This design comes from an exercise in tuning for a short achievable clock period and few clock cycles per item on the open sky130 flow, not from production work. The RTL was checked by simulation tests, not by an equivalence proof against the original design. Not every run is shown, and edits may drop behaviour that the tests do not exercise.

Figure 1. Signal routing as the flow saved it (run 1).
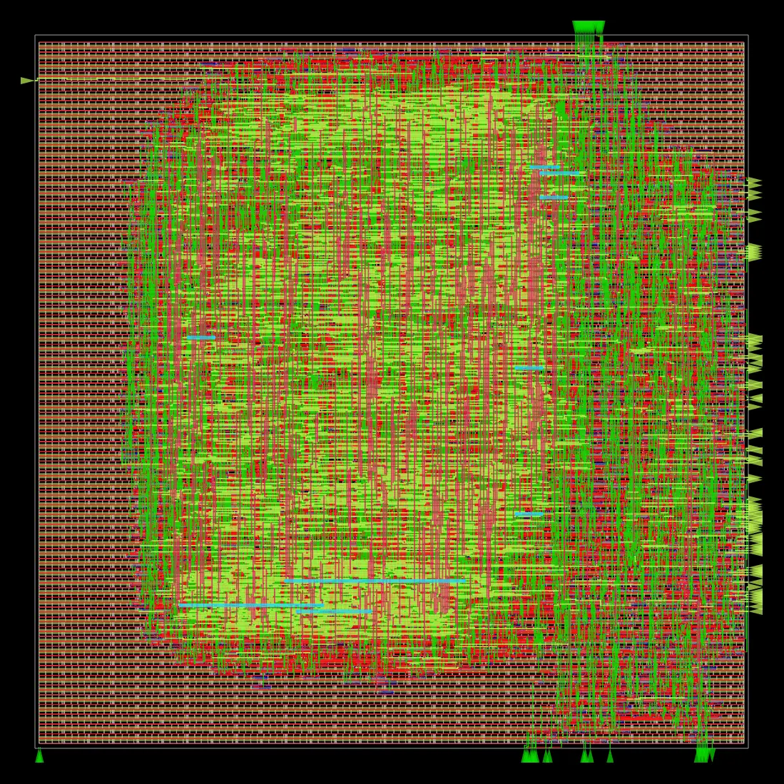
Figure 2. Clock wires, drivers and flops (run 1).
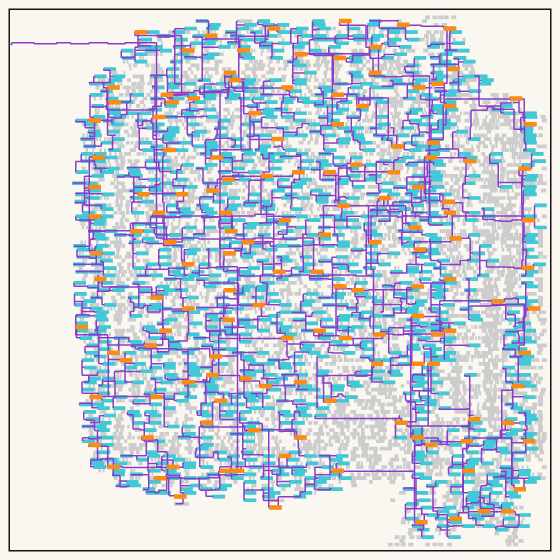
Figure 3. Wires at chosen ports, followed through buffers (run 1).
Bar = 100 um.
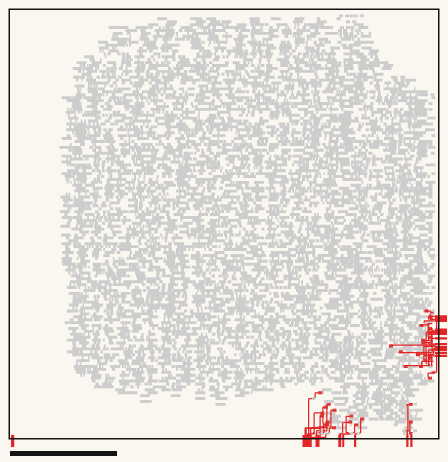
==> flow/design.v <==
`timescale 1ns / 1ps
module TwoXOneMUX( input A,B,S,output  C);
assign C= S? B:A;
endmodule
`timescale 1ns / 1ps
module DFlipFlop (input clk, input rst, input D, output reg Q);
always @ (posedge clk or posedge rst)
 begin
if (rst)
Q <= 1'b0;
else
Q <= D;
end
endmodule
`timescale 1ns / 1ps
module onebitReg( input  in, input S,input clk, input rst, output  Q);
wire C;
TwoXOneMUX  mux(  Q,in,S, C);
DFlipFlop flipflop( clk,  rst,  C, Q);
endmodule
`timescale 1ns / 1ps
module OneReg(input clk,input S,input [31:0] in,input rst, output [31:0] Q );
genvar i;  
generate 
for (i=0;i<=31;i=i+1)
begin
    onebitReg mod1 (   in[i],  S, clk,  rst,   Q[i]);
    end 
   endgenerate 
endmodule
`timescale 1ns / 1ps
module sixtyFour_reg #(parameter n=64)(input clk,input S,input [n-1:0] in,input rst, output [n-1:0] Q );
    genvar i;  
    generate 
    for (i=0;i<n;i=i+1)
    begin
        onebitReg mod1 (   in[i],  S, clk,  rst,   Q[i]);
        end 
       endgenerate 
    endmodule
`timescale 1ns / 1ps
module ThirtytwoMUX(input [31:0]A,input [31:0]B,input S ,output[31:0] C);
genvar i;  
generate 
for (i=0;i<=31;i=i+1)
begin
TwoXOneMUX m(A[i],B[i],S,C[i]);
 end 
  endgenerate 
endmodule
`timescale 1ns / 1ps
module FullAdder(input a,b,c, output sum1, carry_out);
wire w1,w2,w3;
assign sum1=a^b^c;
assign w1=a&b;
assign w2=a&c;
assign w3=c&b;
assign carry_out=w1|w2|w3;
endmodule
`timescale 1ns / 1ps
module ripple_carry(input [31:0] x_ripple,
input [31:0] y_ripple,
input cin,
output [31:0] sum_ripple,
output cout1_ripple
);
wire [31:0]c;
FullAdder add(x_ripple[0],y_ripple[0],cin,sum_ripple[0],c[0]);
genvar i;
generate
for(i=1;i<32;i=i+1)
begin
FullAdder add1(x_ripple[i],y_ripple[i],c[i-1],sum_ripple[i],c[i]);
end
endgenerate 
assign cout1_ripple= c[31];
endmodule
`timescale 1ns / 1ps
module shiftLeft(input [31:0]num ,output[31:0] C);
assign  C ={num[30:0],1'b0}; 
endmodule
`timescale 1ns / 1ps
module ALU (
input [31:0] in1, in2,
input [3:0] aluSel,
output reg [31:0] result, output zero );
wire c1, c2;
wire [31:0]sum;
ripple_carry plus( in1,in2, 1'b0,sum,c1);
wire [31:0]sub;
ripple_carry subt( in1,~in2+32'd1, 1'b0,sub,c2);
always @(*)
begin
case(aluSel)
4'b0010: result= sum; 
4'b0110 :result= sub ;   
4'b0000 : result= in1 & in2  ;
4'b0001 :  result= in1 | in2 ;
default:result=0;
endcase
end
  assign zero=(result==0);
endmodule
`timescale 1ns / 1ps
module ALU_Control(input [1:0]aluop, input [14:12]intr1,input  instr2 ,output reg[3:0]aluS);
always @(*)
begin
if(aluop==2'b00)
aluS=4'b0010;
else if(aluop==2'b01 )
aluS=4'b0110;
else if (aluop==2'b10 && intr1==3'b000 && instr2==1'b0)
aluS=4'b0010;
else if (aluop==2'b10&&intr1==3'b000&&instr2==1)
aluS=4'b0110;
else if (aluop==2'b10&&intr1==3'b111&&instr2==0)
aluS=4'b0000;
else if (aluop==2'b10&&intr1==3'b110&&instr2==0)
aluS=4'b0001;
else
aluS=4'b0010;
end
endmodule
`timescale 1ns / 1ps
module Control_unit(input [6:2]opcode, output reg branch,
output reg  memread,output reg  memtoreg,
output reg [1:0]aluop,output reg memwrite, output reg  alusrc,output reg regwrite );
always @(*)
begin
case(opcode) 
5'b01100 : 
begin 
 branch=0;
  memread=0;
   memtoreg=0;
 aluop=10;
  memwrite=0; 
   alusrc=0;
    regwrite=1;
end
5'b00000 :
begin 
 branch=0;
  memread=1;
   memtoreg=1;
 aluop=00;
  memwrite=0; 
   alusrc=1;
    regwrite=1;
end
5'b01000:
begin 
 branch=0;
  memread=0;
   memtoreg=1;
 aluop=00;
  memwrite=1; 
   alusrc=1;
    regwrite=0;
end
5'b11000:
begin 
 branch=1;
  memread=0;
   memtoreg=0;
 aluop=01;
  memwrite=0; 
   alusrc=0;
    regwrite=0;
end
default :
begin
 branch=0;
 memread=0;
  memtoreg=0;
aluop=2'b00;
 memwrite=0; 
  alusrc=0;
   regwrite=0;
   end
endcase
end
endmodule
`timescale 1ns / 1ps
module Forward_unit(input [4:0] Rs1, input [4:0] Rs2, input [4:0]Ex_mem_RegistarRd, input [4:0] Mem_Wb_RegistarRd,
input exmem_Regwrite, input memwb_Regwrite, output reg [1:0]f1, output reg[1:0]f2 );
always@(*)
begin
if(exmem_Regwrite==1 && Ex_mem_RegistarRd!=0 && Ex_mem_RegistarRd==Rs1 )
f1=2'b10;
else if(memwb_Regwrite==1 && Mem_Wb_RegistarRd!=0 && Mem_Wb_RegistarRd==Rs1 && 
!((exmem_Regwrite==1 && Ex_mem_RegistarRd!=0) && Ex_mem_RegistarRd==Rs1))
f1=2'b01;
else f1=2'b00;
 if(exmem_Regwrite==1 && Ex_mem_RegistarRd!=0 && Ex_mem_RegistarRd==Rs2 )
f2=2'b10;
 else 
 if(memwb_Regwrite==1 && Mem_Wb_RegistarRd!=0 && Mem_Wb_RegistarRd==Rs2 && 
!((exmem_Regwrite==1 && Ex_mem_RegistarRd!=0) && Ex_mem_RegistarRd==Rs2))
f2=2'b01;
else 
f2=2'b00;
end
endmodule
    `timescale 1ns / 1ps
    module FourMuxForward(input [31:0] read_data_ID_EX, input [31:0] write_data_mux, 
    input [31:0] ALU_result_EX_MEM, input[1:0] forward,
     output reg[31:0]RD1_output
     );
    always@(*)
    begin
    case (forward)
    2'b00 :RD1_output=read_data_ID_EX;
    2'b01 :RD1_output=write_data_mux;
    2'b10 :RD1_output=ALU_result_EX_MEM;
    default : RD1_output=0;
    endcase 
    end 
    endmodule
`timescale 1ns / 1ps
module hazard_unit( input  [4:0] RS1_IF_ID, input [4:0]RD_ID_EX,input [4:0]RS2_IF_ID,
                    input memread_ID_EX, output reg stall );
always@(*)
begin
if( RS1_IF_ID == RD_ID_EX | RS2_IF_ID == RD_ID_EX && memread_ID_EX !=0 && RD_ID_EX != 0)
    stall = 1'b1;
 else
 stall =1'b0;
end
endmodule
`timescale 1ns / 1ps
module immediate_generator(output reg [31:0] gen_out, input [31:0] inst );
always @(*)
begin
if(inst[6]==0 && inst[5]==0)  
         begin
          gen_out={{inst[31]?20'hFFFFF:20'h00000},inst[31:20]};
          end
else if(inst[6]==0 && inst[5]==1) 
        begin
           gen_out={{inst[31]?20'hFFFFF:20'h00000},inst[31:25],inst[11:7]};
        end
else   
        begin
           gen_out={{inst[31]?20'hFFFFF:20'h00000},inst[31],inst[7],inst[30:25],inst[11:8]};
         end
end 
endmodule
`timescale 1ns / 1ps
module RegisterFile(input clk, rst, 
input[4:0] readreg1, readreg2, writereg,
input[31:0] writedata,
input regwrite,
output[31:0] readdata1, readdata2  );
reg [31:0]S;
wire [31:0]dataout [0:31];
genvar i; 
assign dataout[0]=0;
generate 
for (i=1;i<32;i=i+1)
begin
OneReg regs (clk,S[i],writedata, rst,  dataout[i]);
end
endgenerate
assign readdata1 = (regwrite && writereg!=0 && writereg==readreg1) ? writedata : dataout[readreg1];
assign readdata2 = (regwrite && writereg!=0 && writereg==readreg2) ? writedata : dataout[readreg2];
always@(*)
begin
S=0;
if (regwrite)
S[writereg] =1;
end
endmodule
`timescale 1ns / 1ps
module Full_dataPath( input clk, input rst,
  output [5:0] imem_addr, input [31:0] imem_data,
  output [5:0] dmem_addr, output [31:0] dmem_wdata, output dmem_we,
  input [31:0] dmem_rdata);
wire [31:0] adder1,adder2,PCmux,PCout;
wire cout1_ripple1,cout1_ripple2;
wire [31:0]ints_out;
wire [31:0]readdata1, readdata2 ;
wire  [31:0] gen_out;  
wire branch;
 wire  memread;
  wire  memtoreg;
 wire [1:0]aluop;
  wire memwrite; 
   wire  alusrc;
    wire regwrite; 
    wire [3:0]aluS;
    wire [31:0]outmux_input_alu;
    wire [31:0]ALU_result;
    wire zero;
    wire [31:0] dataMem_out;
    wire [31:0] writingData;
    wire [31:0] shiftout;
    wire [31:0] IF_ID_PC, IF_ID_Inst;  
wire memtoreg_ID_out;
wire regwrite_ID_out;
wire memread_ID_out;
wire memwrite_ID_out; 
   wire  branch_ID_out;
   wire [1:0]aluop_ID_out;
   wire alusrc_ID_out;
   wire [31:0]IF_ID_PC_ID_out;
   wire [31:0]readdata1_ID_out;
   wire [31:0]readdata2_ID_out; 
   wire [31:0]gen_out_ID_out;
   wire [3:0]ints_out_ID_out_up;
   wire [4:0]ints_out_ID_out_down;
  wire  memtoreg_EX_out;
  wire regwrite_EX_out;
  wire memread_EX_out;
   wire memwrite_EX_out;
   wire  branch_EX_out;
     wire [31:0]adder_branch_Ex_out;
     wire zero_EX_out;
     wire [31:0]ALU_result_EX_out;
     wire [31:0]readdata2_EX_out; 
     wire [4:0]ints_out_EX_out_down;
   wire memtoreg_MEM_out;
      wire  regwrite_MEM_out;
      wire  [31:0] dataMem_out_MEM_out;
      wire [31:0]ALU_result_MEM_out;
      wire [4:0]ints_out_MEM_out_down;
     wire [31:0] RD1_output;
      wire [31:0] RD2_output;
   wire [4:0]RS1, RS2;
    wire [1:0]forwardA,forwardB;
    wire stall;
    wire stall_eff = stall & ~(branch_EX_out & zero_EX_out);
    wire [31:0]ints_out2;
OneReg  pc( clk,~stall_eff, PCmux, rst,  PCout );
ripple_carry  ripplecar0(PCout,
32'd4,
1'b0,
adder1,
cout1_ripple1
);
ripple_carry  ripplecar1(IF_ID_PC_ID_out,
shiftout,
1'b0,
adder2,
cout1_ripple2
);
ThirtytwoMUX  mux3(adder1,adder_branch_Ex_out,branch_EX_out & zero_EX_out ,PCmux);
assign imem_addr = PCout[7:2];
assign ints_out2 = imem_data;
 ThirtytwoMUX mux_ControlH (ints_out2
 ,32'b0000000_00000_00000_000_00000_0110011,branch_EX_out & zero_EX_out ,ints_out);
  sixtyFour_reg #(64) IF_ID  (clk, ~stall_eff,{PCout,ints_out},rst,{IF_ID_PC,IF_ID_Inst});
Control_unit  controlunit(IF_ID_Inst[6:2], branch,
   memread, memtoreg,
aluop, memwrite,  alusrc, regwrite );
wire [7:0]control_hazard;
 assign control_hazard = (stall|(branch_EX_out & zero_EX_out)) ? 8'b0 : {memtoreg,regwrite,memread,memwrite,
 branch,aluop,alusrc};
ALU_Control   aluControl(aluop_ID_out,  ints_out_ID_out_up[2:0],ints_out_ID_out_up[3] ,aluS);
RegisterFile regfile(clk, rst, 
IF_ID_Inst[19:15], IF_ID_Inst[24:20], ints_out_MEM_out_down,
 writingData,
 regwrite_MEM_out,
 readdata1, readdata2  );
immediate_generator   immgen( gen_out, IF_ID_Inst );
hazard_unit hazardU ( IF_ID_Inst[19:15], ints_out_ID_out_down,IF_ID_Inst[24:20],
                     memread_ID_out,  stall );
 sixtyFour_reg #(155) ID_EX (clk, 1'b1,
 {control_hazard ,  IF_ID_PC  ,  readdata1, readdata2
 ,gen_out,{IF_ID_Inst[30],IF_ID_Inst[14:12]},IF_ID_Inst[11:7]
 ,IF_ID_Inst[19:15],IF_ID_Inst[24:20]
  },rst,
{{memtoreg_ID_out,regwrite_ID_out, memread_ID_out, memwrite_ID_out, branch_ID_out,aluop_ID_out
,alusrc_ID_out},IF_ID_PC_ID_out, readdata1_ID_out,readdata2_ID_out,
  gen_out_ID_out
 ,ints_out_ID_out_up
 , ints_out_ID_out_down
 ,RS1,RS2
 });
 shiftLeft sh(gen_out_ID_out ,shiftout);
  FourMuxForward mux_one (readdata1_ID_out,writingData, ALU_result_EX_out, forwardA, RD1_output);
  FourMuxForward mux_two (readdata2_ID_out,writingData, ALU_result_EX_out, forwardB, RD2_output);
   ThirtytwoMUX mux (RD2_output,gen_out_ID_out,alusrc_ID_out ,outmux_input_alu);
   Forward_unit fowr( RS1,RS2, ints_out_EX_out_down,ints_out_MEM_out_down
 ,   regwrite_EX_out, regwrite_MEM_out,forwardA,forwardB 
     );
 ALU alu(
 RD1_output, outmux_input_alu,
 aluS,
 ALU_result,  zero );
 wire [4:0] ex_mem_controls= (branch_EX_out & zero_EX_out)?5'b00000: {memtoreg_ID_out,regwrite_ID_out, memread_ID_out, memwrite_ID_out, branch_ID_out};
  sixtyFour_reg #(107) EX_MEM (clk,1'b1 ,
 {ex_mem_controls,
  adder2,zero,ALU_result,RD2_output,ints_out_ID_out_down },rst,
{ memtoreg_EX_out,
regwrite_EX_out,
   memread_EX_out,
    memwrite_EX_out,
     branch_EX_out,
      adder_branch_Ex_out,
      zero_EX_out,
     ALU_result_EX_out,
      readdata2_EX_out,
     ints_out_EX_out_down});
 assign dmem_addr = ALU_result_EX_out[7:2];
 assign dmem_wdata = readdata2_EX_out;
 assign dmem_we = memwrite_EX_out;
 assign dataMem_out = memread_EX_out ? dmem_rdata : 32'b0;
  sixtyFour_reg #(71) MEM_WB (clk, 1'b1,
   {regwrite_EX_out,memtoreg_EX_out,
     dataMem_out,ALU_result_EX_out,ints_out_EX_out_down},rst,
  { 
       regwrite_MEM_out,
       memtoreg_MEM_out,
      dataMem_out_MEM_out,ALU_result_MEM_out,
             ints_out_MEM_out_down
 });
ThirtytwoMUX mux_writing (ALU_result_MEM_out,dataMem_out_MEM_out,memtoreg_MEM_out ,writingData);
endmodule
==> flow/run.sh <==
#!/bin/bash
# synth_recipe.tcl (not shown) runs the flow's synth.tcl, then flattens the netlist and writes it again
# the make line also repeats each setting of config.mk as NAME=value (left out here)
make -C /OpenROAD-flow-scripts/flow DESIGN_CONFIG=/design/flow/config.mk WORK_HOME=/design/flow/orfs CLKGATE_MAP_FILE= SYNTH_SCRIPT=/design/flow/synth_recipe.tcl finish
==> flow/config.mk <==
export PLATFORM = sky130hd
export DESIGN_NAME = Full_dataPath
export DESIGN_NICKNAME = Full_dataPath
export VERILOG_FILES = /design/flow/design.v
export SDC_FILE = /design/flow/constraint.sdc
export NUM_CORES = 4
export LEC_CHECK = 0
export CAP_MARGIN = 20
export CORE_MARGIN = 2
export CORE_UTILIZATION = 40
export SLEW_MARGIN = 20
==> flow/constraint.sdc <==
create_clock -name core_clock -period 15.0 [get_ports {clk}]
set_input_delay 3.0000 -clock core_clock [delete_from_list [all_inputs] [get_ports {clk}]]
set_output_delay 3.0000 -clock core_clock [all_outputs]
set_load 0.01 [all_outputs]
==> metrics.md, run 1 <==
| Metric | Value |
|---|---|
| Status | `timing/DRC/antenna clean` |
| Largest net degree at the start of global routing | `170` |
| Detailed placement HPWL | `160.4 mm` |
| Starting Density | `40.37%` |
| Reg2reg path depth | `49` |
| CTS Sinks | `1297` |
| Root Buffer | `clkbuf_16` |
| Asr flop ratio synth | `100.0%` |
| RSZ-0062 raised after global routing | `no` |
| GRT overflow | `0` |
| Avg WL per Cell | `34.11 um` |
| Die outline area | `0.1588 sq mm` |
| Synth Flop Type | `dfrtp_1` |
| Final instance area | `0.07167 sq mm` |
| Synth Net Count | `6640` |
| Die Width | `398.5 um` |
| Worst hold stages | `0` |
| CTS tree | `yes` |
| Detailed-router iteration count before antenna repair | `11` |
| Final setup fails | `0` |
| Core footprint | `0.1542 sq mm` |
| Yosys reg bits | `1297` |
| Critical Path Most Common Cell | `fa_2` |
| Worst setup SP type | `flip-flop` |
| First-pass GRT wire length | `406.4 mm` |
| Detailed Route WL | `288.4 mm` |
| Post-synth top area share | `52.13%` |
| Vias/cell | `6.787` |
| Post-layout util | `46.47%` |
| Final Cycle Share | `97.60%` |
| Crit. path cell count | `49` |
| Final Hold Fails | `0` |
| Vias in the first global route | `53910` |
| Clk latency of the worst-skew pair | `820 ps` |
| Vias | `57400` |
| Leading area contributor after synthesis | `dfrtp_1` |
| CP Capture Type | `flip-flop` |
| Synth warn | `9` |
| Clk slew on worst S/H paths | `60 ps` |
| P&R area growth vs syn | `15.12%` |
| Area after DPL | `0.06617 sq mm` |
| CP Class | `flip-flop to flip-flop` |
| Post-synth cell types | `80` |
| Synthesized area | `0.06226 sq mm` |
| Final antenna-violating net count | `0` |
| Worst-case clock buffer depth | `3` |
| Initial antenna violation count | `19` |
| Max-cap violations | `0` |
| Synth top area cells | `dfrtp_1 (52%), a22oi_1 (5.1%), o21ai_0 (4.8%)` |
| Fin Clk Skew | `40.88 ps` |
| Most frequent cells in the layout | `dfrtp_1 (1294), nand2_1 (684), o21ai_0 (602), nor2_1 (566), a21oi_1 (537)` |
| Htree depth | `4` |
| Worst-Margin Slew | `1371 ps` |
| Commonest non-fill, non-tap cell in the layout | `dfrtp_1` |
| Gpl congestion | `0.9534` |
| Nets | `6487` |
| Row Count | `144` |
| CP max stage cell | `fa_1` |
| Final min period | `14640 ps` |
| F_max | `68.31 MHz` |
| 1st-iter DRT viols | `10900` |
| Syn Area/Cell | `9.675 sq um` |
| Die Y | `398.5 um` |
| Worst EP arrival | `15380 ps` |
| Mapped Cells | `6435` |
| Critical Path Fanout Max | `7` |
| Crit path buffers/inverters | `5` |
| Post-CTS Setup Repair Bufs | `0` |
| CP top delay family | `adder cells` |
| Critical path's largest stage delay | `410 ps` |
| Pins Over Slew Limit | `0` |
| Inserted Clock Buffers | `142` |
| Register area share after synthesis | `52.13%` |
| Fraction of layout cells with a size suffix above 1 | `10.70%` |
| Rel. slew slack | `7.919%` |
| EDFF count, synth | `0` |
| Worst hold path type | `flip-flop to flip-flop` |
| GRT Overall Usage | `35.79%` |
| Fill cells | `14440` |
| CP Data Required Time | `15740 ps` |
| Post-route DRC | `0` |
Testbench counts for the RTL of run 1, summed over its fixed seeds: cycles 26,065, instrs 17,427.
-- Figure 1 (at the start) --
Detail Route met3 WL: 44.12 mm
met2 WL: 118.1 mm

-- Figure 2 (at the start) --
Key: cyan = flip-flops [count 1297]; purple = clock wires [length 17300 um]; orange = clock-net drivers [count 142]
There are 143 routed clock nets.

-- Figure 3 (at the start) --
Key: red = imem_data [bits 32, direction input, edge 17 bottom, 15 right, end cells 30, buffers 30, wire 945 um]
Boundary Pins: 111
Port Buf Inserts: 108

==> run 1: worst register-to-register path: cells and delay by family, from the launching register on <==
kind                       cells  cell delay, ps
AOI/OAI and AO/OA              3             600
and+or+nand+nor                8            1440
adders and majority gates     33           11810
buffers and inverters          5             350
DFF                            1             380
==> run 1: cell type report <==
| type | count | area, sq um | share of cell area, % |
|---|---|---|---|
| inverters | 83 | 315.3 | 0.4399 |
| flip-flops and latches | 1297 | 32460 | 45.29 |
| diodes | 13 | 32.53 | 0.04539 |
| clock inverters | 65 | 980.9 | 1.369 |
| multi-input cells | 4422 | 28140 | 39.26 |
| well taps | 2044 | 2557 | 3.568 |
| clock buffers | 196 | 4111 | 5.736 |
| repair buffers | 336 | 3070 | 4.284 |
==> run 1: metrics by stage <==
step	hold WS [ps]	worst slack, ps	TNS, ps	cells
final	353.0	360.2	0	8456
after global routing	364.4	15.05	0	8445
after CTS	356.3	24.85	0	8433
after detailed placement	342.6	-507.6	-844.2	8172
after floorplan	331.2	-5933	-7694490	6435
after global placement	333.3	-518.3	-852.3	8170
==> run 1: cell families (layout without fill, tap and decap cells) <==
family,count (synthesis),in the layout,synth area share [%]
compound gates,2301,2301,24.42
simple gates,1819,1819,12.65
flops,1297,1297,52.13
buf+inv,716,680,4.695
fa+ha+maj,139,139,3.577
mux,89,89,1.457
xor+xnor,74,74,1.065
other cells,0,13,0
==> run 1: flip-flops by register name, indices dropped and copies added, names as in the netlist <==
register                                      cells
MEM_WB.genblk1.mod1.flipflop.Q                   71
EX_MEM.genblk1.mod1.flipflop.Q                   82
ID_EX.genblk1.mod1.flipflop.Q                   108
pc.genblk1.mod1.flipflop.Q                        7
regfile.genblk1.regs.genblk1.mod1.flipflop.Q    992
IF_ID.genblk1.mod1.flipflop.Q                    37
==> run 1: path summary, 6_finish.rpt <==
kind                                                startpoint  slack, ps                                 end
hold / removal             EX_MEM.genblk1[106].mod1.flipflop.Q        350  MEM_WB.genblk1[69].mod1.flipflop.Q
max in group asynchronous                                  rst       9730          asynchronous set/reset pin
min in group asynchronous                                  rst       2810   IF_ID.genblk1[19].mod1.flipflop.Q
setup reg to reg             MEM_WB.genblk1[1].mod1.flipflop.Q        360  EX_MEM.genblk1[69].mod1.flipflop.Q
hold reg to reg            EX_MEM.genblk1[106].mod1.flipflop.Q        350  MEM_WB.genblk1[69].mod1.flipflop.Q
setup / recovery             MEM_WB.genblk1[1].mod1.flipflop.Q        360  EX_MEM.genblk1[69].mod1.flipflop.Q
==> run 1: per-layer routing <==
layer | vias to the layer above | track usage, % | wire (um)
li1 | 23130 | - | -
met1 | 27940 | 44.81 | 104500
met2 | 4827 | 50.42 | 118100
met3 | 1474 | 16.15 | 44120
met4 | 18 | 21.54 | 21340
met5 | - | 0.5145 | 309
==> run 1: timing repair <==
| action | CTS | global route |
|---|---|---|
| pin swaps | 2 | 1 |
| setup endpoints to repair | 3 | 3 |
| gates resized for setup | 21 | 17 |
| hold buffers | 0 | 0 |
==> run 1: synth_stat cells (7+ instances only) <==
cell	n
nand3b_1	7
mux2i_1	76
o221ai_1	30
fa_1	65
o21a_1	34
o21ai_1	10
and3_1	19
ha_1	74
clkbuf_1	527
nor2_1	641
a22oi_1	419
o31ai_1	15
xor2_1	32
mux2_2	13
buf_2	17
a221oi_1	239
nand3_1	148
nor4_1	31
nand4_1	113
inv_1	83
dfrtp_1	1297
nand2_1	690
o21ai_0	602
buf_1	38
a21oi_1	538
buf_4	45
nor3_1	70
and2_1	40
nand2b_1	18
o22ai_1	68
a22o_1	239
a222oi_1	65
xnor2_1	41
Figure 4. Cell placement (run 1).
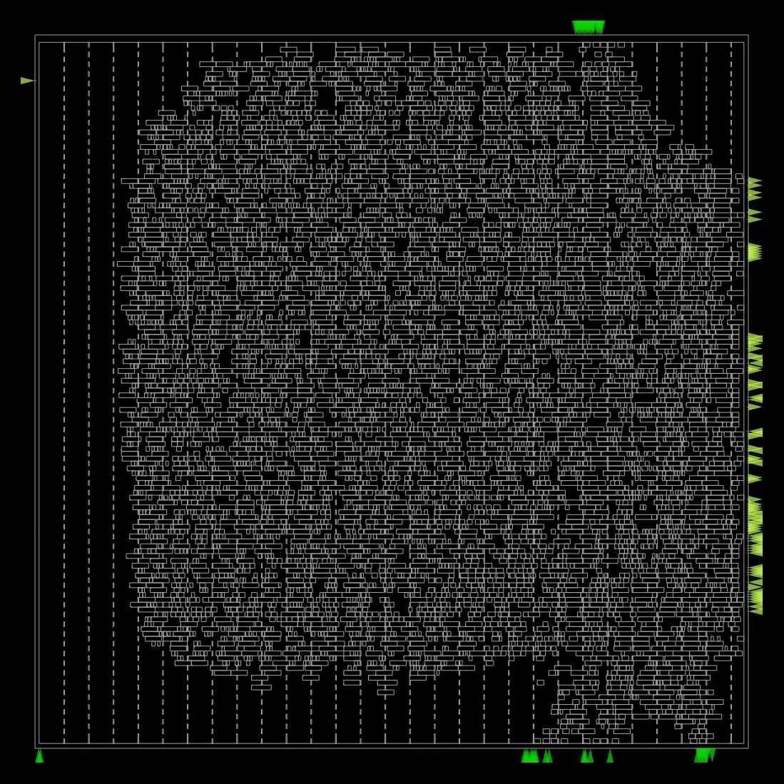

==> run 2: a larger rewrite; changed files in full <==
removed: flow/run.sh
==> flow/design.v <==
`timescale 1ns / 1ps
module TwoXOneMUX( input A,B,S,output  C);
assign C= S? B:A;
endmodule
`timescale 1ns / 1ps
module DFlipFlop (input clk, input rst, input D, output reg Q);
always @ (posedge clk or posedge rst)
 begin
if (rst)
Q <= 1'b0;
else
Q <= D;
end
endmodule
`timescale 1ns / 1ps
module onebitReg( input  in, input S,input clk, input rst, output  Q);
wire C;
TwoXOneMUX  mux(  Q,in,S, C);
DFlipFlop flipflop( clk,  rst,  C, Q);
endmodule
`timescale 1ns / 1ps
module OneReg(input clk,input S,input [31:0] in,input rst, output [31:0] Q );
genvar i;  
generate 
for (i=0;i<=31;i=i+1)
begin
    onebitReg mod1 (   in[i],  S, clk,  rst,   Q[i]);
    end 
   endgenerate 
endmodule
`timescale 1ns / 1ps
module sixtyFour_reg #(parameter n=64)(input clk,input S,input [n-1:0] in,input rst, output [n-1:0] Q );
    genvar i;  
    generate 
    for (i=0;i<n;i=i+1)
    begin
        onebitReg mod1 (   in[i],  S, clk,  rst,   Q[i]);
        end 
       endgenerate 
    endmodule
`timescale 1ns / 1ps
module ThirtytwoMUX(input [31:0]A,input [31:0]B,input S ,output[31:0] C);
genvar i;  
generate 
for (i=0;i<=31;i=i+1)
begin
TwoXOneMUX m(A[i],B[i],S,C[i]);
 end 
  endgenerate 
endmodule
`timescale 1ns / 1ps
module FullAdder(input a,b,c, output sum1, carry_out);
wire w1,w2,w3;
assign sum1=a^b^c;
assign w1=a&b;
assign w2=a&c;
assign w3=c&b;
assign carry_out=w1|w2|w3;
endmodule
`timescale 1ns / 1ps
module ripple_carry(input [31:0] x_ripple,
input [31:0] y_ripple,
input cin,
output [31:0] sum_ripple,
output cout1_ripple
);
wire [31:0]c;
FullAdder add(x_ripple[0],y_ripple[0],cin,sum_ripple[0],c[0]);
genvar i;
generate
for(i=1;i<32;i=i+1)
begin
FullAdder add1(x_ripple[i],y_ripple[i],c[i-1],sum_ripple[i],c[i]);
end
endgenerate 
assign cout1_ripple= c[31];
endmodule
`timescale 1ns / 1ps
module shiftLeft(input [31:0]num ,output[31:0] C);
assign  C ={num[30:0],1'b0}; 
endmodule
`timescale 1ns / 1ps
module ALU (
input [31:0] in1, in2,
input [3:0] aluSel,
output reg [31:0] result, output zero );
wire c1, c2;
wire [31:0]sum;
ripple_carry plus( in1,in2, 1'b0,sum,c1);
wire [31:0]sub;
ripple_carry subt( in1,~in2+32'd1, 1'b0,sub,c2);
always @(*)
begin
case(aluSel)
4'b0010: result= sum; 
4'b0110 :result= sub ;   
4'b0000 : result= in1 & in2  ;
4'b0001 :  result= in1 | in2 ;
default:result=0;
endcase
end
  assign zero=(result==0);
endmodule
`timescale 1ns / 1ps
module ALU_Control(input [1:0]aluop, input [14:12]intr1,input  instr2 ,output reg[3:0]aluS);
always @(*)
begin
if(aluop==2'b00)
aluS=4'b0010;
else if(aluop==2'b01 )
aluS=4'b0110;
else if (aluop==2'b10 && intr1==3'b000 && instr2==1'b0)
aluS=4'b0010;
else if (aluop==2'b10&&intr1==3'b000&&instr2==1)
aluS=4'b0110;
else if (aluop==2'b10&&intr1==3'b111&&instr2==0)
aluS=4'b0000;
else if (aluop==2'b10&&intr1==3'b110&&instr2==0)
aluS=4'b0001;
else
aluS=4'b0010;
end
endmodule
`timescale 1ns / 1ps
module Control_unit(input [6:2]opcode, output reg branch,
output reg  memread,output reg  memtoreg,
output reg [1:0]aluop,output reg memwrite, output reg  alusrc,output reg regwrite );
always @(*)
begin
case(opcode) 
5'b01100 : 
begin 
 branch=0;
  memread=0;
   memtoreg=0;
 aluop=10;
  memwrite=0; 
   alusrc=0;
    regwrite=1;
end
5'b00000 :
begin 
 branch=0;
  memread=1;
   memtoreg=1;
 aluop=00;
  memwrite=0; 
   alusrc=1;
    regwrite=1;
end
5'b01000:
begin 
 branch=0;
  memread=0;
   memtoreg=1;
 aluop=00;
  memwrite=1; 
   alusrc=1;
    regwrite=0;
end
5'b11000:
begin 
 branch=1;
  memread=0;
   memtoreg=0;
 aluop=01;
  memwrite=0; 
   alusrc=0;
    regwrite=0;
end
default :
begin
 branch=0;
 memread=0;
  memtoreg=0;
aluop=2'b00;
 memwrite=0; 
  alusrc=0;
   regwrite=0;
   end
endcase
end
endmodule
`timescale 1ns / 1ps
module Forward_unit(input [4:0] Rs1, input [4:0] Rs2, input [4:0]Ex_mem_RegistarRd, input [4:0] Mem_Wb_RegistarRd,
input exmem_Regwrite, input memwb_Regwrite, output reg [1:0]f1, output reg[1:0]f2 );
always@(*)
begin
if(exmem_Regwrite==1 && Ex_mem_RegistarRd!=0 && Ex_mem_RegistarRd==Rs1 )
f1=2'b10;
else if(memwb_Regwrite==1 && Mem_Wb_RegistarRd!=0 && Mem_Wb_RegistarRd==Rs1 && 
!((exmem_Regwrite==1 && Ex_mem_RegistarRd!=0) && Ex_mem_RegistarRd==Rs1))
f1=2'b01;
else f1=2'b00;
 if(exmem_Regwrite==1 && Ex_mem_RegistarRd!=0 && Ex_mem_RegistarRd==Rs2 )
f2=2'b10;
 else 
 if(memwb_Regwrite==1 && Mem_Wb_RegistarRd!=0 && Mem_Wb_RegistarRd==Rs2 && 
!((exmem_Regwrite==1 && Ex_mem_RegistarRd!=0) && Ex_mem_RegistarRd==Rs2))
f2=2'b01;
else 
f2=2'b00;
end
endmodule
    `timescale 1ns / 1ps
    module FourMuxForward(input [31:0] read_data_ID_EX, input [31:0] write_data_mux, 
    input [31:0] ALU_result_EX_MEM, input[1:0] forward,
     output reg[31:0]RD1_output
     );
    always@(*)
    begin
    case (forward)
    2'b00 :RD1_output=read_data_ID_EX;
    2'b01 :RD1_output=write_data_mux;
    2'b10 :RD1_output=ALU_result_EX_MEM;
    default : RD1_output=0;
    endcase 
    end 
    endmodule
`timescale 1ns / 1ps
module hazard_unit( input  [4:0] RS1_IF_ID, input [4:0]RD_ID_EX,input [4:0]RS2_IF_ID,
                    input memread_ID_EX, output reg stall );
always@(*)
begin
if( RS1_IF_ID == RD_ID_EX | RS2_IF_ID == RD_ID_EX && memread_ID_EX !=0 && RD_ID_EX != 0)
    stall = 1'b1;
 else
 stall =1'b0;
end
endmodule
`timescale 1ns / 1ps
module immediate_generator(output reg [31:0] gen_out, input [31:0] inst );
always @(*)
begin
if(inst[6]==0 && inst[5]==0)  
         begin
          gen_out={{inst[31]?20'hFFFFF:20'h00000},inst[31:20]};
          end
else if(inst[6]==0 && inst[5]==1) 
        begin
           gen_out={{inst[31]?20'hFFFFF:20'h00000},inst[31:25],inst[11:7]};
        end
else   
        begin
           gen_out={{inst[31]?20'hFFFFF:20'h00000},inst[31],inst[7],inst[30:25],inst[11:8]};
         end
end 
endmodule
`timescale 1ns / 1ps
module RegisterFile(input clk, rst, 
input[4:0] readreg1, readreg2, writereg,
input[31:0] writedata,
input regwrite,
output[31:0] readdata1, readdata2  );
reg [31:0]S;
wire [31:0]dataout [0:31];
genvar i; 
assign dataout[0]=0;
generate 
for (i=1;i<32;i=i+1)
begin
OneReg regs (clk,S[i],writedata, rst,  dataout[i]);
end
endgenerate
assign readdata1 = (regwrite && writereg!=0 && writereg==readreg1) ? writedata : dataout[readreg1];
assign readdata2 = (regwrite && writereg!=0 && writereg==readreg2) ? writedata : dataout[readreg2];
always@(*)
begin
S=0;
if (regwrite)
S[writereg] =1;
end
endmodule
`timescale 1ns / 1ps
module Full_dataPath( input clk, input rst,
  output [5:0] imem_addr, input [31:0] imem_data,
  output [5:0] dmem_addr, output [31:0] dmem_wdata, output dmem_we,
  input [31:0] dmem_rdata);
reg  [5:0]  pc;
reg         fd_v;
reg  [31:0] fd_inst;
reg  [5:0]  fd_pc;
reg         fd_pt;                  
reg         de_v;
reg         de_wr;                  
reg         de_lw;
reg  [4:0]  de_rd;
reg  [1:0]  de_op;                  
reg  [31:0] de_a, de_b;
reg         de_fa, de_fb;           
reg  [5:0]  de_addr;
reg  [31:0] de_wd;
reg         de_we;
reg         ew_we;
reg  [4:0]  ew_rd;
reg  [31:0] ew_res;
reg  [31:0] rf [1:31];
reg  [31:1] rfv;
assign imem_addr  = pc;
assign dmem_addr  = de_addr;
assign dmem_wdata = de_wd;
assign dmem_we    = de_we;
wire [31:0] ea = de_fa ? ew_res : de_a;
wire [31:0] eb = de_fb ? ew_res : de_b;
wire [31:0] e_sum = ea + (de_op[0] ? ~eb : eb) + {31'b0, de_op[0]};
wire [31:0] e_alu = de_op[1] ? (de_op[0] ? (ea & eb) : (ea | eb)) : e_sum;
wire [31:0] e_res = de_lw ? dmem_rdata : e_alu;
wire [6:0]  op  = fd_inst[6:0];
wire [4:0]  rs1 = fd_inst[19:15];
wire [4:0]  rs2 = fd_inst[24:20];
wire [4:0]  rd  = fd_inst[11:7];
wire d_br  = op[6];
wire d_alu = ~op[6] & op[4];
wire d_sw  = ~op[6] & op[5] & ~op[4];
wire d_lw  = ~op[6] & ~op[5] & ~op[4];
wire [1:0] d_op = fd_inst[13] ? {1'b1, fd_inst[12]} : {1'b0, fd_inst[30]};
function [31:0] rdreg(input [4:0] r);
  rdreg = (r != 5'd0 && rfv[r]) ? rf[r] : 32'b0;
endfunction
wire w_f1 = ew_we & (ew_rd == rs1);
wire w_f2 = ew_we & (ew_rd == rs2);
wire [31:0] r1 = w_f1 ? ew_res : rdreg(rs1);
wire [31:0] r2 = w_f2 ? ew_res : rdreg(rs2);
wire e_f1 = de_v & de_wr & (de_rd == rs1);
wire e_f2 = de_v & de_wr & (de_rd == rs2);
wire [31:0] v1 = e_f1 ? e_res : r1;
wire [31:0] v2 = e_f2 ? e_res : r2;
wire [7:0] d_imm = d_sw ? {fd_inst[31:25], fd_inst[11:7]} : fd_inst[27:20];
wire [7:0] d_base = e_f1 ? e_alu[7:0] : r1[7:0];
wire [7:0] d_ea = d_base + d_imm;
wire [5:0] d_tgt = fd_pc + {fd_inst[27:25], fd_inst[11:9]};
wire d_stall = fd_v & (d_lw | d_sw) & e_f1 & de_lw;
wire d_mis   = fd_v & d_br & ~fd_pt & (v1 == v2);
wire f_unc = imem_data[6] & (imem_data[19:15] == imem_data[24:20]);
wire [5:0] f_next = f_unc ? pc + {imem_data[27:25], imem_data[11:9]} : pc + 6'd1;
always @(posedge clk or posedge rst)
  if (rst) begin
    pc <= 6'd0;
    fd_v <= 1'b0;
    de_v <= 1'b0; de_wr <= 1'b0; de_we <= 1'b0;
    ew_we <= 1'b0;
    rfv <= 31'b0;
  end else begin
    if (d_mis)        pc <= d_tgt;
    else if (!d_stall) pc <= f_next;
    if (d_mis)         fd_v <= 1'b0;
    else if (!d_stall) fd_v <= 1'b1;
    de_v  <= fd_v & ~d_stall & ~d_br;
    de_wr <= fd_v & ~d_stall & (d_alu | d_lw) & (rd != 5'd0);
    de_we <= fd_v & ~d_stall & d_sw;
    ew_we <= de_v & de_wr;
    if (ew_we) rfv[ew_rd] <= 1'b1;
  end
always @(posedge clk) begin
  if (!d_stall) begin
    fd_inst <= imem_data;
    fd_pc   <= pc;
    fd_pt   <= f_unc;
  end
  de_lw   <= d_lw;
  de_rd   <= rd;
  de_op   <= d_alu ? d_op : 2'b00;
  de_a    <= r1;
  de_b    <= r2;
  de_fa   <= e_f1;
  de_fb   <= e_f2;
  de_addr <= d_ea[7:2];
  de_wd   <= v2;
  ew_rd   <= de_rd;
  ew_res  <= e_res;
  if (ew_we) rf[ew_rd] <= ew_res;
end
endmodule
==> flow/flow/run.sh <==
#!/bin/bash
set -euo pipefail
MARGIN=$(cat flow/margin.txt)
bash standard.sh SETUP_SLACK_MARGIN=$MARGIN finish > make_finish.log 2>&1
==> flow/flow/margin.txt <==
10.8
==> flow/standard.sh <==
#!/bin/bash
# synth_recipe.tcl (not shown) runs the flow's synth.tcl, then flattens the netlist and writes it again
# the make line also repeats each setting of config.mk as NAME=value (left out here)
make -C /OpenROAD-flow-scripts/flow DESIGN_CONFIG=/design/flow/config.mk WORK_HOME=/design/flow/orfs CLKGATE_MAP_FILE= SYNTH_SCRIPT=/design/flow/synth_recipe.tcl "${@:-finish}"
==> flow/config.mk <==
export PLATFORM = sky130hd
export DESIGN_NAME = Full_dataPath
export DESIGN_NICKNAME = Full_dataPath
export VERILOG_FILES = /design/flow/design.v
export SDC_FILE = /design/flow/constraint.sdc
export NUM_CORES = 4
export LEC_CHECK = 0
export ABC_CLOCK_PERIOD_IN_PS = 4000
export CAP_MARGIN = 20
export CORE_MARGIN = 2
export CORE_UTILIZATION = 35
export PLACE_DENSITY = 0.5
export SLEW_MARGIN = 20
Figure 5. Cell placement (run 2).
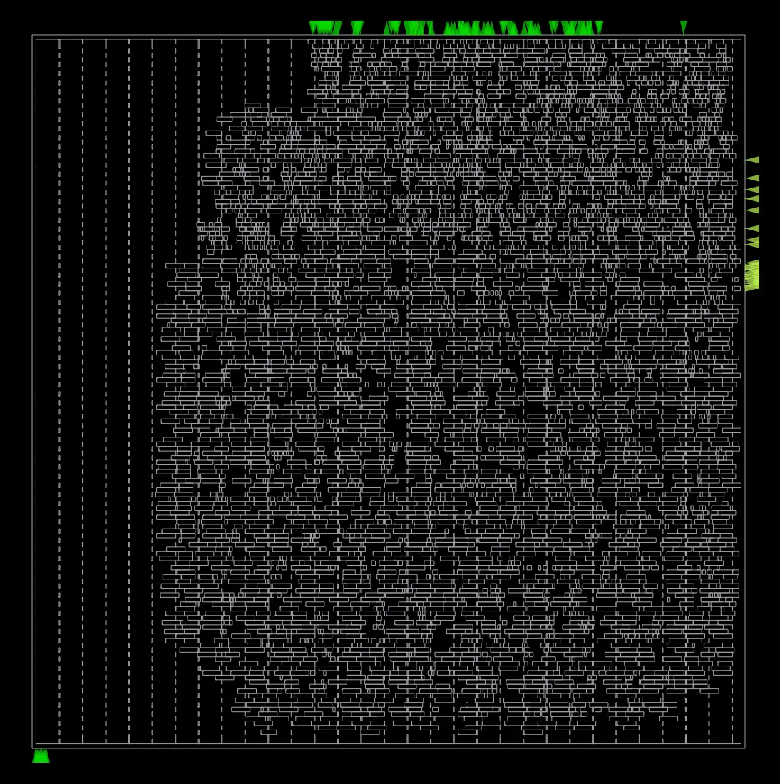
core footprint: 0.1757 sq mm
Row Count: 154
sequential cells: 1224

==> run 2 against run 1 <==
  * Fmax grew to 2.9 times the previous value
  * Largest cell class unchanged
  * Die area rose by 13%
  * Non-clock buffer count increased by 51
  * Critical path type is now primary input to flip-flop
  * First-iteration DRC count down 51%
  * Final cell count fell by 17%
  * Synthesized cell count decreased by 33%
==> metrics.md, run 2 <==
| Metric | Value |
|---|---|
| CP Capture Type | `flip-flop` |
| CP max stage cell | `nor4_4` |
| Crit path buffers/inverters | `2 (-3)` |
| CTS tree | `yes` |
| Max-cap violations | `0 (unchanged)` |
| Vias/cell | `6.161 (-9.2%)` |
| Worst setup SP type | `primary input` |
| Hold WS | `393.6 ps (+40.65 ps)` |
| Final antenna-violating net count | `0 (unchanged)` |
| Clk slew on worst S/H paths | `60 ps (about the same)` |
| CTS Sinks | `1224 (-5.6%)` |
| Final setup fails | `0 (unchanged)` |
| F_max | `194.7 MHz (+190%)` |
| R2R Setup Slk | `9920 ps (+9560 ps)` |
| Pins Over Slew Limit | `0 (unchanged)` |
| Max FFs per register | `992 (unchanged)` |
| Clk latency of the worst-skew pair | `810 ps (about the same)` |
| Fraction of layout cells with a size suffix above 1 | `28.50% (+18 points)` |
| Port Buf Inserts | `102 (-5.6%)` |
| Final Cycle Share | `34.24% (-63 points)` |
| Synth warn | `1 (-8)` |
| Final Hold Fails | `0 (unchanged)` |
| Rel. slew slack | `17.04% (+9.1 points)` |
| Post-layout util | `41.74% (-4.7 points)` |
| Worst-case clock buffer depth | `3 (unchanged)` |
| Most frequent cells in the layout | `edfxtp_1 (1023), mux4_2 (382), mux2i_1 (283), buf_4 (212), nor2_1 (204)` |
| First-pass GRT wire length | `334.7 mm (-18%)` |
| Largest net degree at the start of global routing | `56 (-67%)` |
| CP top delay family | `simple AND/OR/NAND/NOR gates` |
| Starting Density | `35.16% (-5.2 points)` |
| Yosys reg bits | `1224 (-5.6%)` |
| Asr flop ratio synth | `3.431% (-97 points)` |
| Post-synth top area share | `49.72% (-2.4 points)` |
| Most frequent cell after synthesis | `edfxtp_1` |
| Worst-Margin Slew | `1242 ps (-129.1 ps)` |
| Die outline area | `0.1799 sq mm (+13%)` |
| Htree depth | `4 (unchanged)` |
| Nets | `4683 (-28%)` |
| Detailed placement HPWL | `147.7 mm (-7.9%)` |
| Mapped Cells | `4336 (-33%)` |
| P&R area growth vs syn | `18.72%` |
| Gpl congestion | `0.9317 (-2.3%)` |
| Fin Clk Skew | `33.90 ps (-6.973 ps)` |
| Initial antenna violation count | `8 (-11)` |
| Boundary Pins | `111 (unchanged)` |
| GRT overflow | `0 (unchanged)` |
| Synth Flop Type | `edfxtp_1` |
| RSZ-0062 raised after global routing | `yes` |
| Synthesized area | `0.06178 sq mm (-0.76%)` |
| Inserted Clock Buffers | `134 (-5.6%)` |
| Status | `timing/DRC/antenna clean` |
| Die Y | `424.2 um (+6.4%)` |
| Post-route DRC | `0 (unchanged)` |
| Commonest non-fill, non-tap cell in the layout | `edfxtp_1` |
| Critical path's largest stage delay | `360 ps (-50 ps)` |
| Root Buffer | `clkbuf_16` |
| Worst EP arrival | `5800 ps (-9580 ps)` |
| Worst hold path type | `flip-flop to flip-flop` |
| Synth top area cells | `edfxtp_1 (50%), mux4_2 (14%), dfxtp_1 (5.2%)` |
| Die Width | `424.2 um (+6.4%)` |
| Final min period | `5137 ps (-9503 ps)` |
| Post-synth cell types | `108 (+35%)` |
| EDFF count, synth | `1023 (+1023)` |
| Detailed-router iteration count before antenna repair | `6 (-5)` |
| Critical Path Fanout Max | `5 (-2)` |
Testbench counts for the RTL of run 2, summed over its fixed seeds: cycles 18,493, instrs 17,427.
Figure 6. Routed metal, one color a layer (run 2).
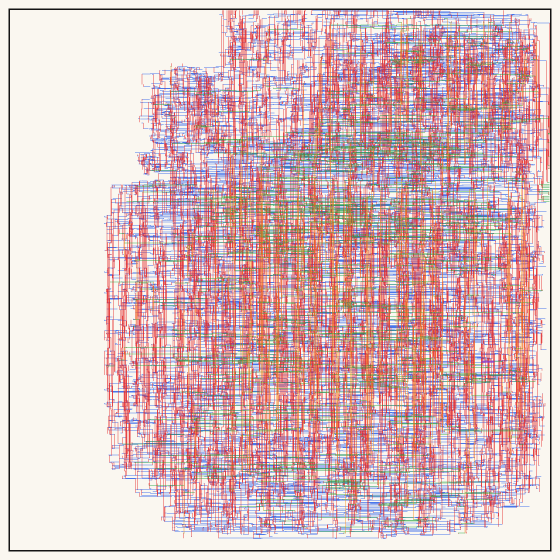
Key: purple = M5 [wire length 8.30 um]; red = M2 [wire length 113 mm]; blue = M1 [wire length 96.4 mm]; orange = M4 [wire length 14800 um]; green = M3 [wire length 19700 um]
GRT Overall Usage: 26.52%
Detailed Route WL: 243.7 mm
Avg WL per Cell: 34.81 um
Vias: 43140

## run 2: cell count changes after synthesis, moves of 95 or more
cell,delta
edfxtp_1,+1023
a22oi_1,-313
a21oi_1,-363
buf_2,+95
nand2_1,-478
clkbuf_1,-416
mux2i_1,+227
mux4_2,+382
a22o_1,-206
a221oi_1,-214
dfxtp_1,+159
dfrtp_1,-1255
o21ai_0,-492
nor2_1,-393
## run 2: per-layer routing
metal / share of wire (%) / vias to the layer above / GRT usage, %
li1: - / 17820 / -
met1: 40 / 22690 / 34.87
met2: 46 / 2135 / 42.09
met3: 8.1 / 501 / 4.660
met4: 6.1 / 2 / 13.77
met5: 0.0033 / - / 0
## run 2: metrics by stage
step / cells / worst slack, ps / area [sq um]
global placement: 6631 / 8229 / 65730
finish: 7002 / 9863 / 73350
detailed placement: 6632 / 8247 / 65750
floorplan: 4336 / 9750 / 61800
global route: 6999 / 9889 / 73350
CTS: 6957 / 10050 / 72260
## run 2: cells by family (layout without fill, tap and decap cells)
kind of cell / Yosys count / count (layout) / synth area share [%]
buffers and inverters: 414 / 736 / 3.149
multiplexers: 743 / 743 / 19.91
other: 0 / 3 / 0
AND/OR/NAND/NOR: 862 / 863 / 6.821
XOR/XNOR: 148 / 148 / 2.122
AO/OA/AOI/OAI: 869 / 869 / 9.903
flip-flops: 1224 / 1224 / 56.57
adder cells (fa/ha/maj): 76 / 76 / 1.523
## run 2: area by class of cell
cell class | instances | area, sq um
Antenna cell | 3 | 7.507
Tap cell | 2340 | 2928
Timing Repair Buffer | 387 | 3938
Multi-Input combinational cell | 2699 | 26680
Clock buffer | 168 | 3572
Inverter | 108 | 429.2
Fill cell | 16090 | 102400
Clock inverter | 73 | 745.7
Sequential cell | 1224 | 35050
## run 2: timing repair
action,CTS,global route
setup buffers,79,39
gates cloned,5,2
gates resized for setup,547,155
setup endpoints to repair,130,62
pin swaps,54,51
## run 2: final timing paths
| path | cells past startpoint | to | startpoint |
|---|---|---|---|
| setup / recovery | 13 | pc[0] | dmem_rdata[0] |
| hold / removal | 0 | ew_rd[2] | de_rd[2] |
| setup reg to reg | 14 | pc[0] | flip-flop |
| hold reg to reg | 0 | ew_rd[2] | de_rd[2] |
| max in group asynchronous | 2 | pc[1] | rst |
| min in group asynchronous | 2 | pc[2] | rst |
--- run 3 (changed files replaced; the others as in run 2) ---
==> flow/design.v <==
`timescale 1ns / 1ps
module TwoXOneMUX( input A,B,S,output  C);
assign C= S? B:A;
endmodule
`timescale 1ns / 1ps
module DFlipFlop (input clk, input rst, input D, output reg Q);
always @ (posedge clk or posedge rst)
 begin
if (rst)
Q <= 1'b0;
else
Q <= D;
end
endmodule
`timescale 1ns / 1ps
module onebitReg( input  in, input S,input clk, input rst, output  Q);
wire C;
TwoXOneMUX  mux(  Q,in,S, C);
DFlipFlop flipflop( clk,  rst,  C, Q);
endmodule
`timescale 1ns / 1ps
module OneReg(input clk,input S,input [31:0] in,input rst, output [31:0] Q );
genvar i;  
generate 
for (i=0;i<=31;i=i+1)
begin
    onebitReg mod1 (   in[i],  S, clk,  rst,   Q[i]);
    end 
   endgenerate 
endmodule
`timescale 1ns / 1ps
module sixtyFour_reg #(parameter n=64)(input clk,input S,input [n-1:0] in,input rst, output [n-1:0] Q );
    genvar i;  
    generate 
    for (i=0;i<n;i=i+1)
    begin
        onebitReg mod1 (   in[i],  S, clk,  rst,   Q[i]);
        end 
       endgenerate 
    endmodule
`timescale 1ns / 1ps
module ThirtytwoMUX(input [31:0]A,input [31:0]B,input S ,output[31:0] C);
genvar i;  
generate 
for (i=0;i<=31;i=i+1)
begin
TwoXOneMUX m(A[i],B[i],S,C[i]);
 end 
  endgenerate 
endmodule
`timescale 1ns / 1ps
module FullAdder(input a,b,c, output sum1, carry_out);
wire w1,w2,w3;
assign sum1=a^b^c;
assign w1=a&b;
assign w2=a&c;
assign w3=c&b;
assign carry_out=w1|w2|w3;
endmodule
`timescale 1ns / 1ps
module ripple_carry(input [31:0] x_ripple,
input [31:0] y_ripple,
input cin,
output [31:0] sum_ripple,
output cout1_ripple
);
wire [31:0]c;
FullAdder add(x_ripple[0],y_ripple[0],cin,sum_ripple[0],c[0]);
genvar i;
generate
for(i=1;i<32;i=i+1)
begin
FullAdder add1(x_ripple[i],y_ripple[i],c[i-1],sum_ripple[i],c[i]);
end
endgenerate 
assign cout1_ripple= c[31];
endmodule
`timescale 1ns / 1ps
module shiftLeft(input [31:0]num ,output[31:0] C);
assign  C ={num[30:0],1'b0}; 
endmodule
`timescale 1ns / 1ps
module ALU (
input [31:0] in1, in2,
input [3:0] aluSel,
output reg [31:0] result, output zero );
wire c1, c2;
wire [31:0]sum;
ripple_carry plus( in1,in2, 1'b0,sum,c1);
wire [31:0]sub;
ripple_carry subt( in1,~in2+32'd1, 1'b0,sub,c2);
always @(*)
begin
case(aluSel)
4'b0010: result= sum; 
4'b0110 :result= sub ;   
4'b0000 : result= in1 & in2  ;
4'b0001 :  result= in1 | in2 ;
default:result=0;
endcase
end
  assign zero=(result==0);
endmodule
`timescale 1ns / 1ps
module ALU_Control(input [1:0]aluop, input [14:12]intr1,input  instr2 ,output reg[3:0]aluS);
always @(*)
begin
if(aluop==2'b00)
aluS=4'b0010;
else if(aluop==2'b01 )
aluS=4'b0110;
else if (aluop==2'b10 && intr1==3'b000 && instr2==1'b0)
aluS=4'b0010;
else if (aluop==2'b10&&intr1==3'b000&&instr2==1)
aluS=4'b0110;
else if (aluop==2'b10&&intr1==3'b111&&instr2==0)
aluS=4'b0000;
else if (aluop==2'b10&&intr1==3'b110&&instr2==0)
aluS=4'b0001;
else
aluS=4'b0010;
end
endmodule
`timescale 1ns / 1ps
module Control_unit(input [6:2]opcode, output reg branch,
output reg  memread,output reg  memtoreg,
output reg [1:0]aluop,output reg memwrite, output reg  alusrc,output reg regwrite );
always @(*)
begin
case(opcode) 
5'b01100 : 
begin 
 branch=0;
  memread=0;
   memtoreg=0;
 aluop=10;
  memwrite=0; 
   alusrc=0;
    regwrite=1;
end
5'b00000 :
begin 
 branch=0;
  memread=1;
   memtoreg=1;
 aluop=00;
  memwrite=0; 
   alusrc=1;
    regwrite=1;
end
5'b01000:
begin 
 branch=0;
  memread=0;
   memtoreg=1;
 aluop=00;
  memwrite=1; 
   alusrc=1;
    regwrite=0;
end
5'b11000:
begin 
 branch=1;
  memread=0;
   memtoreg=0;
 aluop=01;
  memwrite=0; 
   alusrc=0;
    regwrite=0;
end
default :
begin
 branch=0;
 memread=0;
  memtoreg=0;
aluop=2'b00;
 memwrite=0; 
  alusrc=0;
   regwrite=0;
   end
endcase
end
endmodule
`timescale 1ns / 1ps
module Forward_unit(input [4:0] Rs1, input [4:0] Rs2, input [4:0]Ex_mem_RegistarRd, input [4:0] Mem_Wb_RegistarRd,
input exmem_Regwrite, input memwb_Regwrite, output reg [1:0]f1, output reg[1:0]f2 );
always@(*)
begin
if(exmem_Regwrite==1 && Ex_mem_RegistarRd!=0 && Ex_mem_RegistarRd==Rs1 )
f1=2'b10;
else if(memwb_Regwrite==1 && Mem_Wb_RegistarRd!=0 && Mem_Wb_RegistarRd==Rs1 && 
!((exmem_Regwrite==1 && Ex_mem_RegistarRd!=0) && Ex_mem_RegistarRd==Rs1))
f1=2'b01;
else f1=2'b00;
 if(exmem_Regwrite==1 && Ex_mem_RegistarRd!=0 && Ex_mem_RegistarRd==Rs2 )
f2=2'b10;
 else 
 if(memwb_Regwrite==1 && Mem_Wb_RegistarRd!=0 && Mem_Wb_RegistarRd==Rs2 && 
!((exmem_Regwrite==1 && Ex_mem_RegistarRd!=0) && Ex_mem_RegistarRd==Rs2))
f2=2'b01;
else 
f2=2'b00;
end
endmodule
    `timescale 1ns / 1ps
    module FourMuxForward(input [31:0] read_data_ID_EX, input [31:0] write_data_mux, 
    input [31:0] ALU_result_EX_MEM, input[1:0] forward,
     output reg[31:0]RD1_output
     );
    always@(*)
    begin
    case (forward)
    2'b00 :RD1_output=read_data_ID_EX;
    2'b01 :RD1_output=write_data_mux;
    2'b10 :RD1_output=ALU_result_EX_MEM;
    default : RD1_output=0;
    endcase 
    end 
    endmodule
`timescale 1ns / 1ps
module hazard_unit( input  [4:0] RS1_IF_ID, input [4:0]RD_ID_EX,input [4:0]RS2_IF_ID,
                    input memread_ID_EX, output reg stall );
always@(*)
begin
if( RS1_IF_ID == RD_ID_EX | RS2_IF_ID == RD_ID_EX && memread_ID_EX !=0 && RD_ID_EX != 0)
    stall = 1'b1;
 else
 stall =1'b0;
end
endmodule
`timescale 1ns / 1ps
module immediate_generator(output reg [31:0] gen_out, input [31:0] inst );
always @(*)
begin
if(inst[6]==0 && inst[5]==0)  
         begin
          gen_out={{inst[31]?20'hFFFFF:20'h00000},inst[31:20]};
          end
else if(inst[6]==0 && inst[5]==1) 
        begin
           gen_out={{inst[31]?20'hFFFFF:20'h00000},inst[31:25],inst[11:7]};
        end
else   
        begin
           gen_out={{inst[31]?20'hFFFFF:20'h00000},inst[31],inst[7],inst[30:25],inst[11:8]};
         end
end 
endmodule
`timescale 1ns / 1ps
module RegisterFile(input clk, rst, 
input[4:0] readreg1, readreg2, writereg,
input[31:0] writedata,
input regwrite,
output[31:0] readdata1, readdata2  );
reg [31:0]S;
wire [31:0]dataout [0:31];
genvar i; 
assign dataout[0]=0;
generate 
for (i=1;i<32;i=i+1)
begin
OneReg regs (clk,S[i],writedata, rst,  dataout[i]);
end
endgenerate
assign readdata1 = (regwrite && writereg!=0 && writereg==readreg1) ? writedata : dataout[readreg1];
assign readdata2 = (regwrite && writereg!=0 && writereg==readreg2) ? writedata : dataout[readreg2];
always@(*)
begin
S=0;
if (regwrite)
S[writereg] =1;
end
endmodule
`timescale 1ns / 1ps
module Full_dataPath( input clk, input rst,
  output [5:0] imem_addr, input [31:0] imem_data,
  output [5:0] dmem_addr, output [31:0] dmem_wdata, output dmem_we,
  input [31:0] dmem_rdata);
reg  [5:0]  pf;                     
reg  [20:0] ic [0:63];              
reg  [63:0] icv;                    
reg  [5:0]  fpc;                    
reg  [63:0] foh;                    
reg         fd_v0, fd_v1;
reg  [20:0] fd_i0, fd_i1;
reg  [5:0]  fd_pc;                  
reg         fd_pt0, fd_pt1;         
reg  [31:1] fd_o10, fd_o20, fd_o11, fd_o21;  
reg         de_v0, de_v1;
reg         de_wr0, de_wr1;         
reg         de_lw0, de_lw1;
reg  [4:0]  de_rd0, de_rd1;
reg  [1:0]  de_op0, de_op1;         
reg  [31:0] de_a0, de_b0, de_a1, de_b1;
reg  [1:0]  de_fa0, de_fb0, de_fa1, de_fb1;  
reg  [5:0]  de_addr;
reg  [31:0] de_wd;
reg         de_we;
reg         ew_we0, ew_we1;
reg  [4:0]  ew_rd0, ew_rd1;
reg  [31:0] ew_res0, ew_res1;
reg  [31:0] rf [1:31];
reg  [31:1] rfv;
assign imem_addr  = pf;
assign dmem_addr  = de_addr;
assign dmem_wdata = de_wd;
assign dmem_we    = de_we;
function [20:0] pack; input [31:0] i; input [5:0] a;
  reg [1:0] c;
  begin
    pack[20]   = i[6] & (i[19:15] == i[24:20]);
    c = i[6] ? 2'd3 : i[4] ? 2'd0 : i[5] ? 2'd2 : 2'd1;
    pack[1:0]  = c;
    pack[6:2]  = i[19:15];
    pack[11:7] = (c == 2'd1) ? i[11:7] : i[24:20];
    case (c)
      2'd0: pack[19:12] = {i[11:7], i[13], i[13] ? i[12] : i[30], 1'b0};
      2'd1: pack[19:12] = i[27:20];
      2'd2: pack[19:12] = {i[27:25], i[11:7]};
      default: pack[19:12] = {a + {i[27:25], i[11:9]}, 2'b00};
    endcase
  end
endfunction
function f_br;  input [20:0] w; f_br  = (w[1:0] == 2'd3); endfunction
function f_sw;  input [20:0] w; f_sw  = (w[1:0] == 2'd2); endfunction
function f_lw;  input [20:0] w; f_lw  = (w[1:0] == 2'd1); endfunction
function f_mem; input [20:0] w; f_mem = w[1] ^ w[0]; endfunction
function f_unc; input [20:0] w; f_unc = w[20]; endfunction
function [4:0] f_rs1; input [20:0] w; f_rs1 = w[6:2]; endfunction
function [4:0] f_rs2; input [20:0] w; f_rs2 = w[11:7]; endfunction
function [4:0] f_rdn; input [20:0] w; f_rdn = (w[1:0] == 2'd0) ? w[19:15] : w[11:7]; endfunction
function [5:0] f_tgt; input [20:0] w; f_tgt = w[19:14]; endfunction
function f_wrd; input [20:0] w; f_wrd = ~w[1] & (f_rdn(w) != 5'd0); endfunction
function f_rd; input [20:0] w; input [4:0] r;
  f_rd = (w[6:2] == r) | (~f_lw(w) & (w[11:7] == r));
endfunction
function [31:0] alu; input [1:0] op; input [31:0] a, b;
  reg [31:0] s;
  begin
    s = a + (op[0] ? ~b : b) + {31'b0, op[0]};
    alu = op[1] ? (op[0] ? (a & b) : (a | b)) : s;
  end
endfunction
wire [31:0] ea0 = de_fa0[1] ? ew_res1 : de_fa0[0] ? ew_res0 : de_a0;
wire [31:0] eb0 = de_fb0[1] ? ew_res1 : de_fb0[0] ? ew_res0 : de_b0;
wire [31:0] ea1 = de_fa1[1] ? ew_res1 : de_fa1[0] ? ew_res0 : de_a1;
wire [31:0] eb1 = de_fb1[1] ? ew_res1 : de_fb1[0] ? ew_res0 : de_b1;
wire [31:0] e_alu0 = alu(de_op0, ea0, eb0);
wire [31:0] e_alu1 = alu(de_op1, ea1, eb1);
wire [31:0] e_res0 = de_lw0 ? dmem_rdata : e_alu0;
wire [31:0] e_res1 = de_lw1 ? dmem_rdata : e_alu1;
function [31:0] rdreg; input [4:0] r; input [31:1] oh;
  integer k;
  reg [31:0] v;
  begin
    v = 32'b0;
    for (k = 1; k < 32; k = k + 1)
      v = v | ({32{oh[k] & rfv[k]}} & rf[k]);
    rdreg = (ew_we1 && ew_rd1 == r) ? ew_res1 :
            (ew_we0 && ew_rd0 == r) ? ew_res0 : v;
  end
endfunction
function [31:1] onehot; input [4:0] r;
  integer k;
  for (k = 1; k < 32; k = k + 1) onehot[k] = (r == k);
endfunction
function [1:0] esel; input [4:0] r;
  begin
    esel[1] = de_v1 & de_wr1 & (de_rd1 == r);
    esel[0] = de_v0 & de_wr0 & (de_rd0 == r) & ~esel[1];
  end
endfunction
function [31:0] fwd; input [1:0] s; input [31:0] v;
  fwd = s[1] ? e_res1 : s[0] ? e_res0 : v;
endfunction
wire [4:0] d_rs1_0 = f_rs1(fd_i0), d_rs2_0 = f_rs2(fd_i0), d_rd_0 = f_rdn(fd_i0);
wire [4:0] d_rs1_1 = f_rs1(fd_i1), d_rs2_1 = f_rs2(fd_i1), d_rd_1 = f_rdn(fd_i1);
wire [31:0] r1_0 = rdreg(d_rs1_0, fd_o10), r2_0 = rdreg(d_rs2_0, fd_o20);
wire [31:0] r1_1 = rdreg(d_rs1_1, fd_o11), r2_1 = rdreg(d_rs2_1, fd_o21);
wire [1:0] s1_0 = esel(d_rs1_0), s2_0 = esel(d_rs2_0);
wire [1:0] s1_1 = esel(d_rs1_1), s2_1 = esel(d_rs2_1);
wire [31:0] v2_0 = fwd(s2_0, r2_0), v2_1 = fwd(s2_1, r2_1);
wire d_br0 = fd_v0 & f_br(fd_i0), d_br1 = fd_v1 & f_br(fd_i1);
wire [5:0] d_tgt0 = f_tgt(fd_i0);
wire [5:0] d_tgt1 = f_tgt(fd_i1);
function sumeq; input [1:0] op; input [31:0] a, b, c;
  reg [31:0] bb, p, g, kin;
  begin
    bb  = op[0] ? ~b : b;
    p   = a ^ bb;
    g   = a & bb;
    kin = {g[30:0] | (p[30:0] & ~c[30:0]), op[0]};
    if (op[1]) sumeq = ((op[0] ? (a & b) : (a | b)) == c);
    else       sumeq = ((p ^ c) == kin);
  end
endfunction
wire [31:0] e_rd = dmem_rdata;
function eeq0; input [31:0] c; eeq0 = de_lw0 ? (e_rd == c) : sumeq(de_op0, ea0, eb0, c); endfunction
function eeq1; input [31:0] c; eeq1 = de_lw1 ? (e_rd == c) : sumeq(de_op1, ea1, eb1, c); endfunction
function beq_eq; input [31:0] r1, r2; input [1:0] s1, s2;
  reg [31:0] c; reg [1:0] k;
  begin
    c = (s1 != 2'b00) ? r2 : r1;
    k = (s1 != 2'b00) ? s1 : s2;
    if (s1 != 2'b00 && s2 != 2'b00) beq_eq = 1'b1;    
    else if (k[1]) beq_eq = eeq1(c);
    else if (k[0]) beq_eq = eeq0(c);
    else beq_eq = (r1 == r2);
  end
endfunction
wire d_bst0 = d_br0 & ~fd_pt0 & (s1_0 != 2'b00) & (s2_0 != 2'b00) & (s1_0 != s2_0);
wire d_bst1 = d_br1 & ~fd_pt1 & (s1_1 != 2'b00) & (s2_1 != 2'b00) & (s1_1 != s2_1);
wire d_mis0 = d_br0 & ~fd_pt0 & ~d_bst0 & beq_eq(r1_0, r2_0, s1_0, s2_0);
wire d_mis1 = d_br1 & ~fd_pt1 & ~d_bst1 & beq_eq(r1_1, r2_1, s1_1, s2_1);
wire d_m1   = fd_v1 & f_mem(fd_i1);            
wire [20:0] d_mi = d_m1 ? fd_i1 : fd_i0;
wire d_mem  = (fd_v0 & f_mem(fd_i0)) | d_m1;
wire d_sw   = d_mem & f_sw(d_mi);
wire [1:0]  d_msel = d_m1 ? s1_1 : s1_0;        
wire [31:0] d_mbase_r = d_m1 ? r1_1 : r1_0;
wire [7:0]  d_mbase = d_msel[1] ? e_alu1[7:0] : d_msel[0] ? e_alu0[7:0] : d_mbase_r[7:0];
wire [7:0]  d_imm  = d_mi[19:12];
wire [7:0]  d_ea   = d_mbase + d_imm;
wire [31:0] d_wd   = d_m1 ? v2_1 : v2_0;
wire d_stall = (d_mem & ((d_msel[1] & de_lw1) | (d_msel[0] & de_lw0))) | d_bst0 | d_bst1;
wire d_redir = d_mis0 | (d_mis1 & ~d_stall);
wire [5:0] fpc1 = fpc + 6'd1;
wire [63:0] foh1 = {foh[62:0], foh[63]};
wire [63:0] foh2 = {foh[61:0], foh[63:62]};
function [20:0] icread; input [63:0] oh;
  integer k;
  begin
    icread = 21'b0;
    for (k = 0; k < 64; k = k + 1)
      icread = icread | ({21{oh[k]}} & ic[k]);
  end
endfunction
function [63:0] dec64; input [5:0] a;
  integer k;
  for (k = 0; k < 64; k = k + 1) dec64[k] = (a == k);
endfunction
wire hit0 = |(foh & icv), hit1 = |(foh1 & icv);
wire [20:0] c0 = icread(foh & icv), c1 = icread(foh1 & icv);
wire [20:0] bus_w = pack(imem_data, pf);
wire bus0 = ~hit0 & (pf == fpc);
wire av0 = hit0 | bus0;
wire [20:0] w0 = hit0 ? c0 : bus_w;
wire [20:0] w1 = c1;
wire unc0 = f_unc(w0), unc1 = f_unc(w1);
wire pair = hit0 & hit1 & ~f_unc(c0) & ~(f_mem(c0) & f_mem(w1)) &
            ~(f_wrd(c0) & f_rd(w1, f_rdn(c0)));
wire [5:0] f_next_c = f_unc(c0) ? f_tgt(c0) :
                      pair ? (unc1 ? f_tgt(w1) : fpc + 6'd2) : fpc1;
wire [63:0] f_noh_c = f_unc(c0) ? dec64(f_tgt(c0)) :
                      pair ? (unc1 ? dec64(f_tgt(w1)) : foh2) : foh1;
wire [5:0] f_next_b = f_unc(bus_w) ? f_tgt(bus_w) : fpc1;
wire [63:0] f_noh_b = f_unc(bus_w) ? dec64(f_tgt(bus_w)) : foh1;
wire [5:0] f_next  = hit0 ? f_next_c : bus0 ? f_next_b : fpc;
wire [63:0] f_noh  = hit0 ? f_noh_c : bus0 ? f_noh_b : foh;
wire [5:0] pf_seq = pf + 6'd1;
wire [5:0] pf_nr  = (~av0 & ~d_stall) ? fpc : pf_seq;
wire [5:0] pf_r0  = icv[d_tgt0] ? pf_seq : d_tgt0;
wire [5:0] pf_r1  = icv[d_tgt1] ? pf_seq : d_tgt1;
wire d_mis1r = d_mis1 & ~d_stall;
wire [5:0] pf_next  = d_mis0 ? pf_r0 : d_mis1r ? pf_r1 : pf_nr;
wire [5:0] fpc_nr   = d_stall ? fpc : f_next;
wire [5:0] fpc_next = d_mis0 ? d_tgt0 : d_mis1r ? d_tgt1 : fpc_nr;
wire [63:0] foh_nr   = d_stall ? foh : f_noh;
wire [63:0] foh_next = d_mis0 ? dec64(d_tgt0) : d_mis1r ? dec64(d_tgt1) : foh_nr;
always @(posedge clk or posedge rst)
  if (rst) begin
    icv <= 64'b0;
    fpc <= 6'd0;
    foh <= 64'd1;
    fd_v0 <= 1'b0; fd_v1 <= 1'b0;
    de_v0 <= 1'b0; de_v1 <= 1'b0; de_wr0 <= 1'b0; de_wr1 <= 1'b0;
    ew_we0 <= 1'b0; ew_we1 <= 1'b0;
    rfv <= 31'b0;
  end else begin
    icv[pf] <= 1'b1;
    fpc <= fpc_next;
    foh <= foh_next;
    if (d_redir) begin
      fd_v0 <= 1'b0; fd_v1 <= 1'b0;
    end else if (!d_stall) begin
      fd_v0 <= av0; fd_v1 <= pair;
    end
    de_v0  <= fd_v0 & ~d_stall & ~f_br(fd_i0);
    de_v1  <= fd_v1 & ~d_stall & ~d_mis0 & ~f_br(fd_i1);
    de_wr0 <= fd_v0 & ~d_stall & f_wrd(fd_i0);
    de_wr1 <= fd_v1 & ~d_stall & ~d_mis0 & f_wrd(fd_i1);
    ew_we0 <= de_v0 & de_wr0;
    ew_we1 <= de_v1 & de_wr1;
    if (ew_we0) rfv[ew_rd0] <= 1'b1;
    if (ew_we1) rfv[ew_rd1] <= 1'b1;
  end
always @(posedge clk) begin
  pf    <= rst ? 6'd0 : pf_next;
  de_we <= d_sw & ~d_stall & ~(d_m1 & d_mis0);
  ic[pf] <= bus_w;
  if (!d_stall) begin
    fd_i0 <= w0; fd_i1 <= w1; fd_pc <= fpc;
    fd_pt0 <= unc0; fd_pt1 <= unc1;
    fd_o10 <= onehot(f_rs1(w0)); fd_o20 <= onehot(f_rs2(w0));
    fd_o11 <= onehot(f_rs1(w1)); fd_o21 <= onehot(f_rs2(w1));
  end
  de_lw0 <= f_lw(fd_i0);  de_lw1 <= f_lw(fd_i1);
  de_rd0 <= d_rd_0;       de_rd1 <= d_rd_1;
  de_op0 <= fd_i0[14:13];
  de_op1 <= fd_i1[14:13];
  de_a0 <= r1_0; de_b0 <= r2_0; de_a1 <= r1_1; de_b1 <= r2_1;
  de_fa0 <= s1_0; de_fb0 <= s2_0; de_fa1 <= s1_1; de_fb1 <= s2_1;
  de_addr <= d_ea[7:2];
  de_wd   <= d_wd;
  ew_rd0 <= de_rd0; ew_rd1 <= de_rd1;
  ew_res0 <= e_res0; ew_res1 <= e_res1;
  if (ew_we0 && !(ew_we1 && ew_rd1 == ew_rd0)) rf[ew_rd0] <= ew_res0;
  if (ew_we1) rf[ew_rd1] <= ew_res1;
end
endmodule
==> flow/config.mk <==
export PLATFORM = sky130hd
export DESIGN_NAME = Full_dataPath
export DESIGN_NICKNAME = Full_dataPath
export VERILOG_FILES = /design/flow/design.v
export SDC_FILE = /design/flow/constraint.sdc
export NUM_CORES = 4
export LEC_CHECK = 0
export ABC_CLOCK_PERIOD_IN_PS = 4000
export CAP_MARGIN = 20
export CORE_MARGIN = 2
export CORE_UTILIZATION = 40
export PLACE_DENSITY = 0.5
export SLEW_MARGIN = 20
==> run 3 against run 2 <==
  * The flow now stops in global routing (5_1_grt)
  * Area after synthesis rose to 2.9 times the previous value
  * Synthesized cell count rose to 4.1 times the previous value
==> metrics.md, run 3 <==
| Metric | Value |
|---|---|
| GRT overflow | `3` |
| Top post-synthesis cells by count | `edfxtp_1 (2502), nand3_1 (2456), clkbuf_1 (1408), a22oi_1 (1188), nand2_1 (960)` |
| Post-synth top area share | `41.88% (-7.8 points)` |
| Port Buf Inserts | `102 (unchanged)` |
| Cells after DPL | `23230 (+250%)` |
| Die Width | `673.7 um (+59%)` |
| Synth Net Count | `18030` |
| Synthesized area | `0.1794 sq mm (+190%)` |
| Inserted Clock Buffers | `347 (+160%)` |
| CTS Sinks | `2946 (+140%)` |
| Register area share after synthesis | `47.32%` |
| Synth Flop Type | `edfxtp_1` |
| Htree depth | `5 (+1)` |
| Yosys reg bits | `2946 (+140%)` |
| Row Count | `245 (+59%)` |
| Count of hold-fix buffers inserted at cts | `0` |
| Area after DPL | `0.1929 sq mm (+190%)` |
| Die Y | `673.7 um (+59%)` |
| Worst-case clock buffer depth | `4 (+1)` |
| Mapped Cells | `17730 (+310%)` |
| Post-synth cell types | `110 (+1.9%)` |
| Synth top area cells | `edfxtp_1 (42%), nand3_1 (6.9%), mux2_2 (5.0%)` |
| Synth warn | `1 (unchanged)` |
| Syn Area/Cell | `10.12 sq um` |
| Vias in the first global route | `203300` |
| Asr flop ratio synth | `5.872% (+2.4 points)` |
| Detailed placement HPWL | `1050 mm (+610%)` |
| Most frequent cell after synthesis | `edfxtp_1` |
| Largest net degree at the start of global routing | `91` |
| Leading area contributor after synthesis | `edfxtp_1` |
| Error msg | `[ERROR GRT-0116] Global routing finished with congestion. Check the congestion regions in the DRC Viewer.` |
| Failing step | `global routing (5_1_grt)` |
| First-pass GRT wire length | `2255 mm` |
| Starting Density | `40.22% (+5.1 points)` |
| Gpl congestion | `1.213 (+30%)` |
| Root Buffer | `clkbuf_16` |
| Status | `stopped before the end` |
| EDFF count, synth | `2502 (+140%)` |
| GRT Overall Usage | `75.95%` |
| Boundary Pins | `111 (unchanged)` |
Testbench counts for the RTL of run 3, summed over its fixed seeds: cycles 13,465, instrs 17,427.
run 3: cell count changes after synthesis, sizes merged, moves of 262 or more:
cell / delta
a221oi: +336
nand2: +748
nand3: +2378
nor2: +466
a22oi: +1081
clkbuf: +1297
edfxtp: +1479
and3: +546
mux2: +741
nand4: +815
mux4: -342
o21ai: +519
xnor2: +262
a22o: +299
run 3: stage by stage:
stage | util, % | worst slack [ps]
after floorplan | - | 9046
after detailed placement | 43.25 | 5199
after global placement | 43.23 | 5045
after CTS | 48.38 | 8396
run 3: timing repair:
action,in CTS
endpoints found under the hold margin,0
setup endpoints to repair,1770
buffers inserted,423
pin swaps,252
cloned,60
gates resized for setup,1664
run 3: worst min-delay path by stage:
| stage | end | cells past startpoint |
|---|---|---|
| after floorplan | de_op0[1] | 0 |
| after global placement | de_op0[0] | 0 |
| after detailed placement | de_op0[0] | 0 |
| after CTS | de_op1[0] | 0 |
run 3: kinds of logic after synthesis:
logic type | after synthesis | synth area share (%)
multiplexers | 1070 | 6.807
AND/OR/NAND/NOR | 6675 | 19.26
flip-flops | 2946 | 47.32
AO/OA/AOI/OAI | 4129 | 16.90
XOR/XNOR | 561 | 2.739
buffers and inverters | 2044 | 4.430
adder cells (fa/ha/maj) | 300 | 2.537
run 3: routing by layer:
layer	track usage, %	overflow
met1	79.72	0
met2	86.54	1
met3	64.83	0
met4	68.16	2
met5	46.67	0
## Run 4: files that changed since run 3, shown whole
==> flow/design.v <==
`timescale 1ns / 1ps
module TwoXOneMUX( input A,B,S,output  C);
assign C= S? B:A;
endmodule
`timescale 1ns / 1ps
module DFlipFlop (input clk, input rst, input D, output reg Q);
always @ (posedge clk or posedge rst)
 begin
if (rst)
Q <= 1'b0;
else
Q <= D;
end
endmodule
`timescale 1ns / 1ps
module onebitReg( input  in, input S,input clk, input rst, output  Q);
wire C;
TwoXOneMUX  mux(  Q,in,S, C);
DFlipFlop flipflop( clk,  rst,  C, Q);
endmodule
`timescale 1ns / 1ps
module OneReg(input clk,input S,input [31:0] in,input rst, output [31:0] Q );
genvar i;  
generate 
for (i=0;i<=31;i=i+1)
begin
    onebitReg mod1 (   in[i],  S, clk,  rst,   Q[i]);
    end 
   endgenerate 
endmodule
`timescale 1ns / 1ps
module sixtyFour_reg #(parameter n=64)(input clk,input S,input [n-1:0] in,input rst, output [n-1:0] Q );
    genvar i;  
    generate 
    for (i=0;i<n;i=i+1)
    begin
        onebitReg mod1 (   in[i],  S, clk,  rst,   Q[i]);
        end 
       endgenerate 
    endmodule
`timescale 1ns / 1ps
module ThirtytwoMUX(input [31:0]A,input [31:0]B,input S ,output[31:0] C);
genvar i;  
generate 
for (i=0;i<=31;i=i+1)
begin
TwoXOneMUX m(A[i],B[i],S,C[i]);
 end 
  endgenerate 
endmodule
`timescale 1ns / 1ps
module FullAdder(input a,b,c, output sum1, carry_out);
wire w1,w2,w3;
assign sum1=a^b^c;
assign w1=a&b;
assign w2=a&c;
assign w3=c&b;
assign carry_out=w1|w2|w3;
endmodule
`timescale 1ns / 1ps
module ripple_carry(input [31:0] x_ripple,
input [31:0] y_ripple,
input cin,
output [31:0] sum_ripple,
output cout1_ripple
);
wire [31:0]c;
FullAdder add(x_ripple[0],y_ripple[0],cin,sum_ripple[0],c[0]);
genvar i;
generate
for(i=1;i<32;i=i+1)
begin
FullAdder add1(x_ripple[i],y_ripple[i],c[i-1],sum_ripple[i],c[i]);
end
endgenerate 
assign cout1_ripple= c[31];
endmodule
`timescale 1ns / 1ps
module shiftLeft(input [31:0]num ,output[31:0] C);
assign  C ={num[30:0],1'b0}; 
endmodule
`timescale 1ns / 1ps
module ALU (
input [31:0] in1, in2,
input [3:0] aluSel,
output reg [31:0] result, output zero );
wire c1, c2;
wire [31:0]sum;
ripple_carry plus( in1,in2, 1'b0,sum,c1);
wire [31:0]sub;
ripple_carry subt( in1,~in2+32'd1, 1'b0,sub,c2);
always @(*)
begin
case(aluSel)
4'b0010: result= sum; 
4'b0110 :result= sub ;   
4'b0000 : result= in1 & in2  ;
4'b0001 :  result= in1 | in2 ;
default:result=0;
endcase
end
  assign zero=(result==0);
endmodule
`timescale 1ns / 1ps
module ALU_Control(input [1:0]aluop, input [14:12]intr1,input  instr2 ,output reg[3:0]aluS);
always @(*)
begin
if(aluop==2'b00)
aluS=4'b0010;
else if(aluop==2'b01 )
aluS=4'b0110;
else if (aluop==2'b10 && intr1==3'b000 && instr2==1'b0)
aluS=4'b0010;
else if (aluop==2'b10&&intr1==3'b000&&instr2==1)
aluS=4'b0110;
else if (aluop==2'b10&&intr1==3'b111&&instr2==0)
aluS=4'b0000;
else if (aluop==2'b10&&intr1==3'b110&&instr2==0)
aluS=4'b0001;
else
aluS=4'b0010;
end
endmodule
`timescale 1ns / 1ps
module Control_unit(input [6:2]opcode, output reg branch,
output reg  memread,output reg  memtoreg,
output reg [1:0]aluop,output reg memwrite, output reg  alusrc,output reg regwrite );
always @(*)
begin
case(opcode) 
5'b01100 : 
begin 
 branch=0;
  memread=0;
   memtoreg=0;
 aluop=10;
  memwrite=0; 
   alusrc=0;
    regwrite=1;
end
5'b00000 :
begin 
 branch=0;
  memread=1;
   memtoreg=1;
 aluop=00;
  memwrite=0; 
   alusrc=1;
    regwrite=1;
end
5'b01000:
begin 
 branch=0;
  memread=0;
   memtoreg=1;
 aluop=00;
  memwrite=1; 
   alusrc=1;
    regwrite=0;
end
5'b11000:
begin 
 branch=1;
  memread=0;
   memtoreg=0;
 aluop=01;
  memwrite=0; 
   alusrc=0;
    regwrite=0;
end
default :
begin
 branch=0;
 memread=0;
  memtoreg=0;
aluop=2'b00;
 memwrite=0; 
  alusrc=0;
   regwrite=0;
   end
endcase
end
endmodule
`timescale 1ns / 1ps
module Forward_unit(input [4:0] Rs1, input [4:0] Rs2, input [4:0]Ex_mem_RegistarRd, input [4:0] Mem_Wb_RegistarRd,
input exmem_Regwrite, input memwb_Regwrite, output reg [1:0]f1, output reg[1:0]f2 );
always@(*)
begin
if(exmem_Regwrite==1 && Ex_mem_RegistarRd!=0 && Ex_mem_RegistarRd==Rs1 )
f1=2'b10;
else if(memwb_Regwrite==1 && Mem_Wb_RegistarRd!=0 && Mem_Wb_RegistarRd==Rs1 && 
!((exmem_Regwrite==1 && Ex_mem_RegistarRd!=0) && Ex_mem_RegistarRd==Rs1))
f1=2'b01;
else f1=2'b00;
 if(exmem_Regwrite==1 && Ex_mem_RegistarRd!=0 && Ex_mem_RegistarRd==Rs2 )
f2=2'b10;
 else 
 if(memwb_Regwrite==1 && Mem_Wb_RegistarRd!=0 && Mem_Wb_RegistarRd==Rs2 && 
!((exmem_Regwrite==1 && Ex_mem_RegistarRd!=0) && Ex_mem_RegistarRd==Rs2))
f2=2'b01;
else 
f2=2'b00;
end
endmodule
    `timescale 1ns / 1ps
    module FourMuxForward(input [31:0] read_data_ID_EX, input [31:0] write_data_mux, 
    input [31:0] ALU_result_EX_MEM, input[1:0] forward,
     output reg[31:0]RD1_output
     );
    always@(*)
    begin
    case (forward)
    2'b00 :RD1_output=read_data_ID_EX;
    2'b01 :RD1_output=write_data_mux;
    2'b10 :RD1_output=ALU_result_EX_MEM;
    default : RD1_output=0;
    endcase 
    end 
    endmodule
`timescale 1ns / 1ps
module hazard_unit( input  [4:0] RS1_IF_ID, input [4:0]RD_ID_EX,input [4:0]RS2_IF_ID,
                    input memread_ID_EX, output reg stall );
always@(*)
begin
if( RS1_IF_ID == RD_ID_EX | RS2_IF_ID == RD_ID_EX && memread_ID_EX !=0 && RD_ID_EX != 0)
    stall = 1'b1;
 else
 stall =1'b0;
end
endmodule
`timescale 1ns / 1ps
module immediate_generator(output reg [31:0] gen_out, input [31:0] inst );
always @(*)
begin
if(inst[6]==0 && inst[5]==0)  
         begin
          gen_out={{inst[31]?20'hFFFFF:20'h00000},inst[31:20]};
          end
else if(inst[6]==0 && inst[5]==1) 
        begin
           gen_out={{inst[31]?20'hFFFFF:20'h00000},inst[31:25],inst[11:7]};
        end
else   
        begin
           gen_out={{inst[31]?20'hFFFFF:20'h00000},inst[31],inst[7],inst[30:25],inst[11:8]};
         end
end 
endmodule
`timescale 1ns / 1ps
module RegisterFile(input clk, rst, 
input[4:0] readreg1, readreg2, writereg,
input[31:0] writedata,
input regwrite,
output[31:0] readdata1, readdata2  );
reg [31:0]S;
wire [31:0]dataout [0:31];
genvar i; 
assign dataout[0]=0;
generate 
for (i=1;i<32;i=i+1)
begin
OneReg regs (clk,S[i],writedata, rst,  dataout[i]);
end
endgenerate
assign readdata1 = (regwrite && writereg!=0 && writereg==readreg1) ? writedata : dataout[readreg1];
assign readdata2 = (regwrite && writereg!=0 && writereg==readreg2) ? writedata : dataout[readreg2];
always@(*)
begin
S=0;
if (regwrite)
S[writereg] =1;
end
endmodule
`timescale 1ns / 1ps
module Full_dataPath( input clk, input rst,
  output [5:0] imem_addr, input [31:0] imem_data,
  output [5:0] dmem_addr, output [31:0] dmem_wdata, output dmem_we,
  input [31:0] dmem_rdata);
reg  [5:0]  pf;                     
reg  [20:0] ic [0:63];              
reg  [63:0] icv;                    
reg  [63:0] pairok;                 
reg  [20:0] bw;                     
reg  [5:0]  bwa;                    
reg         bwv;
reg  [20:0] lw;                     
reg  [5:0]  la;
reg         lv;
reg  [5:0]  fpc;                    
reg  [63:0] foh;                    
reg         fd_v0, fd_v1;
reg  [20:0] fd_i0, fd_i1;
reg  [31:1] fd_o10, fd_o20, fd_o11, fd_o21;  
reg         de_v0, de_v1;
reg         de_wr0, de_wr1;         
reg         de_lw0, de_lw1;
reg         de_bc0, de_bc1;         
reg  [5:0]  de_tgt0, de_tgt1;       
reg  [4:0]  de_rd0, de_rd1;
reg  [1:0]  de_op0, de_op1;         
reg         de_eq0, de_eq1;         
reg  [31:0] de_a0, de_b0, de_a1, de_b1;
reg  [1:0]  de_fa0, de_fb0, de_fa1, de_fb1;  
reg  [5:0]  de_addr;
reg  [31:0] de_wd;
reg         de_we;
reg         ew_we0, ew_we1;
reg  [4:0]  ew_rd0, ew_rd1;
reg  [31:0] ew_res0, ew_res1;
reg  [31:0] rf [1:31];
reg  [31:1] rfv;
assign imem_addr  = pf;
assign dmem_addr  = de_addr;
assign dmem_wdata = de_wd;
assign dmem_we    = de_we;
function [20:0] pack; input [31:0] i; input [5:0] a;
  reg [1:0] c;
  begin
    c = i[6] ? 2'd3 : i[4] ? 2'd0 : i[5] ? 2'd2 : 2'd1;
    pack[20]   = i[6] & (i[19:15] == i[24:20]);
    pack[1:0]  = c;
    pack[6:2]  = i[19:15];
    pack[11:7] = (c == 2'd1) ? i[11:7] : i[24:20];
    case (c)
      2'd0: pack[19:12] = {i[11:7], i[13], i[13] ? i[12] : i[30], 1'b0};
      2'd1: pack[19:12] = i[27:20];
      2'd2: pack[19:12] = {i[27:25], i[11:7]};
      default: pack[19:12] = {a + {i[27:25], i[11:9]}, 2'b00};
    endcase
  end
endfunction
function f_br;  input [20:0] w; f_br  = (w[1:0] == 2'd3); endfunction
function f_sw;  input [20:0] w; f_sw  = (w[1:0] == 2'd2); endfunction
function f_lw;  input [20:0] w; f_lw  = (w[1:0] == 2'd1); endfunction
function f_mem; input [20:0] w; f_mem = w[1] ^ w[0]; endfunction
function f_unc; input [20:0] w; f_unc = w[20]; endfunction
function [4:0] f_rs1; input [20:0] w; f_rs1 = w[6:2]; endfunction
function [4:0] f_rs2; input [20:0] w; f_rs2 = w[11:7]; endfunction
function [4:0] f_rdn; input [20:0] w; f_rdn = (w[1:0] == 2'd0) ? w[19:15] : w[11:7]; endfunction
function [5:0] f_tgt; input [20:0] w; f_tgt = w[19:14]; endfunction
function f_wrd; input [20:0] w; f_wrd = ~w[1] & (f_rdn(w) != 5'd0); endfunction
function f_rd; input [20:0] w; input [4:0] r;
  f_rd = (w[6:2] == r) | (~f_lw(w) & (w[11:7] == r));
endfunction
function [31:1] onehot; input [4:0] r;
  integer k;
  for (k = 1; k < 32; k = k + 1) onehot[k] = (r == k);
endfunction
function [63:0] dec64; input [5:0] a;
  integer k;
  for (k = 0; k < 64; k = k + 1) dec64[k] = (a == k);
endfunction
function [31:0] alu; input [1:0] op; input [31:0] a, b;
  reg [31:0] s;
  begin
    s = a + (op[0] ? ~b : b) + {31'b0, op[0]};
    alu = op[1] ? (op[0] ? (a & b) : (a | b)) : s;
  end
endfunction
wire [31:0] ea0 = de_fa0[1] ? ew_res1 : de_fa0[0] ? ew_res0 : de_a0;
wire [31:0] eb0 = de_fb0[1] ? ew_res1 : de_fb0[0] ? ew_res0 : de_b0;
wire [31:0] ea1 = de_fa1[1] ? ew_res1 : de_fa1[0] ? ew_res0 : de_a1;
wire [31:0] eb1 = de_fb1[1] ? ew_res1 : de_fb1[0] ? ew_res0 : de_b1;
wire [31:0] e_alu0 = alu(de_op0, ea0, eb0);
wire [31:0] e_alu1 = alu(de_op1, ea1, eb1);
wire [31:0] e_res0 = de_lw0 ? dmem_rdata : e_alu0;
wire [31:0] e_res1 = de_lw1 ? dmem_rdata : e_alu1;
wire ew01 = (ew_res0 == ew_res1);
function eqop; input [1:0] fa, fb; input [31:0] a, b; input deq;
  begin
    if (fa == 2'b00 && fb == 2'b00) eqop = deq;
    else if (fb == 2'b00) eqop = fa[1] ? (ew_res1 == b) : (ew_res0 == b);
    else if (fa == 2'b00) eqop = fb[1] ? (a == ew_res1) : (a == ew_res0);
    else eqop = (fa == fb) | ew01;
  end
endfunction
wire eq0 = eqop(de_fa0, de_fb0, de_a0, de_b0, de_eq0);
wire eq1 = eqop(de_fa1, de_fb1, de_a1, de_b1, de_eq1);
wire e_mis0 = de_v0 & de_bc0 & eq0;
wire e_mis1 = de_v1 & de_bc1 & eq1 & ~e_mis0;
wire e_mis  = e_mis0 | e_mis1;
wire ez0 = ~de_lw0 & (de_op0 == 2'b01) & eq0;
wire ez1 = ~de_lw1 & (de_op1 == 2'b01) & eq1;
wire [31:1] rfv_n = rfv | ({31{ew_we0}} & onehot(ew_rd0)) | ({31{ew_we1}} & onehot(ew_rd1));
function [31:0] rdreg; input [4:0] r; input [31:1] oh;
  integer k;
  reg [31:0] v;
  begin
    v = 32'b0;
    for (k = 1; k < 32; k = k + 1)
      v = v | ({32{oh[k]}} & rf[k]);
    rdreg = (ew_we1 && ew_rd1 == r) ? ew_res1 :
            (ew_we0 && ew_rd0 == r) ? ew_res0 : v;
  end
endfunction
function [1:0] esel; input [4:0] r;
  begin
    esel[1] = de_v1 & de_wr1 & (de_rd1 == r);
    esel[0] = de_v0 & de_wr0 & (de_rd0 == r) & ~esel[1];
  end
endfunction
wire [4:0] d_rs1_0 = f_rs1(fd_i0), d_rs2_0 = f_rs2(fd_i0);
wire [4:0] d_rs1_1 = f_rs1(fd_i1), d_rs2_1 = f_rs2(fd_i1);
wire [31:0] r1_0 = rdreg(d_rs1_0, fd_o10), r2_0 = rdreg(d_rs2_0, fd_o20);
wire [31:0] r1_1 = rdreg(d_rs1_1, fd_o11), r2_1 = rdreg(d_rs2_1, fd_o21);
wire [1:0] s1_0 = esel(d_rs1_0), s2_0 = esel(d_rs2_0);
wire [1:0] s1_1 = esel(d_rs1_1), s2_1 = esel(d_rs2_1);
wire d_m1   = fd_v1 & f_mem(fd_i1);            
wire [20:0] d_mi = d_m1 ? fd_i1 : fd_i0;
wire d_mem  = d_m1 | (fd_v0 & f_mem(fd_i0));
wire [1:0]  d_msel = d_m1 ? s1_1 : s1_0;        
wire [31:0] d_mbase_r = d_m1 ? r1_1 : r1_0;
wire [7:0]  d_mbase = d_msel[1] ? e_alu1[7:0] : d_msel[0] ? e_alu0[7:0] : d_mbase_r[7:0];
wire [7:0]  d_ea   = d_mbase + d_mi[19:12];
wire [1:0]  d_dsel = d_m1 ? s2_1 : s2_0;        
wire [31:0] d_wd_r = d_m1 ? r2_1 : r2_0;
wire [31:0] d_wd   = d_dsel[1] ? e_res1 : d_dsel[0] ? e_res0 : d_wd_r;
wire d_stall = d_mem & ((d_msel[1] & de_lw1) | (d_msel[0] & de_lw0));
function d_early; input v; input [20:0] w;
  reg [4:0] r; reg [1:0] k;
  begin
    r = (f_rs2(w) == 5'd0) ? f_rs1(w) : f_rs2(w);
    k = esel(r);
    d_early = v & f_br(w) & ~f_unc(w) &
              ((f_rs1(w) == 5'd0) | (f_rs2(w) == 5'd0)) &
              ((k[1] & ez1) | (k[0] & ez0));
  end
endfunction
wire d_et0 = d_early(fd_v0, fd_i0);
wire d_et1 = d_early(fd_v1, fd_i1) & ~d_stall & ~d_et0;
wire d_red = d_et0 | d_et1;
wire d_go0 = ~e_mis & (~d_stall | d_et0);        
wire d_go1 = ~e_mis & ~d_stall & ~d_et0;         
wire [5:0] fpc1 = fpc + 6'd1;
wire [63:0] foh1 = {foh[62:0], foh[63]};
wire [63:0] foh2 = {foh[61:0], foh[63:62]};
function [20:0] icread; input [63:0] oh;
  integer k;
  begin
    icread = 21'b0;
    for (k = 0; k < 64; k = k + 1)
      icread = icread | ({21{oh[k]}} & ic[k]);
  end
endfunction
function pairable; input [20:0] a, b;
  pairable = ~f_unc(a) & ~(f_mem(a) & f_mem(b)) & ~(f_br(a) & f_sw(b)) &
             ~(f_wrd(a) & f_rd(b, f_rdn(a)));
endfunction
wire hit0 = |(foh & icv), hit1 = |(foh1 & icv);
wire [63:0] icsel = (foh | foh1) & icv;
wire [20:0] ic_ev = icread(icsel & {32{2'b01}});
wire [20:0] ic_od = icread(icsel & {32{2'b10}});
wire [20:0] c0 = fpc[0] ? ic_od : ic_ev;
wire [20:0] c1 = fpc[0] ? ic_ev : ic_od;
wire [20:0] bus_w = pack(imem_data, pf);
wire bwh0 = ~hit0 & bwv & (bwa == fpc);
wire bus0 = ~hit0 & ~bwh0 & (pf == fpc);
wire av0 = hit0 | bwh0 | bus0;
wire [20:0] w0 = hit0 ? c0 : bwh0 ? bw : bus_w;
wire [20:0] w1 = c1;
wire pair = hit0 & hit1 & |(foh & pairok);
wire [5:0] f_next_c = f_unc(c0) ? f_tgt(c0) :
                      pair ? (f_unc(c1) ? f_tgt(c1) : fpc + 6'd2) : fpc1;
wire [63:0] f_noh_c = f_unc(c0) ? dec64(f_tgt(c0)) :
                      pair ? (f_unc(c1) ? dec64(f_tgt(c1)) : foh2) : foh1;
wire [5:0] f_next_w = f_unc(bw) ? f_tgt(bw) : fpc1;
wire [63:0] f_noh_w = f_unc(bw) ? dec64(f_tgt(bw)) : foh1;
wire [5:0] f_next_b = f_unc(bus_w) ? f_tgt(bus_w) : fpc1;
wire [63:0] f_noh_b = f_unc(bus_w) ? dec64(f_tgt(bus_w)) : foh1;
wire [5:0] f_next_r = hit0 ? f_next_c : bwh0 ? f_next_w : fpc;
wire [63:0] f_noh_r = hit0 ? f_noh_c : bwh0 ? f_noh_w : foh;
wire [5:0] pf_seq = pf + 6'd1;
wire [5:0] pf_nr  = (~av0 & ~d_stall) ? fpc : pf_seq;
wire [5:0] pf_r0  = icv[de_tgt0] ? pf_seq : de_tgt0;
wire [5:0] pf_r1  = icv[de_tgt1] ? pf_seq : de_tgt1;
wire [5:0] d_tgt0 = f_tgt(fd_i0), d_tgt1 = f_tgt(fd_i1);
wire [5:0] pf_d0  = icv[d_tgt0] ? pf_seq : d_tgt0;
wire [5:0] pf_d1  = icv[d_tgt1] ? pf_seq : d_tgt1;
wire [5:0] pf_nd  = d_et0 ? pf_d0 : d_et1 ? pf_d1 : pf_nr;
wire [5:0] pf_next  = e_mis0 ? pf_r0 : e_mis1 ? pf_r1 : pf_nd;
wire f_own = ~e_mis & ~d_red & ~d_stall;       
wire [5:0] fpc_nr   = d_et0 ? d_tgt0 : d_et1 ? d_tgt1 : d_stall ? fpc : f_next_r;
wire [5:0] fpc_o    = e_mis0 ? de_tgt0 : e_mis1 ? de_tgt1 : fpc_nr;
wire [5:0] fpc_next = (f_own & bus0) ? f_next_b : fpc_o;
wire [63:0] foh_nr   = d_et0 ? dec64(d_tgt0) : d_et1 ? dec64(d_tgt1) : d_stall ? foh : f_noh_r;
wire [63:0] foh_o    = e_mis0 ? dec64(de_tgt0) : e_mis1 ? dec64(de_tgt1) : foh_nr;
wire [63:0] foh_next = (f_own & bus0) ? f_noh_b : foh_o;
always @(posedge clk or posedge rst)
  if (rst) begin
    icv <= 64'b0;
    bwv <= 1'b0; lv <= 1'b0;
    fpc <= 6'd0;
    foh <= 64'd1;
    fd_v0 <= 1'b0; fd_v1 <= 1'b0;
    de_v0 <= 1'b0; de_v1 <= 1'b0; de_wr0 <= 1'b0; de_wr1 <= 1'b0;
    de_bc0 <= 1'b0; de_bc1 <= 1'b0;
    ew_we0 <= 1'b0; ew_we1 <= 1'b0;
    rfv <= 31'b0;
  end else begin
    bwv <= 1'b1;
    lv  <= bwv;
    if (bwv) icv[bwa] <= 1'b1;
    fpc <= fpc_next;
    foh <= foh_next;
    if (e_mis | d_red) begin
      fd_v0 <= 1'b0; fd_v1 <= 1'b0;
    end else if (!d_stall) begin
      fd_v0 <= av0; fd_v1 <= pair;
    end
    de_v0  <= fd_v0 & d_go0;
    de_v1  <= fd_v1 & d_go1;
    de_wr0 <= fd_v0 & d_go0 & f_wrd(fd_i0);
    de_wr1 <= fd_v1 & d_go1 & f_wrd(fd_i1);
    de_bc0 <= fd_v0 & d_go0 & f_br(fd_i0) & ~f_unc(fd_i0) & ~d_et0;
    de_bc1 <= fd_v1 & d_go1 & f_br(fd_i1) & ~f_unc(fd_i1) & ~d_et1;
    ew_we0 <= de_v0 & de_wr0;
    ew_we1 <= de_v1 & de_wr1 & ~e_mis0;
    if (ew_we0) rfv[ew_rd0] <= 1'b1;
    if (ew_we1) rfv[ew_rd1] <= 1'b1;
  end
always @(posedge clk) begin
  pf    <= rst ? 6'd0 : pf_next;
  de_we <= d_mem & f_sw(d_mi) & (d_m1 ? d_go1 : d_go0);
  bw <= bus_w; bwa <= pf;
  lw <= bw;    la  <= bwa;
  if (bwv) begin
    ic[bwa] <= bw;
    if (lv && la == bwa - 6'd1) pairok[la] <= pairable(lw, bw);
    if (!icv[bwa]) pairok[bwa] <= 1'b0;
  end
  if (!d_stall) begin
    fd_i0 <= w0; fd_i1 <= w1;
    fd_o10 <= onehot(f_rs1(w0)) & rfv_n; fd_o20 <= onehot(f_rs2(w0)) & rfv_n;
    fd_o11 <= onehot(f_rs1(w1)) & rfv_n; fd_o21 <= onehot(f_rs2(w1)) & rfv_n;
  end else begin
    fd_o10 <= onehot(f_rs1(fd_i0)) & rfv_n; fd_o20 <= onehot(f_rs2(fd_i0)) & rfv_n;
    fd_o11 <= onehot(f_rs1(fd_i1)) & rfv_n; fd_o21 <= onehot(f_rs2(fd_i1)) & rfv_n;
  end
  de_lw0 <= f_lw(fd_i0);  de_lw1 <= f_lw(fd_i1);
  de_rd0 <= f_rdn(fd_i0); de_rd1 <= f_rdn(fd_i1);
  de_op0 <= fd_i0[14:13];
  de_op1 <= fd_i1[14:13];
  de_tgt0 <= f_tgt(fd_i0); de_tgt1 <= f_tgt(fd_i1);
  de_a0 <= r1_0; de_b0 <= r2_0; de_a1 <= r1_1; de_b1 <= r2_1;
  de_eq0 <= (r1_0 == r2_0); de_eq1 <= (r1_1 == r2_1);
  de_fa0 <= s1_0; de_fb0 <= s2_0; de_fa1 <= s1_1; de_fb1 <= s2_1;
  de_addr <= d_ea[7:2];
  de_wd   <= d_wd;
  ew_rd0 <= de_rd0; ew_rd1 <= de_rd1;
  ew_res0 <= e_res0; ew_res1 <= e_res1;
  if (ew_we0 && !(ew_we1 && ew_rd1 == ew_rd0)) rf[ew_rd0] <= ew_res0;
  if (ew_we1) rf[ew_rd1] <= ew_res1;
end
endmodule
==> flow/config.mk <==
export PLATFORM = sky130hd
export DESIGN_NAME = Full_dataPath
export DESIGN_NICKNAME = Full_dataPath
export VERILOG_FILES = /design/flow/design.v
export SDC_FILE = /design/flow/constraint.sdc
export NUM_CORES = 4
export LEC_CHECK = 0
export ABC_CLOCK_PERIOD_IN_PS = 4000
export CAP_MARGIN = 20
export CELL_PAD_IN_SITES_DETAIL_PLACEMENT = 1
export CELL_PAD_IN_SITES_GLOBAL_PLACEMENT = 2
export CORE_MARGIN = 2
export CORE_UTILIZATION = 22
export PLACE_DENSITY = 0.35
export SLEW_MARGIN = 20
Figure 7. Clock wires, drivers and flops (run 4).
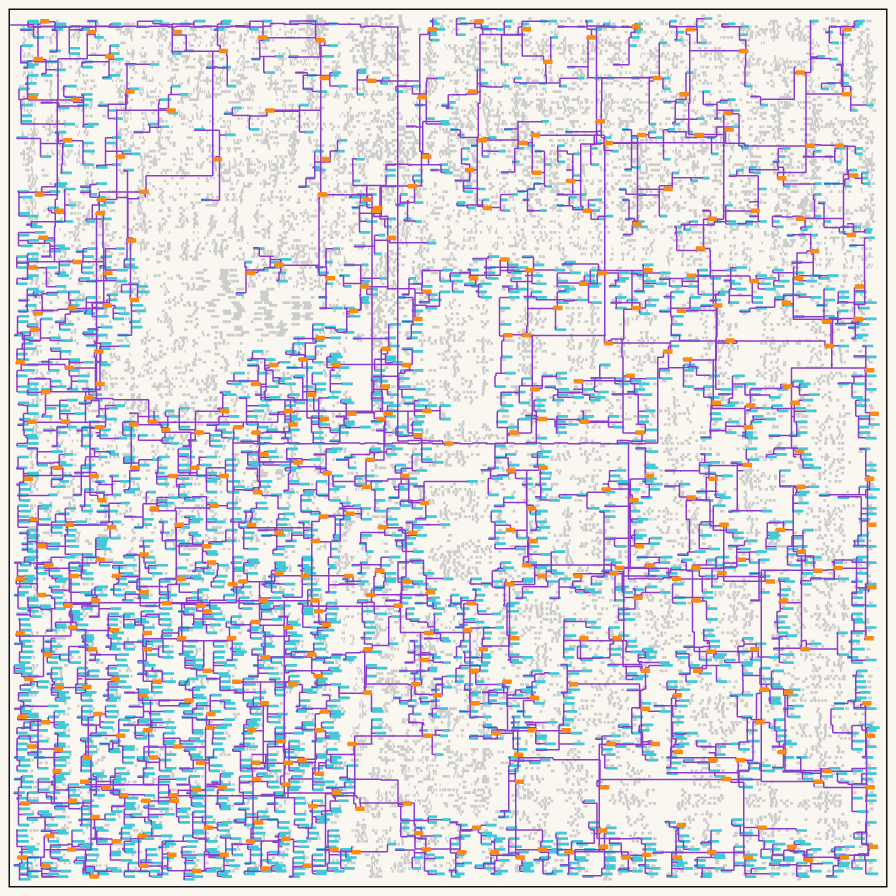
Key: cyan = flip-flops [count 3072]; purple = clock wires [length 57.9 mm]; orange = clock-net drivers [count 410]
Position of the flops: widely spread. There are 411 routed clock nets.

==> run 4 against run 3 <==
  * The run now finishes clean
  * Area after synthesis down 5.8%
  * Synthesized cell count decreased by 16%
==> metrics.md, run 4 <==
| Metric | Value |
|---|---|
| Rel. slew slack | `14.28%` |
| Synth top area cells | `edfxtp_1 (43%), mux2_2 (7.1%), a22oi_1 (5.4%)` |
| Top post-synthesis cells by count | `edfxtp_1 (2442), clkbuf_1 (1226), a22oi_1 (1221), mux2_2 (1058), nor2_1 (798)` |
| Largest net degree at the start of global routing | `69` |
| Register area share after synthesis | `51.40% (+4.1 points)` |
| CTS Sinks | `3072 (+4.3%)` |
| Final Cycle Share | `31.76%` |
| Status | `timing/DRC/antenna clean` |
| Die Width | `880.3 um (+31%)` |
| Worst-case clock buffer depth | `4 (unchanged)` |
| GRT Overall Usage | `37.27%` |
| Largest Register | `ic` |
| Yosys reg bits | `3072 (+4.3%)` |
| Synth Net Count | `14990 (-17%)` |
| Port Buf Inserts | `102 (unchanged)` |
| 1st-iter DRT viols | `26590` |
| F_max | `209.9 MHz` |
| FF+latch area | `0.08762 sq mm` |
| Die outline area | `0.7749 sq mm` |
| Die Y | `880.3 um (+31%)` |
| Post-synth top area share | `43.41% (+1.5 points)` |
| Row Count | `321 (+31%)` |
| Starting Density | `22.09% (-18 points)` |
| Mapped Cells | `14800 (-16%)` |
| Syn Area/Cell | `11.41 sq um (+13%)` |
| Clk slew on worst S/H paths | `60 ps` |
| Vias in the first global route | `160500` |
| Post-route DRC | `0` |
| GRT overflow | `0` |
| First-pass GRT wire length | `1883 mm` |
| Root Buffer | `clkbuf_16` |
| Gpl congestion | `0.9542 (-21%)` |
| Post-layout util | `28.35%` |
| Biggest regs | `ic: 1344 flops, rf: 992 flops` |
| CP Capture Type | `flip-flop` |
| Synth Flop Type | `edfxtp_1` |
| Count of hold-fix buffers inserted at cts | `0 (unchanged)` |
| Post-synth cell types | `110 (unchanged)` |
| Boundary Pins | `111 (unchanged)` |
| Htree depth | `5 (unchanged)` |
| Leading area contributor after synthesis | `edfxtp_1` |
| Synth warn | `1 (unchanged)` |
| Asr flop ratio synth | `5.762% (-0.11 points)` |
| EDFF count, synth | `2442 (-2.4%)` |
| Synthesized area | `0.1689 sq mm (-5.8%)` |
| Inserted Clock Buffers | `410 (+18%)` |
| Most frequent cell after synthesis | `edfxtp_1` |
| Detailed placement HPWL | `956.2 mm (-9.0%)` |
Testbench counts for the RTL of run 4, summed over its fixed seeds: cycles 13,717, instrs 17,427.
Figure 8. Signal routing as the flow saved it (run 4).
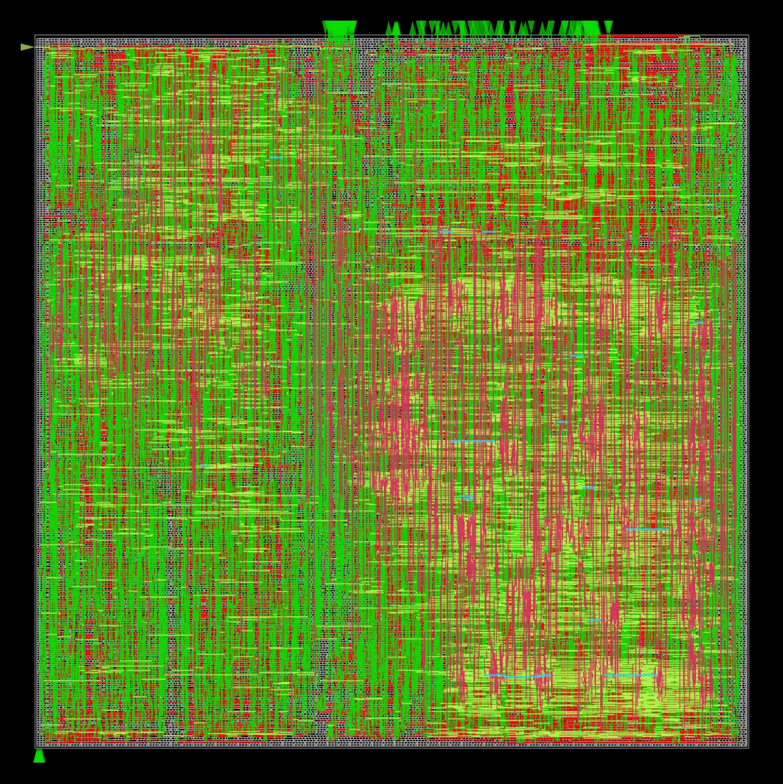
Vias: 167000
Detail Route met3 WL: 129.5 mm
Avg WL per Cell: 58.08 um

## run 4: cell types whose count changed after synthesis, sizes merged, moves of 179 or more
cell / delta
and3: -524
nand2: -426
a22o: +294
and2: -228
a221oi: +290
mux2: +259
nand4: -374
nand3: -2141
clkbuf: -179
dfxtp: +182
o21ai: -302
o211ai: +282
## run 4: timing repair
action,4_1_cts,5_1_grt
gates resized for setup,1505,736
pin swaps,249,296
cloned,32,24
setup buffers,371,228
endpoints found under the setup margin,1119,440
## run 4: kinds of logic after synthesis
group	Yosys count	synth area share [%]
compound gates	4757	21.54
xor+xnor	515	2.670
fa+ha+maj	171	1.201
buf+inv	1784	4.075
flops	3072	51.40
mux	1501	10.28
other cells	1	0.002220
simple gates	3001	8.834
## run 4: metal layers
layer	up-vias	wire (um)	global-route usage, %	share of wire, %
li1	61150	-	-	-
met1	89240	589900	45.39	39
met2	12490	671500	58.47	44
met3	4035	129500	9.573	8.6
met4	32	122300	24.09	8.1
met5	-	395	0.2276	0.026
## run 4: critical path, delay by kind of cell (launching register included)
kind,cells,cell delay [ps]
multiplexers,1,240
AO/OA/AOI/OAI,3,850
buffers and inverters,4,730
XOR/XNOR,1,300
AND/OR/NAND/NOR,6,2000
flip-flops,1,390
## run 4: cell type report
cell class | instances | area share, %
multi-input combinational | 9957 | 38.74
sequential | 3072 | 40.41
clock inverter | 225 | 1.018
tap | 10170 | 5.871
inverter | 243 | 0.4443
timing repair buffer | 1720 | 8.243
antenna | 132 | 0.1523
clock buffer | 538 | 5.126
## run 4: worst paths after layout
| path | from | to | slack [ps] | depth (start not counted) |
|---|---|---|---|---|
| max in group asynchronous | rst | icv[58] | 10980 | 5 |
| hold reg to reg | fd_i0[20] | de_bc0 | 490 | 1 |
| setup / recovery | de_fa1[1] | foh[9] | 10240 | 15 |
| hold / removal | fd_i0[20] | de_bc0 | 490 | 1 |
| setup reg to reg | de_fa1[1] | foh[9] | 10240 | 15 |
| min in group asynchronous | rst | fpc[2] | 2680 | 3 |
## run 4: metrics by stage
step / hold slack (ps) / instances / instance area, sq um / setup slack, ps
global placement: 486.2 / 24500 / 187100 / 7476
CTS: 483.7 / 25680 / 210300 / 10250
floorplan: 325.8 / 14800 / 169800 / 8821
global route: 515.8 / 25980 / 216600 / 10280
finish: 485.3 / 26060 / 216800 / 10240
detailed placement: 483.6 / 24510 / 187300 / 7662
Figure 9. Routed metal, one color a layer (run 4).
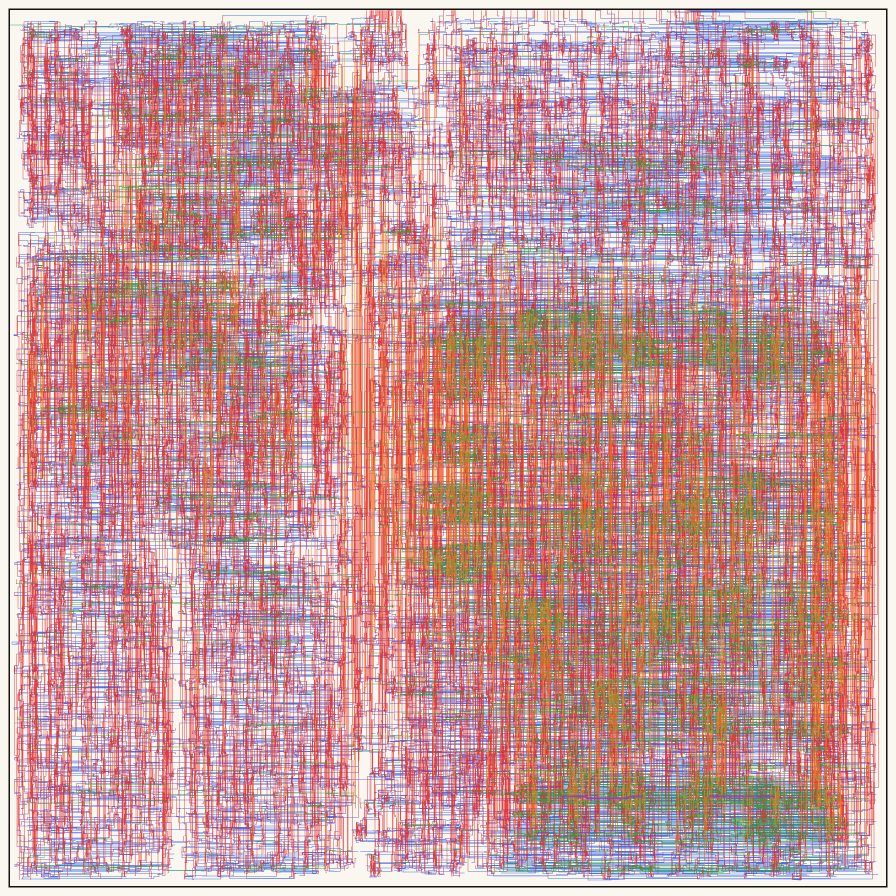

==> inputs of run 5 (changes only) <==
--- a/flow/config.mk
+++ b/flow/config.mk
@@ -11,5 +11,5 @@
 export CELL_PAD_IN_SITES_GLOBAL_PLACEMENT = 2
 export CORE_MARGIN = 2
-export CORE_UTILIZATION = 22
-export PLACE_DENSITY = 0.35
+export CORE_UTILIZATION = 18
+export PLACE_DENSITY = 0.3
 export SLEW_MARGIN = 20
Figure 10. Routed metal, one color a layer (run 5).
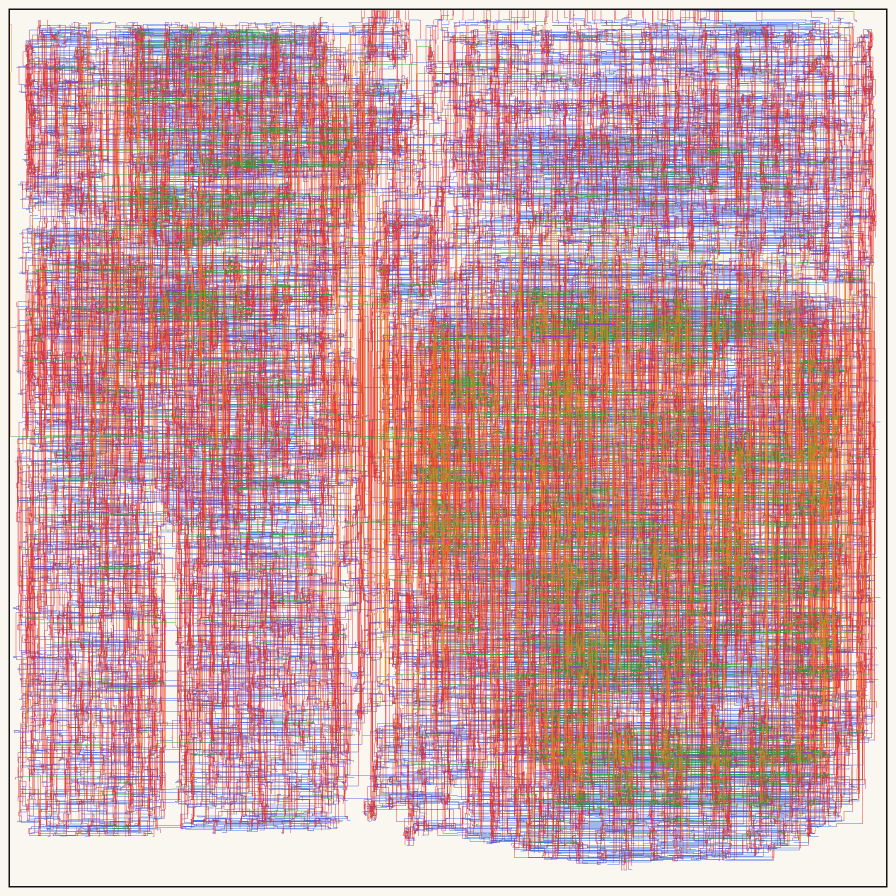
Key: purple = M5 [wire length 499 um]; red = M2 [wire length 740 mm]; orange = M4 [wire length 136 mm]; blue = M1 [wire length 656 mm]; green = M3 [wire length 116 mm]
Avg WL per Cell: 57.27 um
GRT Overall Usage: 33.46%
Vias: 168300
Detailed Route WL: 1649 mm

Figure 11. Clock wires, drivers and flops (run 5).
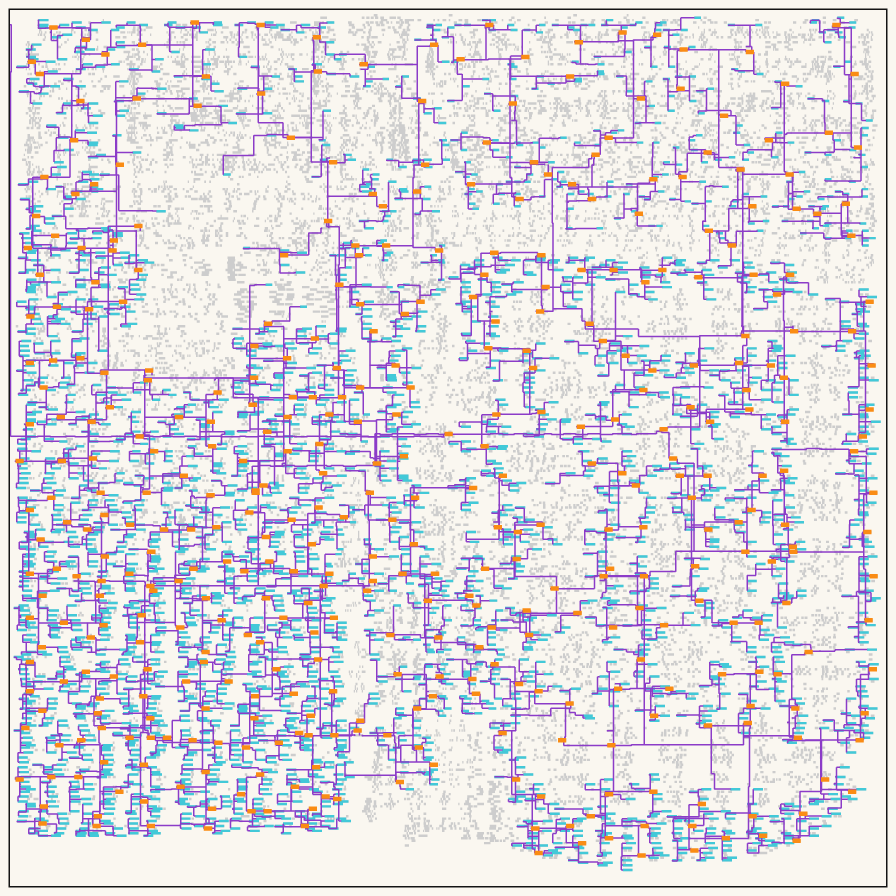
Fin Clk Skew: 93.72 ps
clk latency of the worst-skew pair: 1080 ps

==> run 5 against run 4 <==
  * Still clean on timing, DRC and antenna
  * Final area up 4.0%
  * Utilization down 4.2 points
  * Clock-buffer cell count up 26
  * Die area up 22%
  * Wire length up 8.9%
  * Setup slack better by 31 ps
  * Highest routed layer unchanged
==> metrics.md, run 5 <==
| Metric | Value |
|---|---|
| Register area share after synthesis | `51.40% (unchanged)` |
| Final WS setup | `10270 ps (+31.30 ps)` |
| Mapped Cells | `14800 (unchanged)` |
| Max FFs per register | `1344` |
| F_max | `211.3 MHz (+0.66%)` |
| Initial antenna violation count | `235` |
| Worst-case clock buffer depth | `4 (unchanged)` |
| Final Hold Fails | `0` |
| Worst EP arrival | `5700 ps` |
| Largest net degree at the start of global routing | `70 (+1.4%)` |
| Cells after DPL | `26900 (+9.8%)` |
| CTS tree | `yes` |
| Worst hold path type | `flip-flop to flip-flop` |
| Boundary Pins | `111 (unchanged)` |
| Inserted Clock Buffers | `426 (+3.9%)` |
| Die Y | `972.8 um (+11%)` |
| Syn Area/Cell | `11.41 sq um (unchanged)` |
| Final setup fails | `0` |
| Pins Over Slew Limit | `0` |
| CTS Sinks | `3072 (unchanged)` |
| Final antenna-violating net count | `0` |
| 1st-iter DRT viols | `24840 (-6.6%)` |
| Row Count | `355 (+11%)` |
| Reg2reg path depth | `20 (+5)` |
| Synth top area cells | `edfxtp_1 (43%), mux2_2 (7.1%), a22oi_1 (5.4%)` |
| Final min period | `4733 ps` |
| Status | `timing/DRC/antenna clean` |
| Area after DPL | `0.1908 sq mm (+1.9%)` |
| CP Data Required Time | `15970 ps` |
| Synth Flop Type | `edfxtp_1` |
| P&R area growth vs syn | `33.43%` |
| Post-synth top area share | `43.41% (unchanged)` |
| Most frequent cell after synthesis | `edfxtp_1` |
| Nets | `15950` |
| Leading area contributor after synthesis | `edfxtp_1` |
| CP Capture Type | `flip-flop` |
| Fin cells | `28790 (+10%)` |
| Fill cells | `102000` |
| Starting Density | `18.07% (-4.0 points)` |
| Asr flop ratio synth | `5.762% (unchanged)` |
| Worst hold stages | `1 (unchanged)` |
| First-pass GRT wire length | `2038 mm (+8.2%)` |
| Most frequent cells in the layout | `edfxtp_1 (2442), buf_4 (1239), a22oi_1 (1198), mux2_2 (1035), nor2_1 (633)` |
| Vias/cell | `5.844` |
| Post-route DRC | `0 (unchanged)` |
| Clk slew on worst S/H paths | `60 ps (about the same)` |
| CP Class | `flip-flop to flip-flop` |
| Core footprint | `0.9350 sq mm` |
| Largest Register | `ic` |
| Yosys reg bits | `3072 (unchanged)` |
| Gpl congestion | `0.9209 (-3.5%)` |
| Biggest regs | `ic: 1344 flops, rf: 992 flops` |
| Worst-Margin Slew | `1358 ps` |
| Root Buffer | `clkbuf_16` |
| Fraction of layout cells with a size suffix above 1 | `33.45%` |
| Max-cap violations | `0` |
| Detailed-router iteration count before antenna repair | `10` |
| Post-synth cell types | `110 (unchanged)` |
| TNS Setup | `0 ps` |
| Port Buf Inserts | `102 (unchanged)` |
| GRT overflow | `0 (unchanged)` |
| Rel. slew slack | `8.793% (-5.5 points)` |
| Commonest non-fill, non-tap cell in the layout | `edfxtp_1` |
| Worst setup SP type | `flip-flop` |
| Detailed placement HPWL | `1050 mm (+9.8%)` |
| Final Cycle Share | `31.55% (-0.21 points)` |
| RSZ-0062 raised after global routing | `yes` |
| Htree depth | `5 (unchanged)` |
| Vias in the first global route | `164200 (+2.3%)` |
| Final instance area | `0.2254 sq mm (+4.0%)` |
| Synth warn | `1 (unchanged)` |
| Pre-CTS setup slack | `7509 ps (-153.2 ps)` |
| EDFF count, synth | `2442 (unchanged)` |
| Critical Path Fanout Max | `6` |
| Synthesized area | `0.1689 sq mm (unchanged)` |
| Top post-synthesis cells by count | `edfxtp_1 (2442), clkbuf_1 (1226), a22oi_1 (1221), mux2_2 (1058), nor2_1 (798)` |
| Post-layout util | `24.11% (-4.2 points)` |
| Count of hold-fix buffers inserted at cts | `0 (unchanged)` |
| Synth Net Count | `14990 (unchanged)` |
| Die outline area | `0.9463 sq mm (+22%)` |
| Die Width | `972.8 um (+11%)` |
run 5: cell counts after synthesis:
No cell type changed its count.
run 5: kinds of logic (layout without fill, tap and decap cells):
| family | count (synthesis) | in the layout | synth area share [%] |
|---|---|---|---|
| AND/OR/NAND/NOR | 3001 | 3014 | 8.834 |
| multiplexers | 1501 | 1501 | 10.28 |
| flip-flops | 3072 | 3072 | 51.40 |
| buffers and inverters | 1784 | 3076 | 4.075 |
| AO/OA/AOI/OAI | 4757 | 4757 | 21.54 |
| XOR/XNOR | 515 | 515 | 2.670 |
| other | 1 | 193 | 0.002220 |
| adder cells (fa/ha/maj) | 171 | 171 | 1.201 |
run 5: timing repair:
| item | in CTS | in global routing |
|---|---|---|
| setup endpoints to repair | 1147 | 665 |
| pin swaps | 392 | 269 |
| gates resized for setup | 2191 | 531 |
| gates cloned | 59 | 9 |
| endpoints found under the hold margin | 0 | 0 |
| buffers inserted | 612 | 250 |
run 5: critical path, cell delays in order, from the launching register on:
cell and delay (ps):
dfxtp_4 440, buf_12 140, buf_16 130, buf_12 140
mux2i_4 280, o22ai_2 140, a2111oi_4 420, nand4_1 160
buf_6 170, buf_6 110, or4_4 580, o31ai_4 160
o21a_4 210, o21ai_4 120, or3_4 450, buf_12 150
buf_12 130, buf_4 130, o21ai_2 280, o221ai_4 170
nand2_1 80
run 5: cell type report:
cell class	count	area [sq um]	share of cell area [%]
Clock inverter	205	1824	0.8093
Inverter	243	962.2	0.4268
Sequential cell	3072	87680	38.90
Timing Repair inverter	1	5.005	0.002220
Timing Repair Buffer	2063	22500	9.981
Tap cell	12500	15630	6.936
Multi-Input combinational cell	9959	84770	37.61
Antenna cell	192	480.5	0.2131
Clock buffer	564	11560	5.127
run 5: per-layer routing:
layer,GRT usage [%],wire (um),up-vias
li1,-,-,62070
met1,41.00,656400,90970
met2,53.20,740100,11260
met3,7.066,115600,3915
met4,21.95,136300,54
met5,0,499,-
run 5: path summary, 6_finish.rpt:
check / slack (ps) / start / end
max in group asynchronous: 10930 / rst / icv[46]
setup / recovery: 10270 / de_fa1[1] / foh[49]
min in group asynchronous: 2830 / rst / fpc[3]
hold reg to reg: 460 / fd_i1[20] / de_bc1
setup reg to reg: 10270 / de_fa1[1] / foh[49]
hold / removal: 460 / fd_i1[20] / de_bc1
run 5: stage by stage:
stage                     hold slack [ps]
after floorplan                     325.8
final                               458.3
after global placement              452.6
after detailed placement            456.5
after CTS                           434.7
after global routing                456.9

## Gallery

Cell area per tile.
image #1
The die is cut into 40 by 40 equal tiles; dark purple is low, yellow is high, 0 to 100% covered.
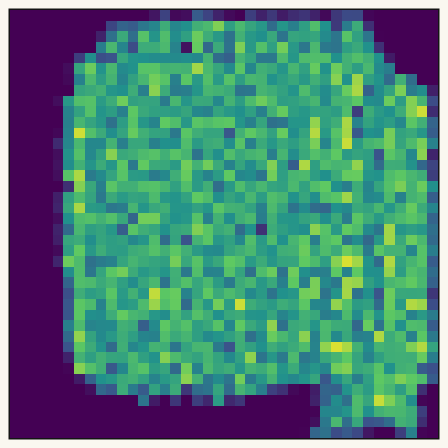
image #2
The die is cut into 22 by 22 equal tiles; dark purple is low, yellow is high, 0 to 100% covered.
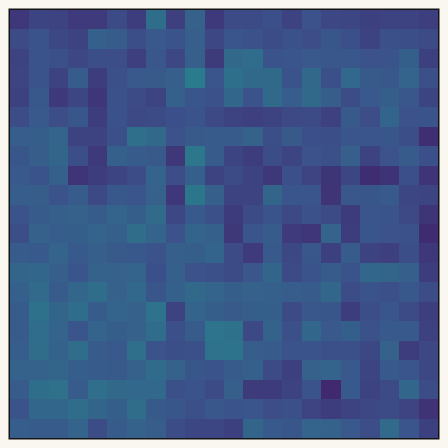
image #3
The die is cut into 24 by 24 equal tiles; dark purple is low, yellow is high, 0 to 100% covered.
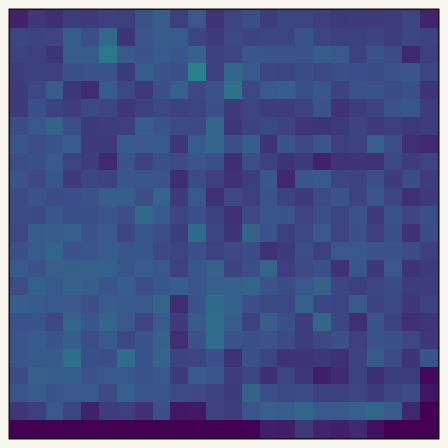
image #4
The die is cut into 21 by 21 equal tiles; dark purple is low, yellow is high, 0 to 100% covered.
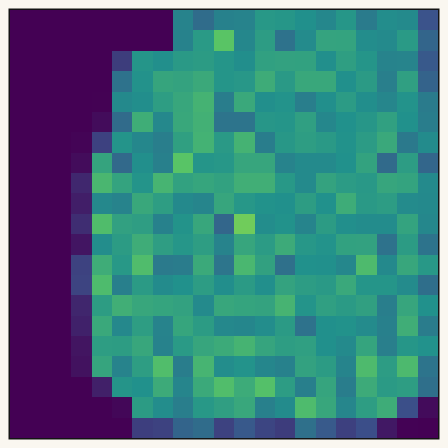
| from | picture |
|---|---|
| run 1 | image #1 |
| run 5 | image #3 |
| run 4 | image #2 |
| run 2 | image #4 |
Of these, lowest utilization: image #3

## port drivers added, routing unchanged
How much do the figures lean on ideal ports? The routed layouts below were timed once more, with nothing changed but the port constraints.
Step 1 sets driving cells, clkbuf_16 on the clock port and buf_2 on the other inputs (assumed; they add their load-dependent delay and slew).
Step 2 moves the port delays by t, midway between the first and last clock arrival at a register: inputs arrive t later, outputs are due t later. That takes back most of the time a late clock gives input paths.
a / b / c = ideal ports / drivers / drivers and shift; a / b = the first two.
| run | t (ns) | setup slack, ns | slew at the worst register clock pin (ns) |
|---|---|---|---|
| run 1 | 0.889 | 0.360 / 0.360 / 0.360 | 0.07 / 0.07 |
| run 2 | 0.875 | 9.863 / 9.915 / 9.039 | 0.07 / 0.07 |
| run 4 | 1.244 | 10.236 / 10.187 / 9.213 | 0.07 / 0.07 |
| run 5 | 1.177 | 10.267 / 10.260 / 9.248 | 0.07 / 0.07 |
After both steps every run listed still meets setup and hold. The setup slack of run 4, which loses most, moves by -0.049 ns with the drivers and by -1.023 ns with both steps.
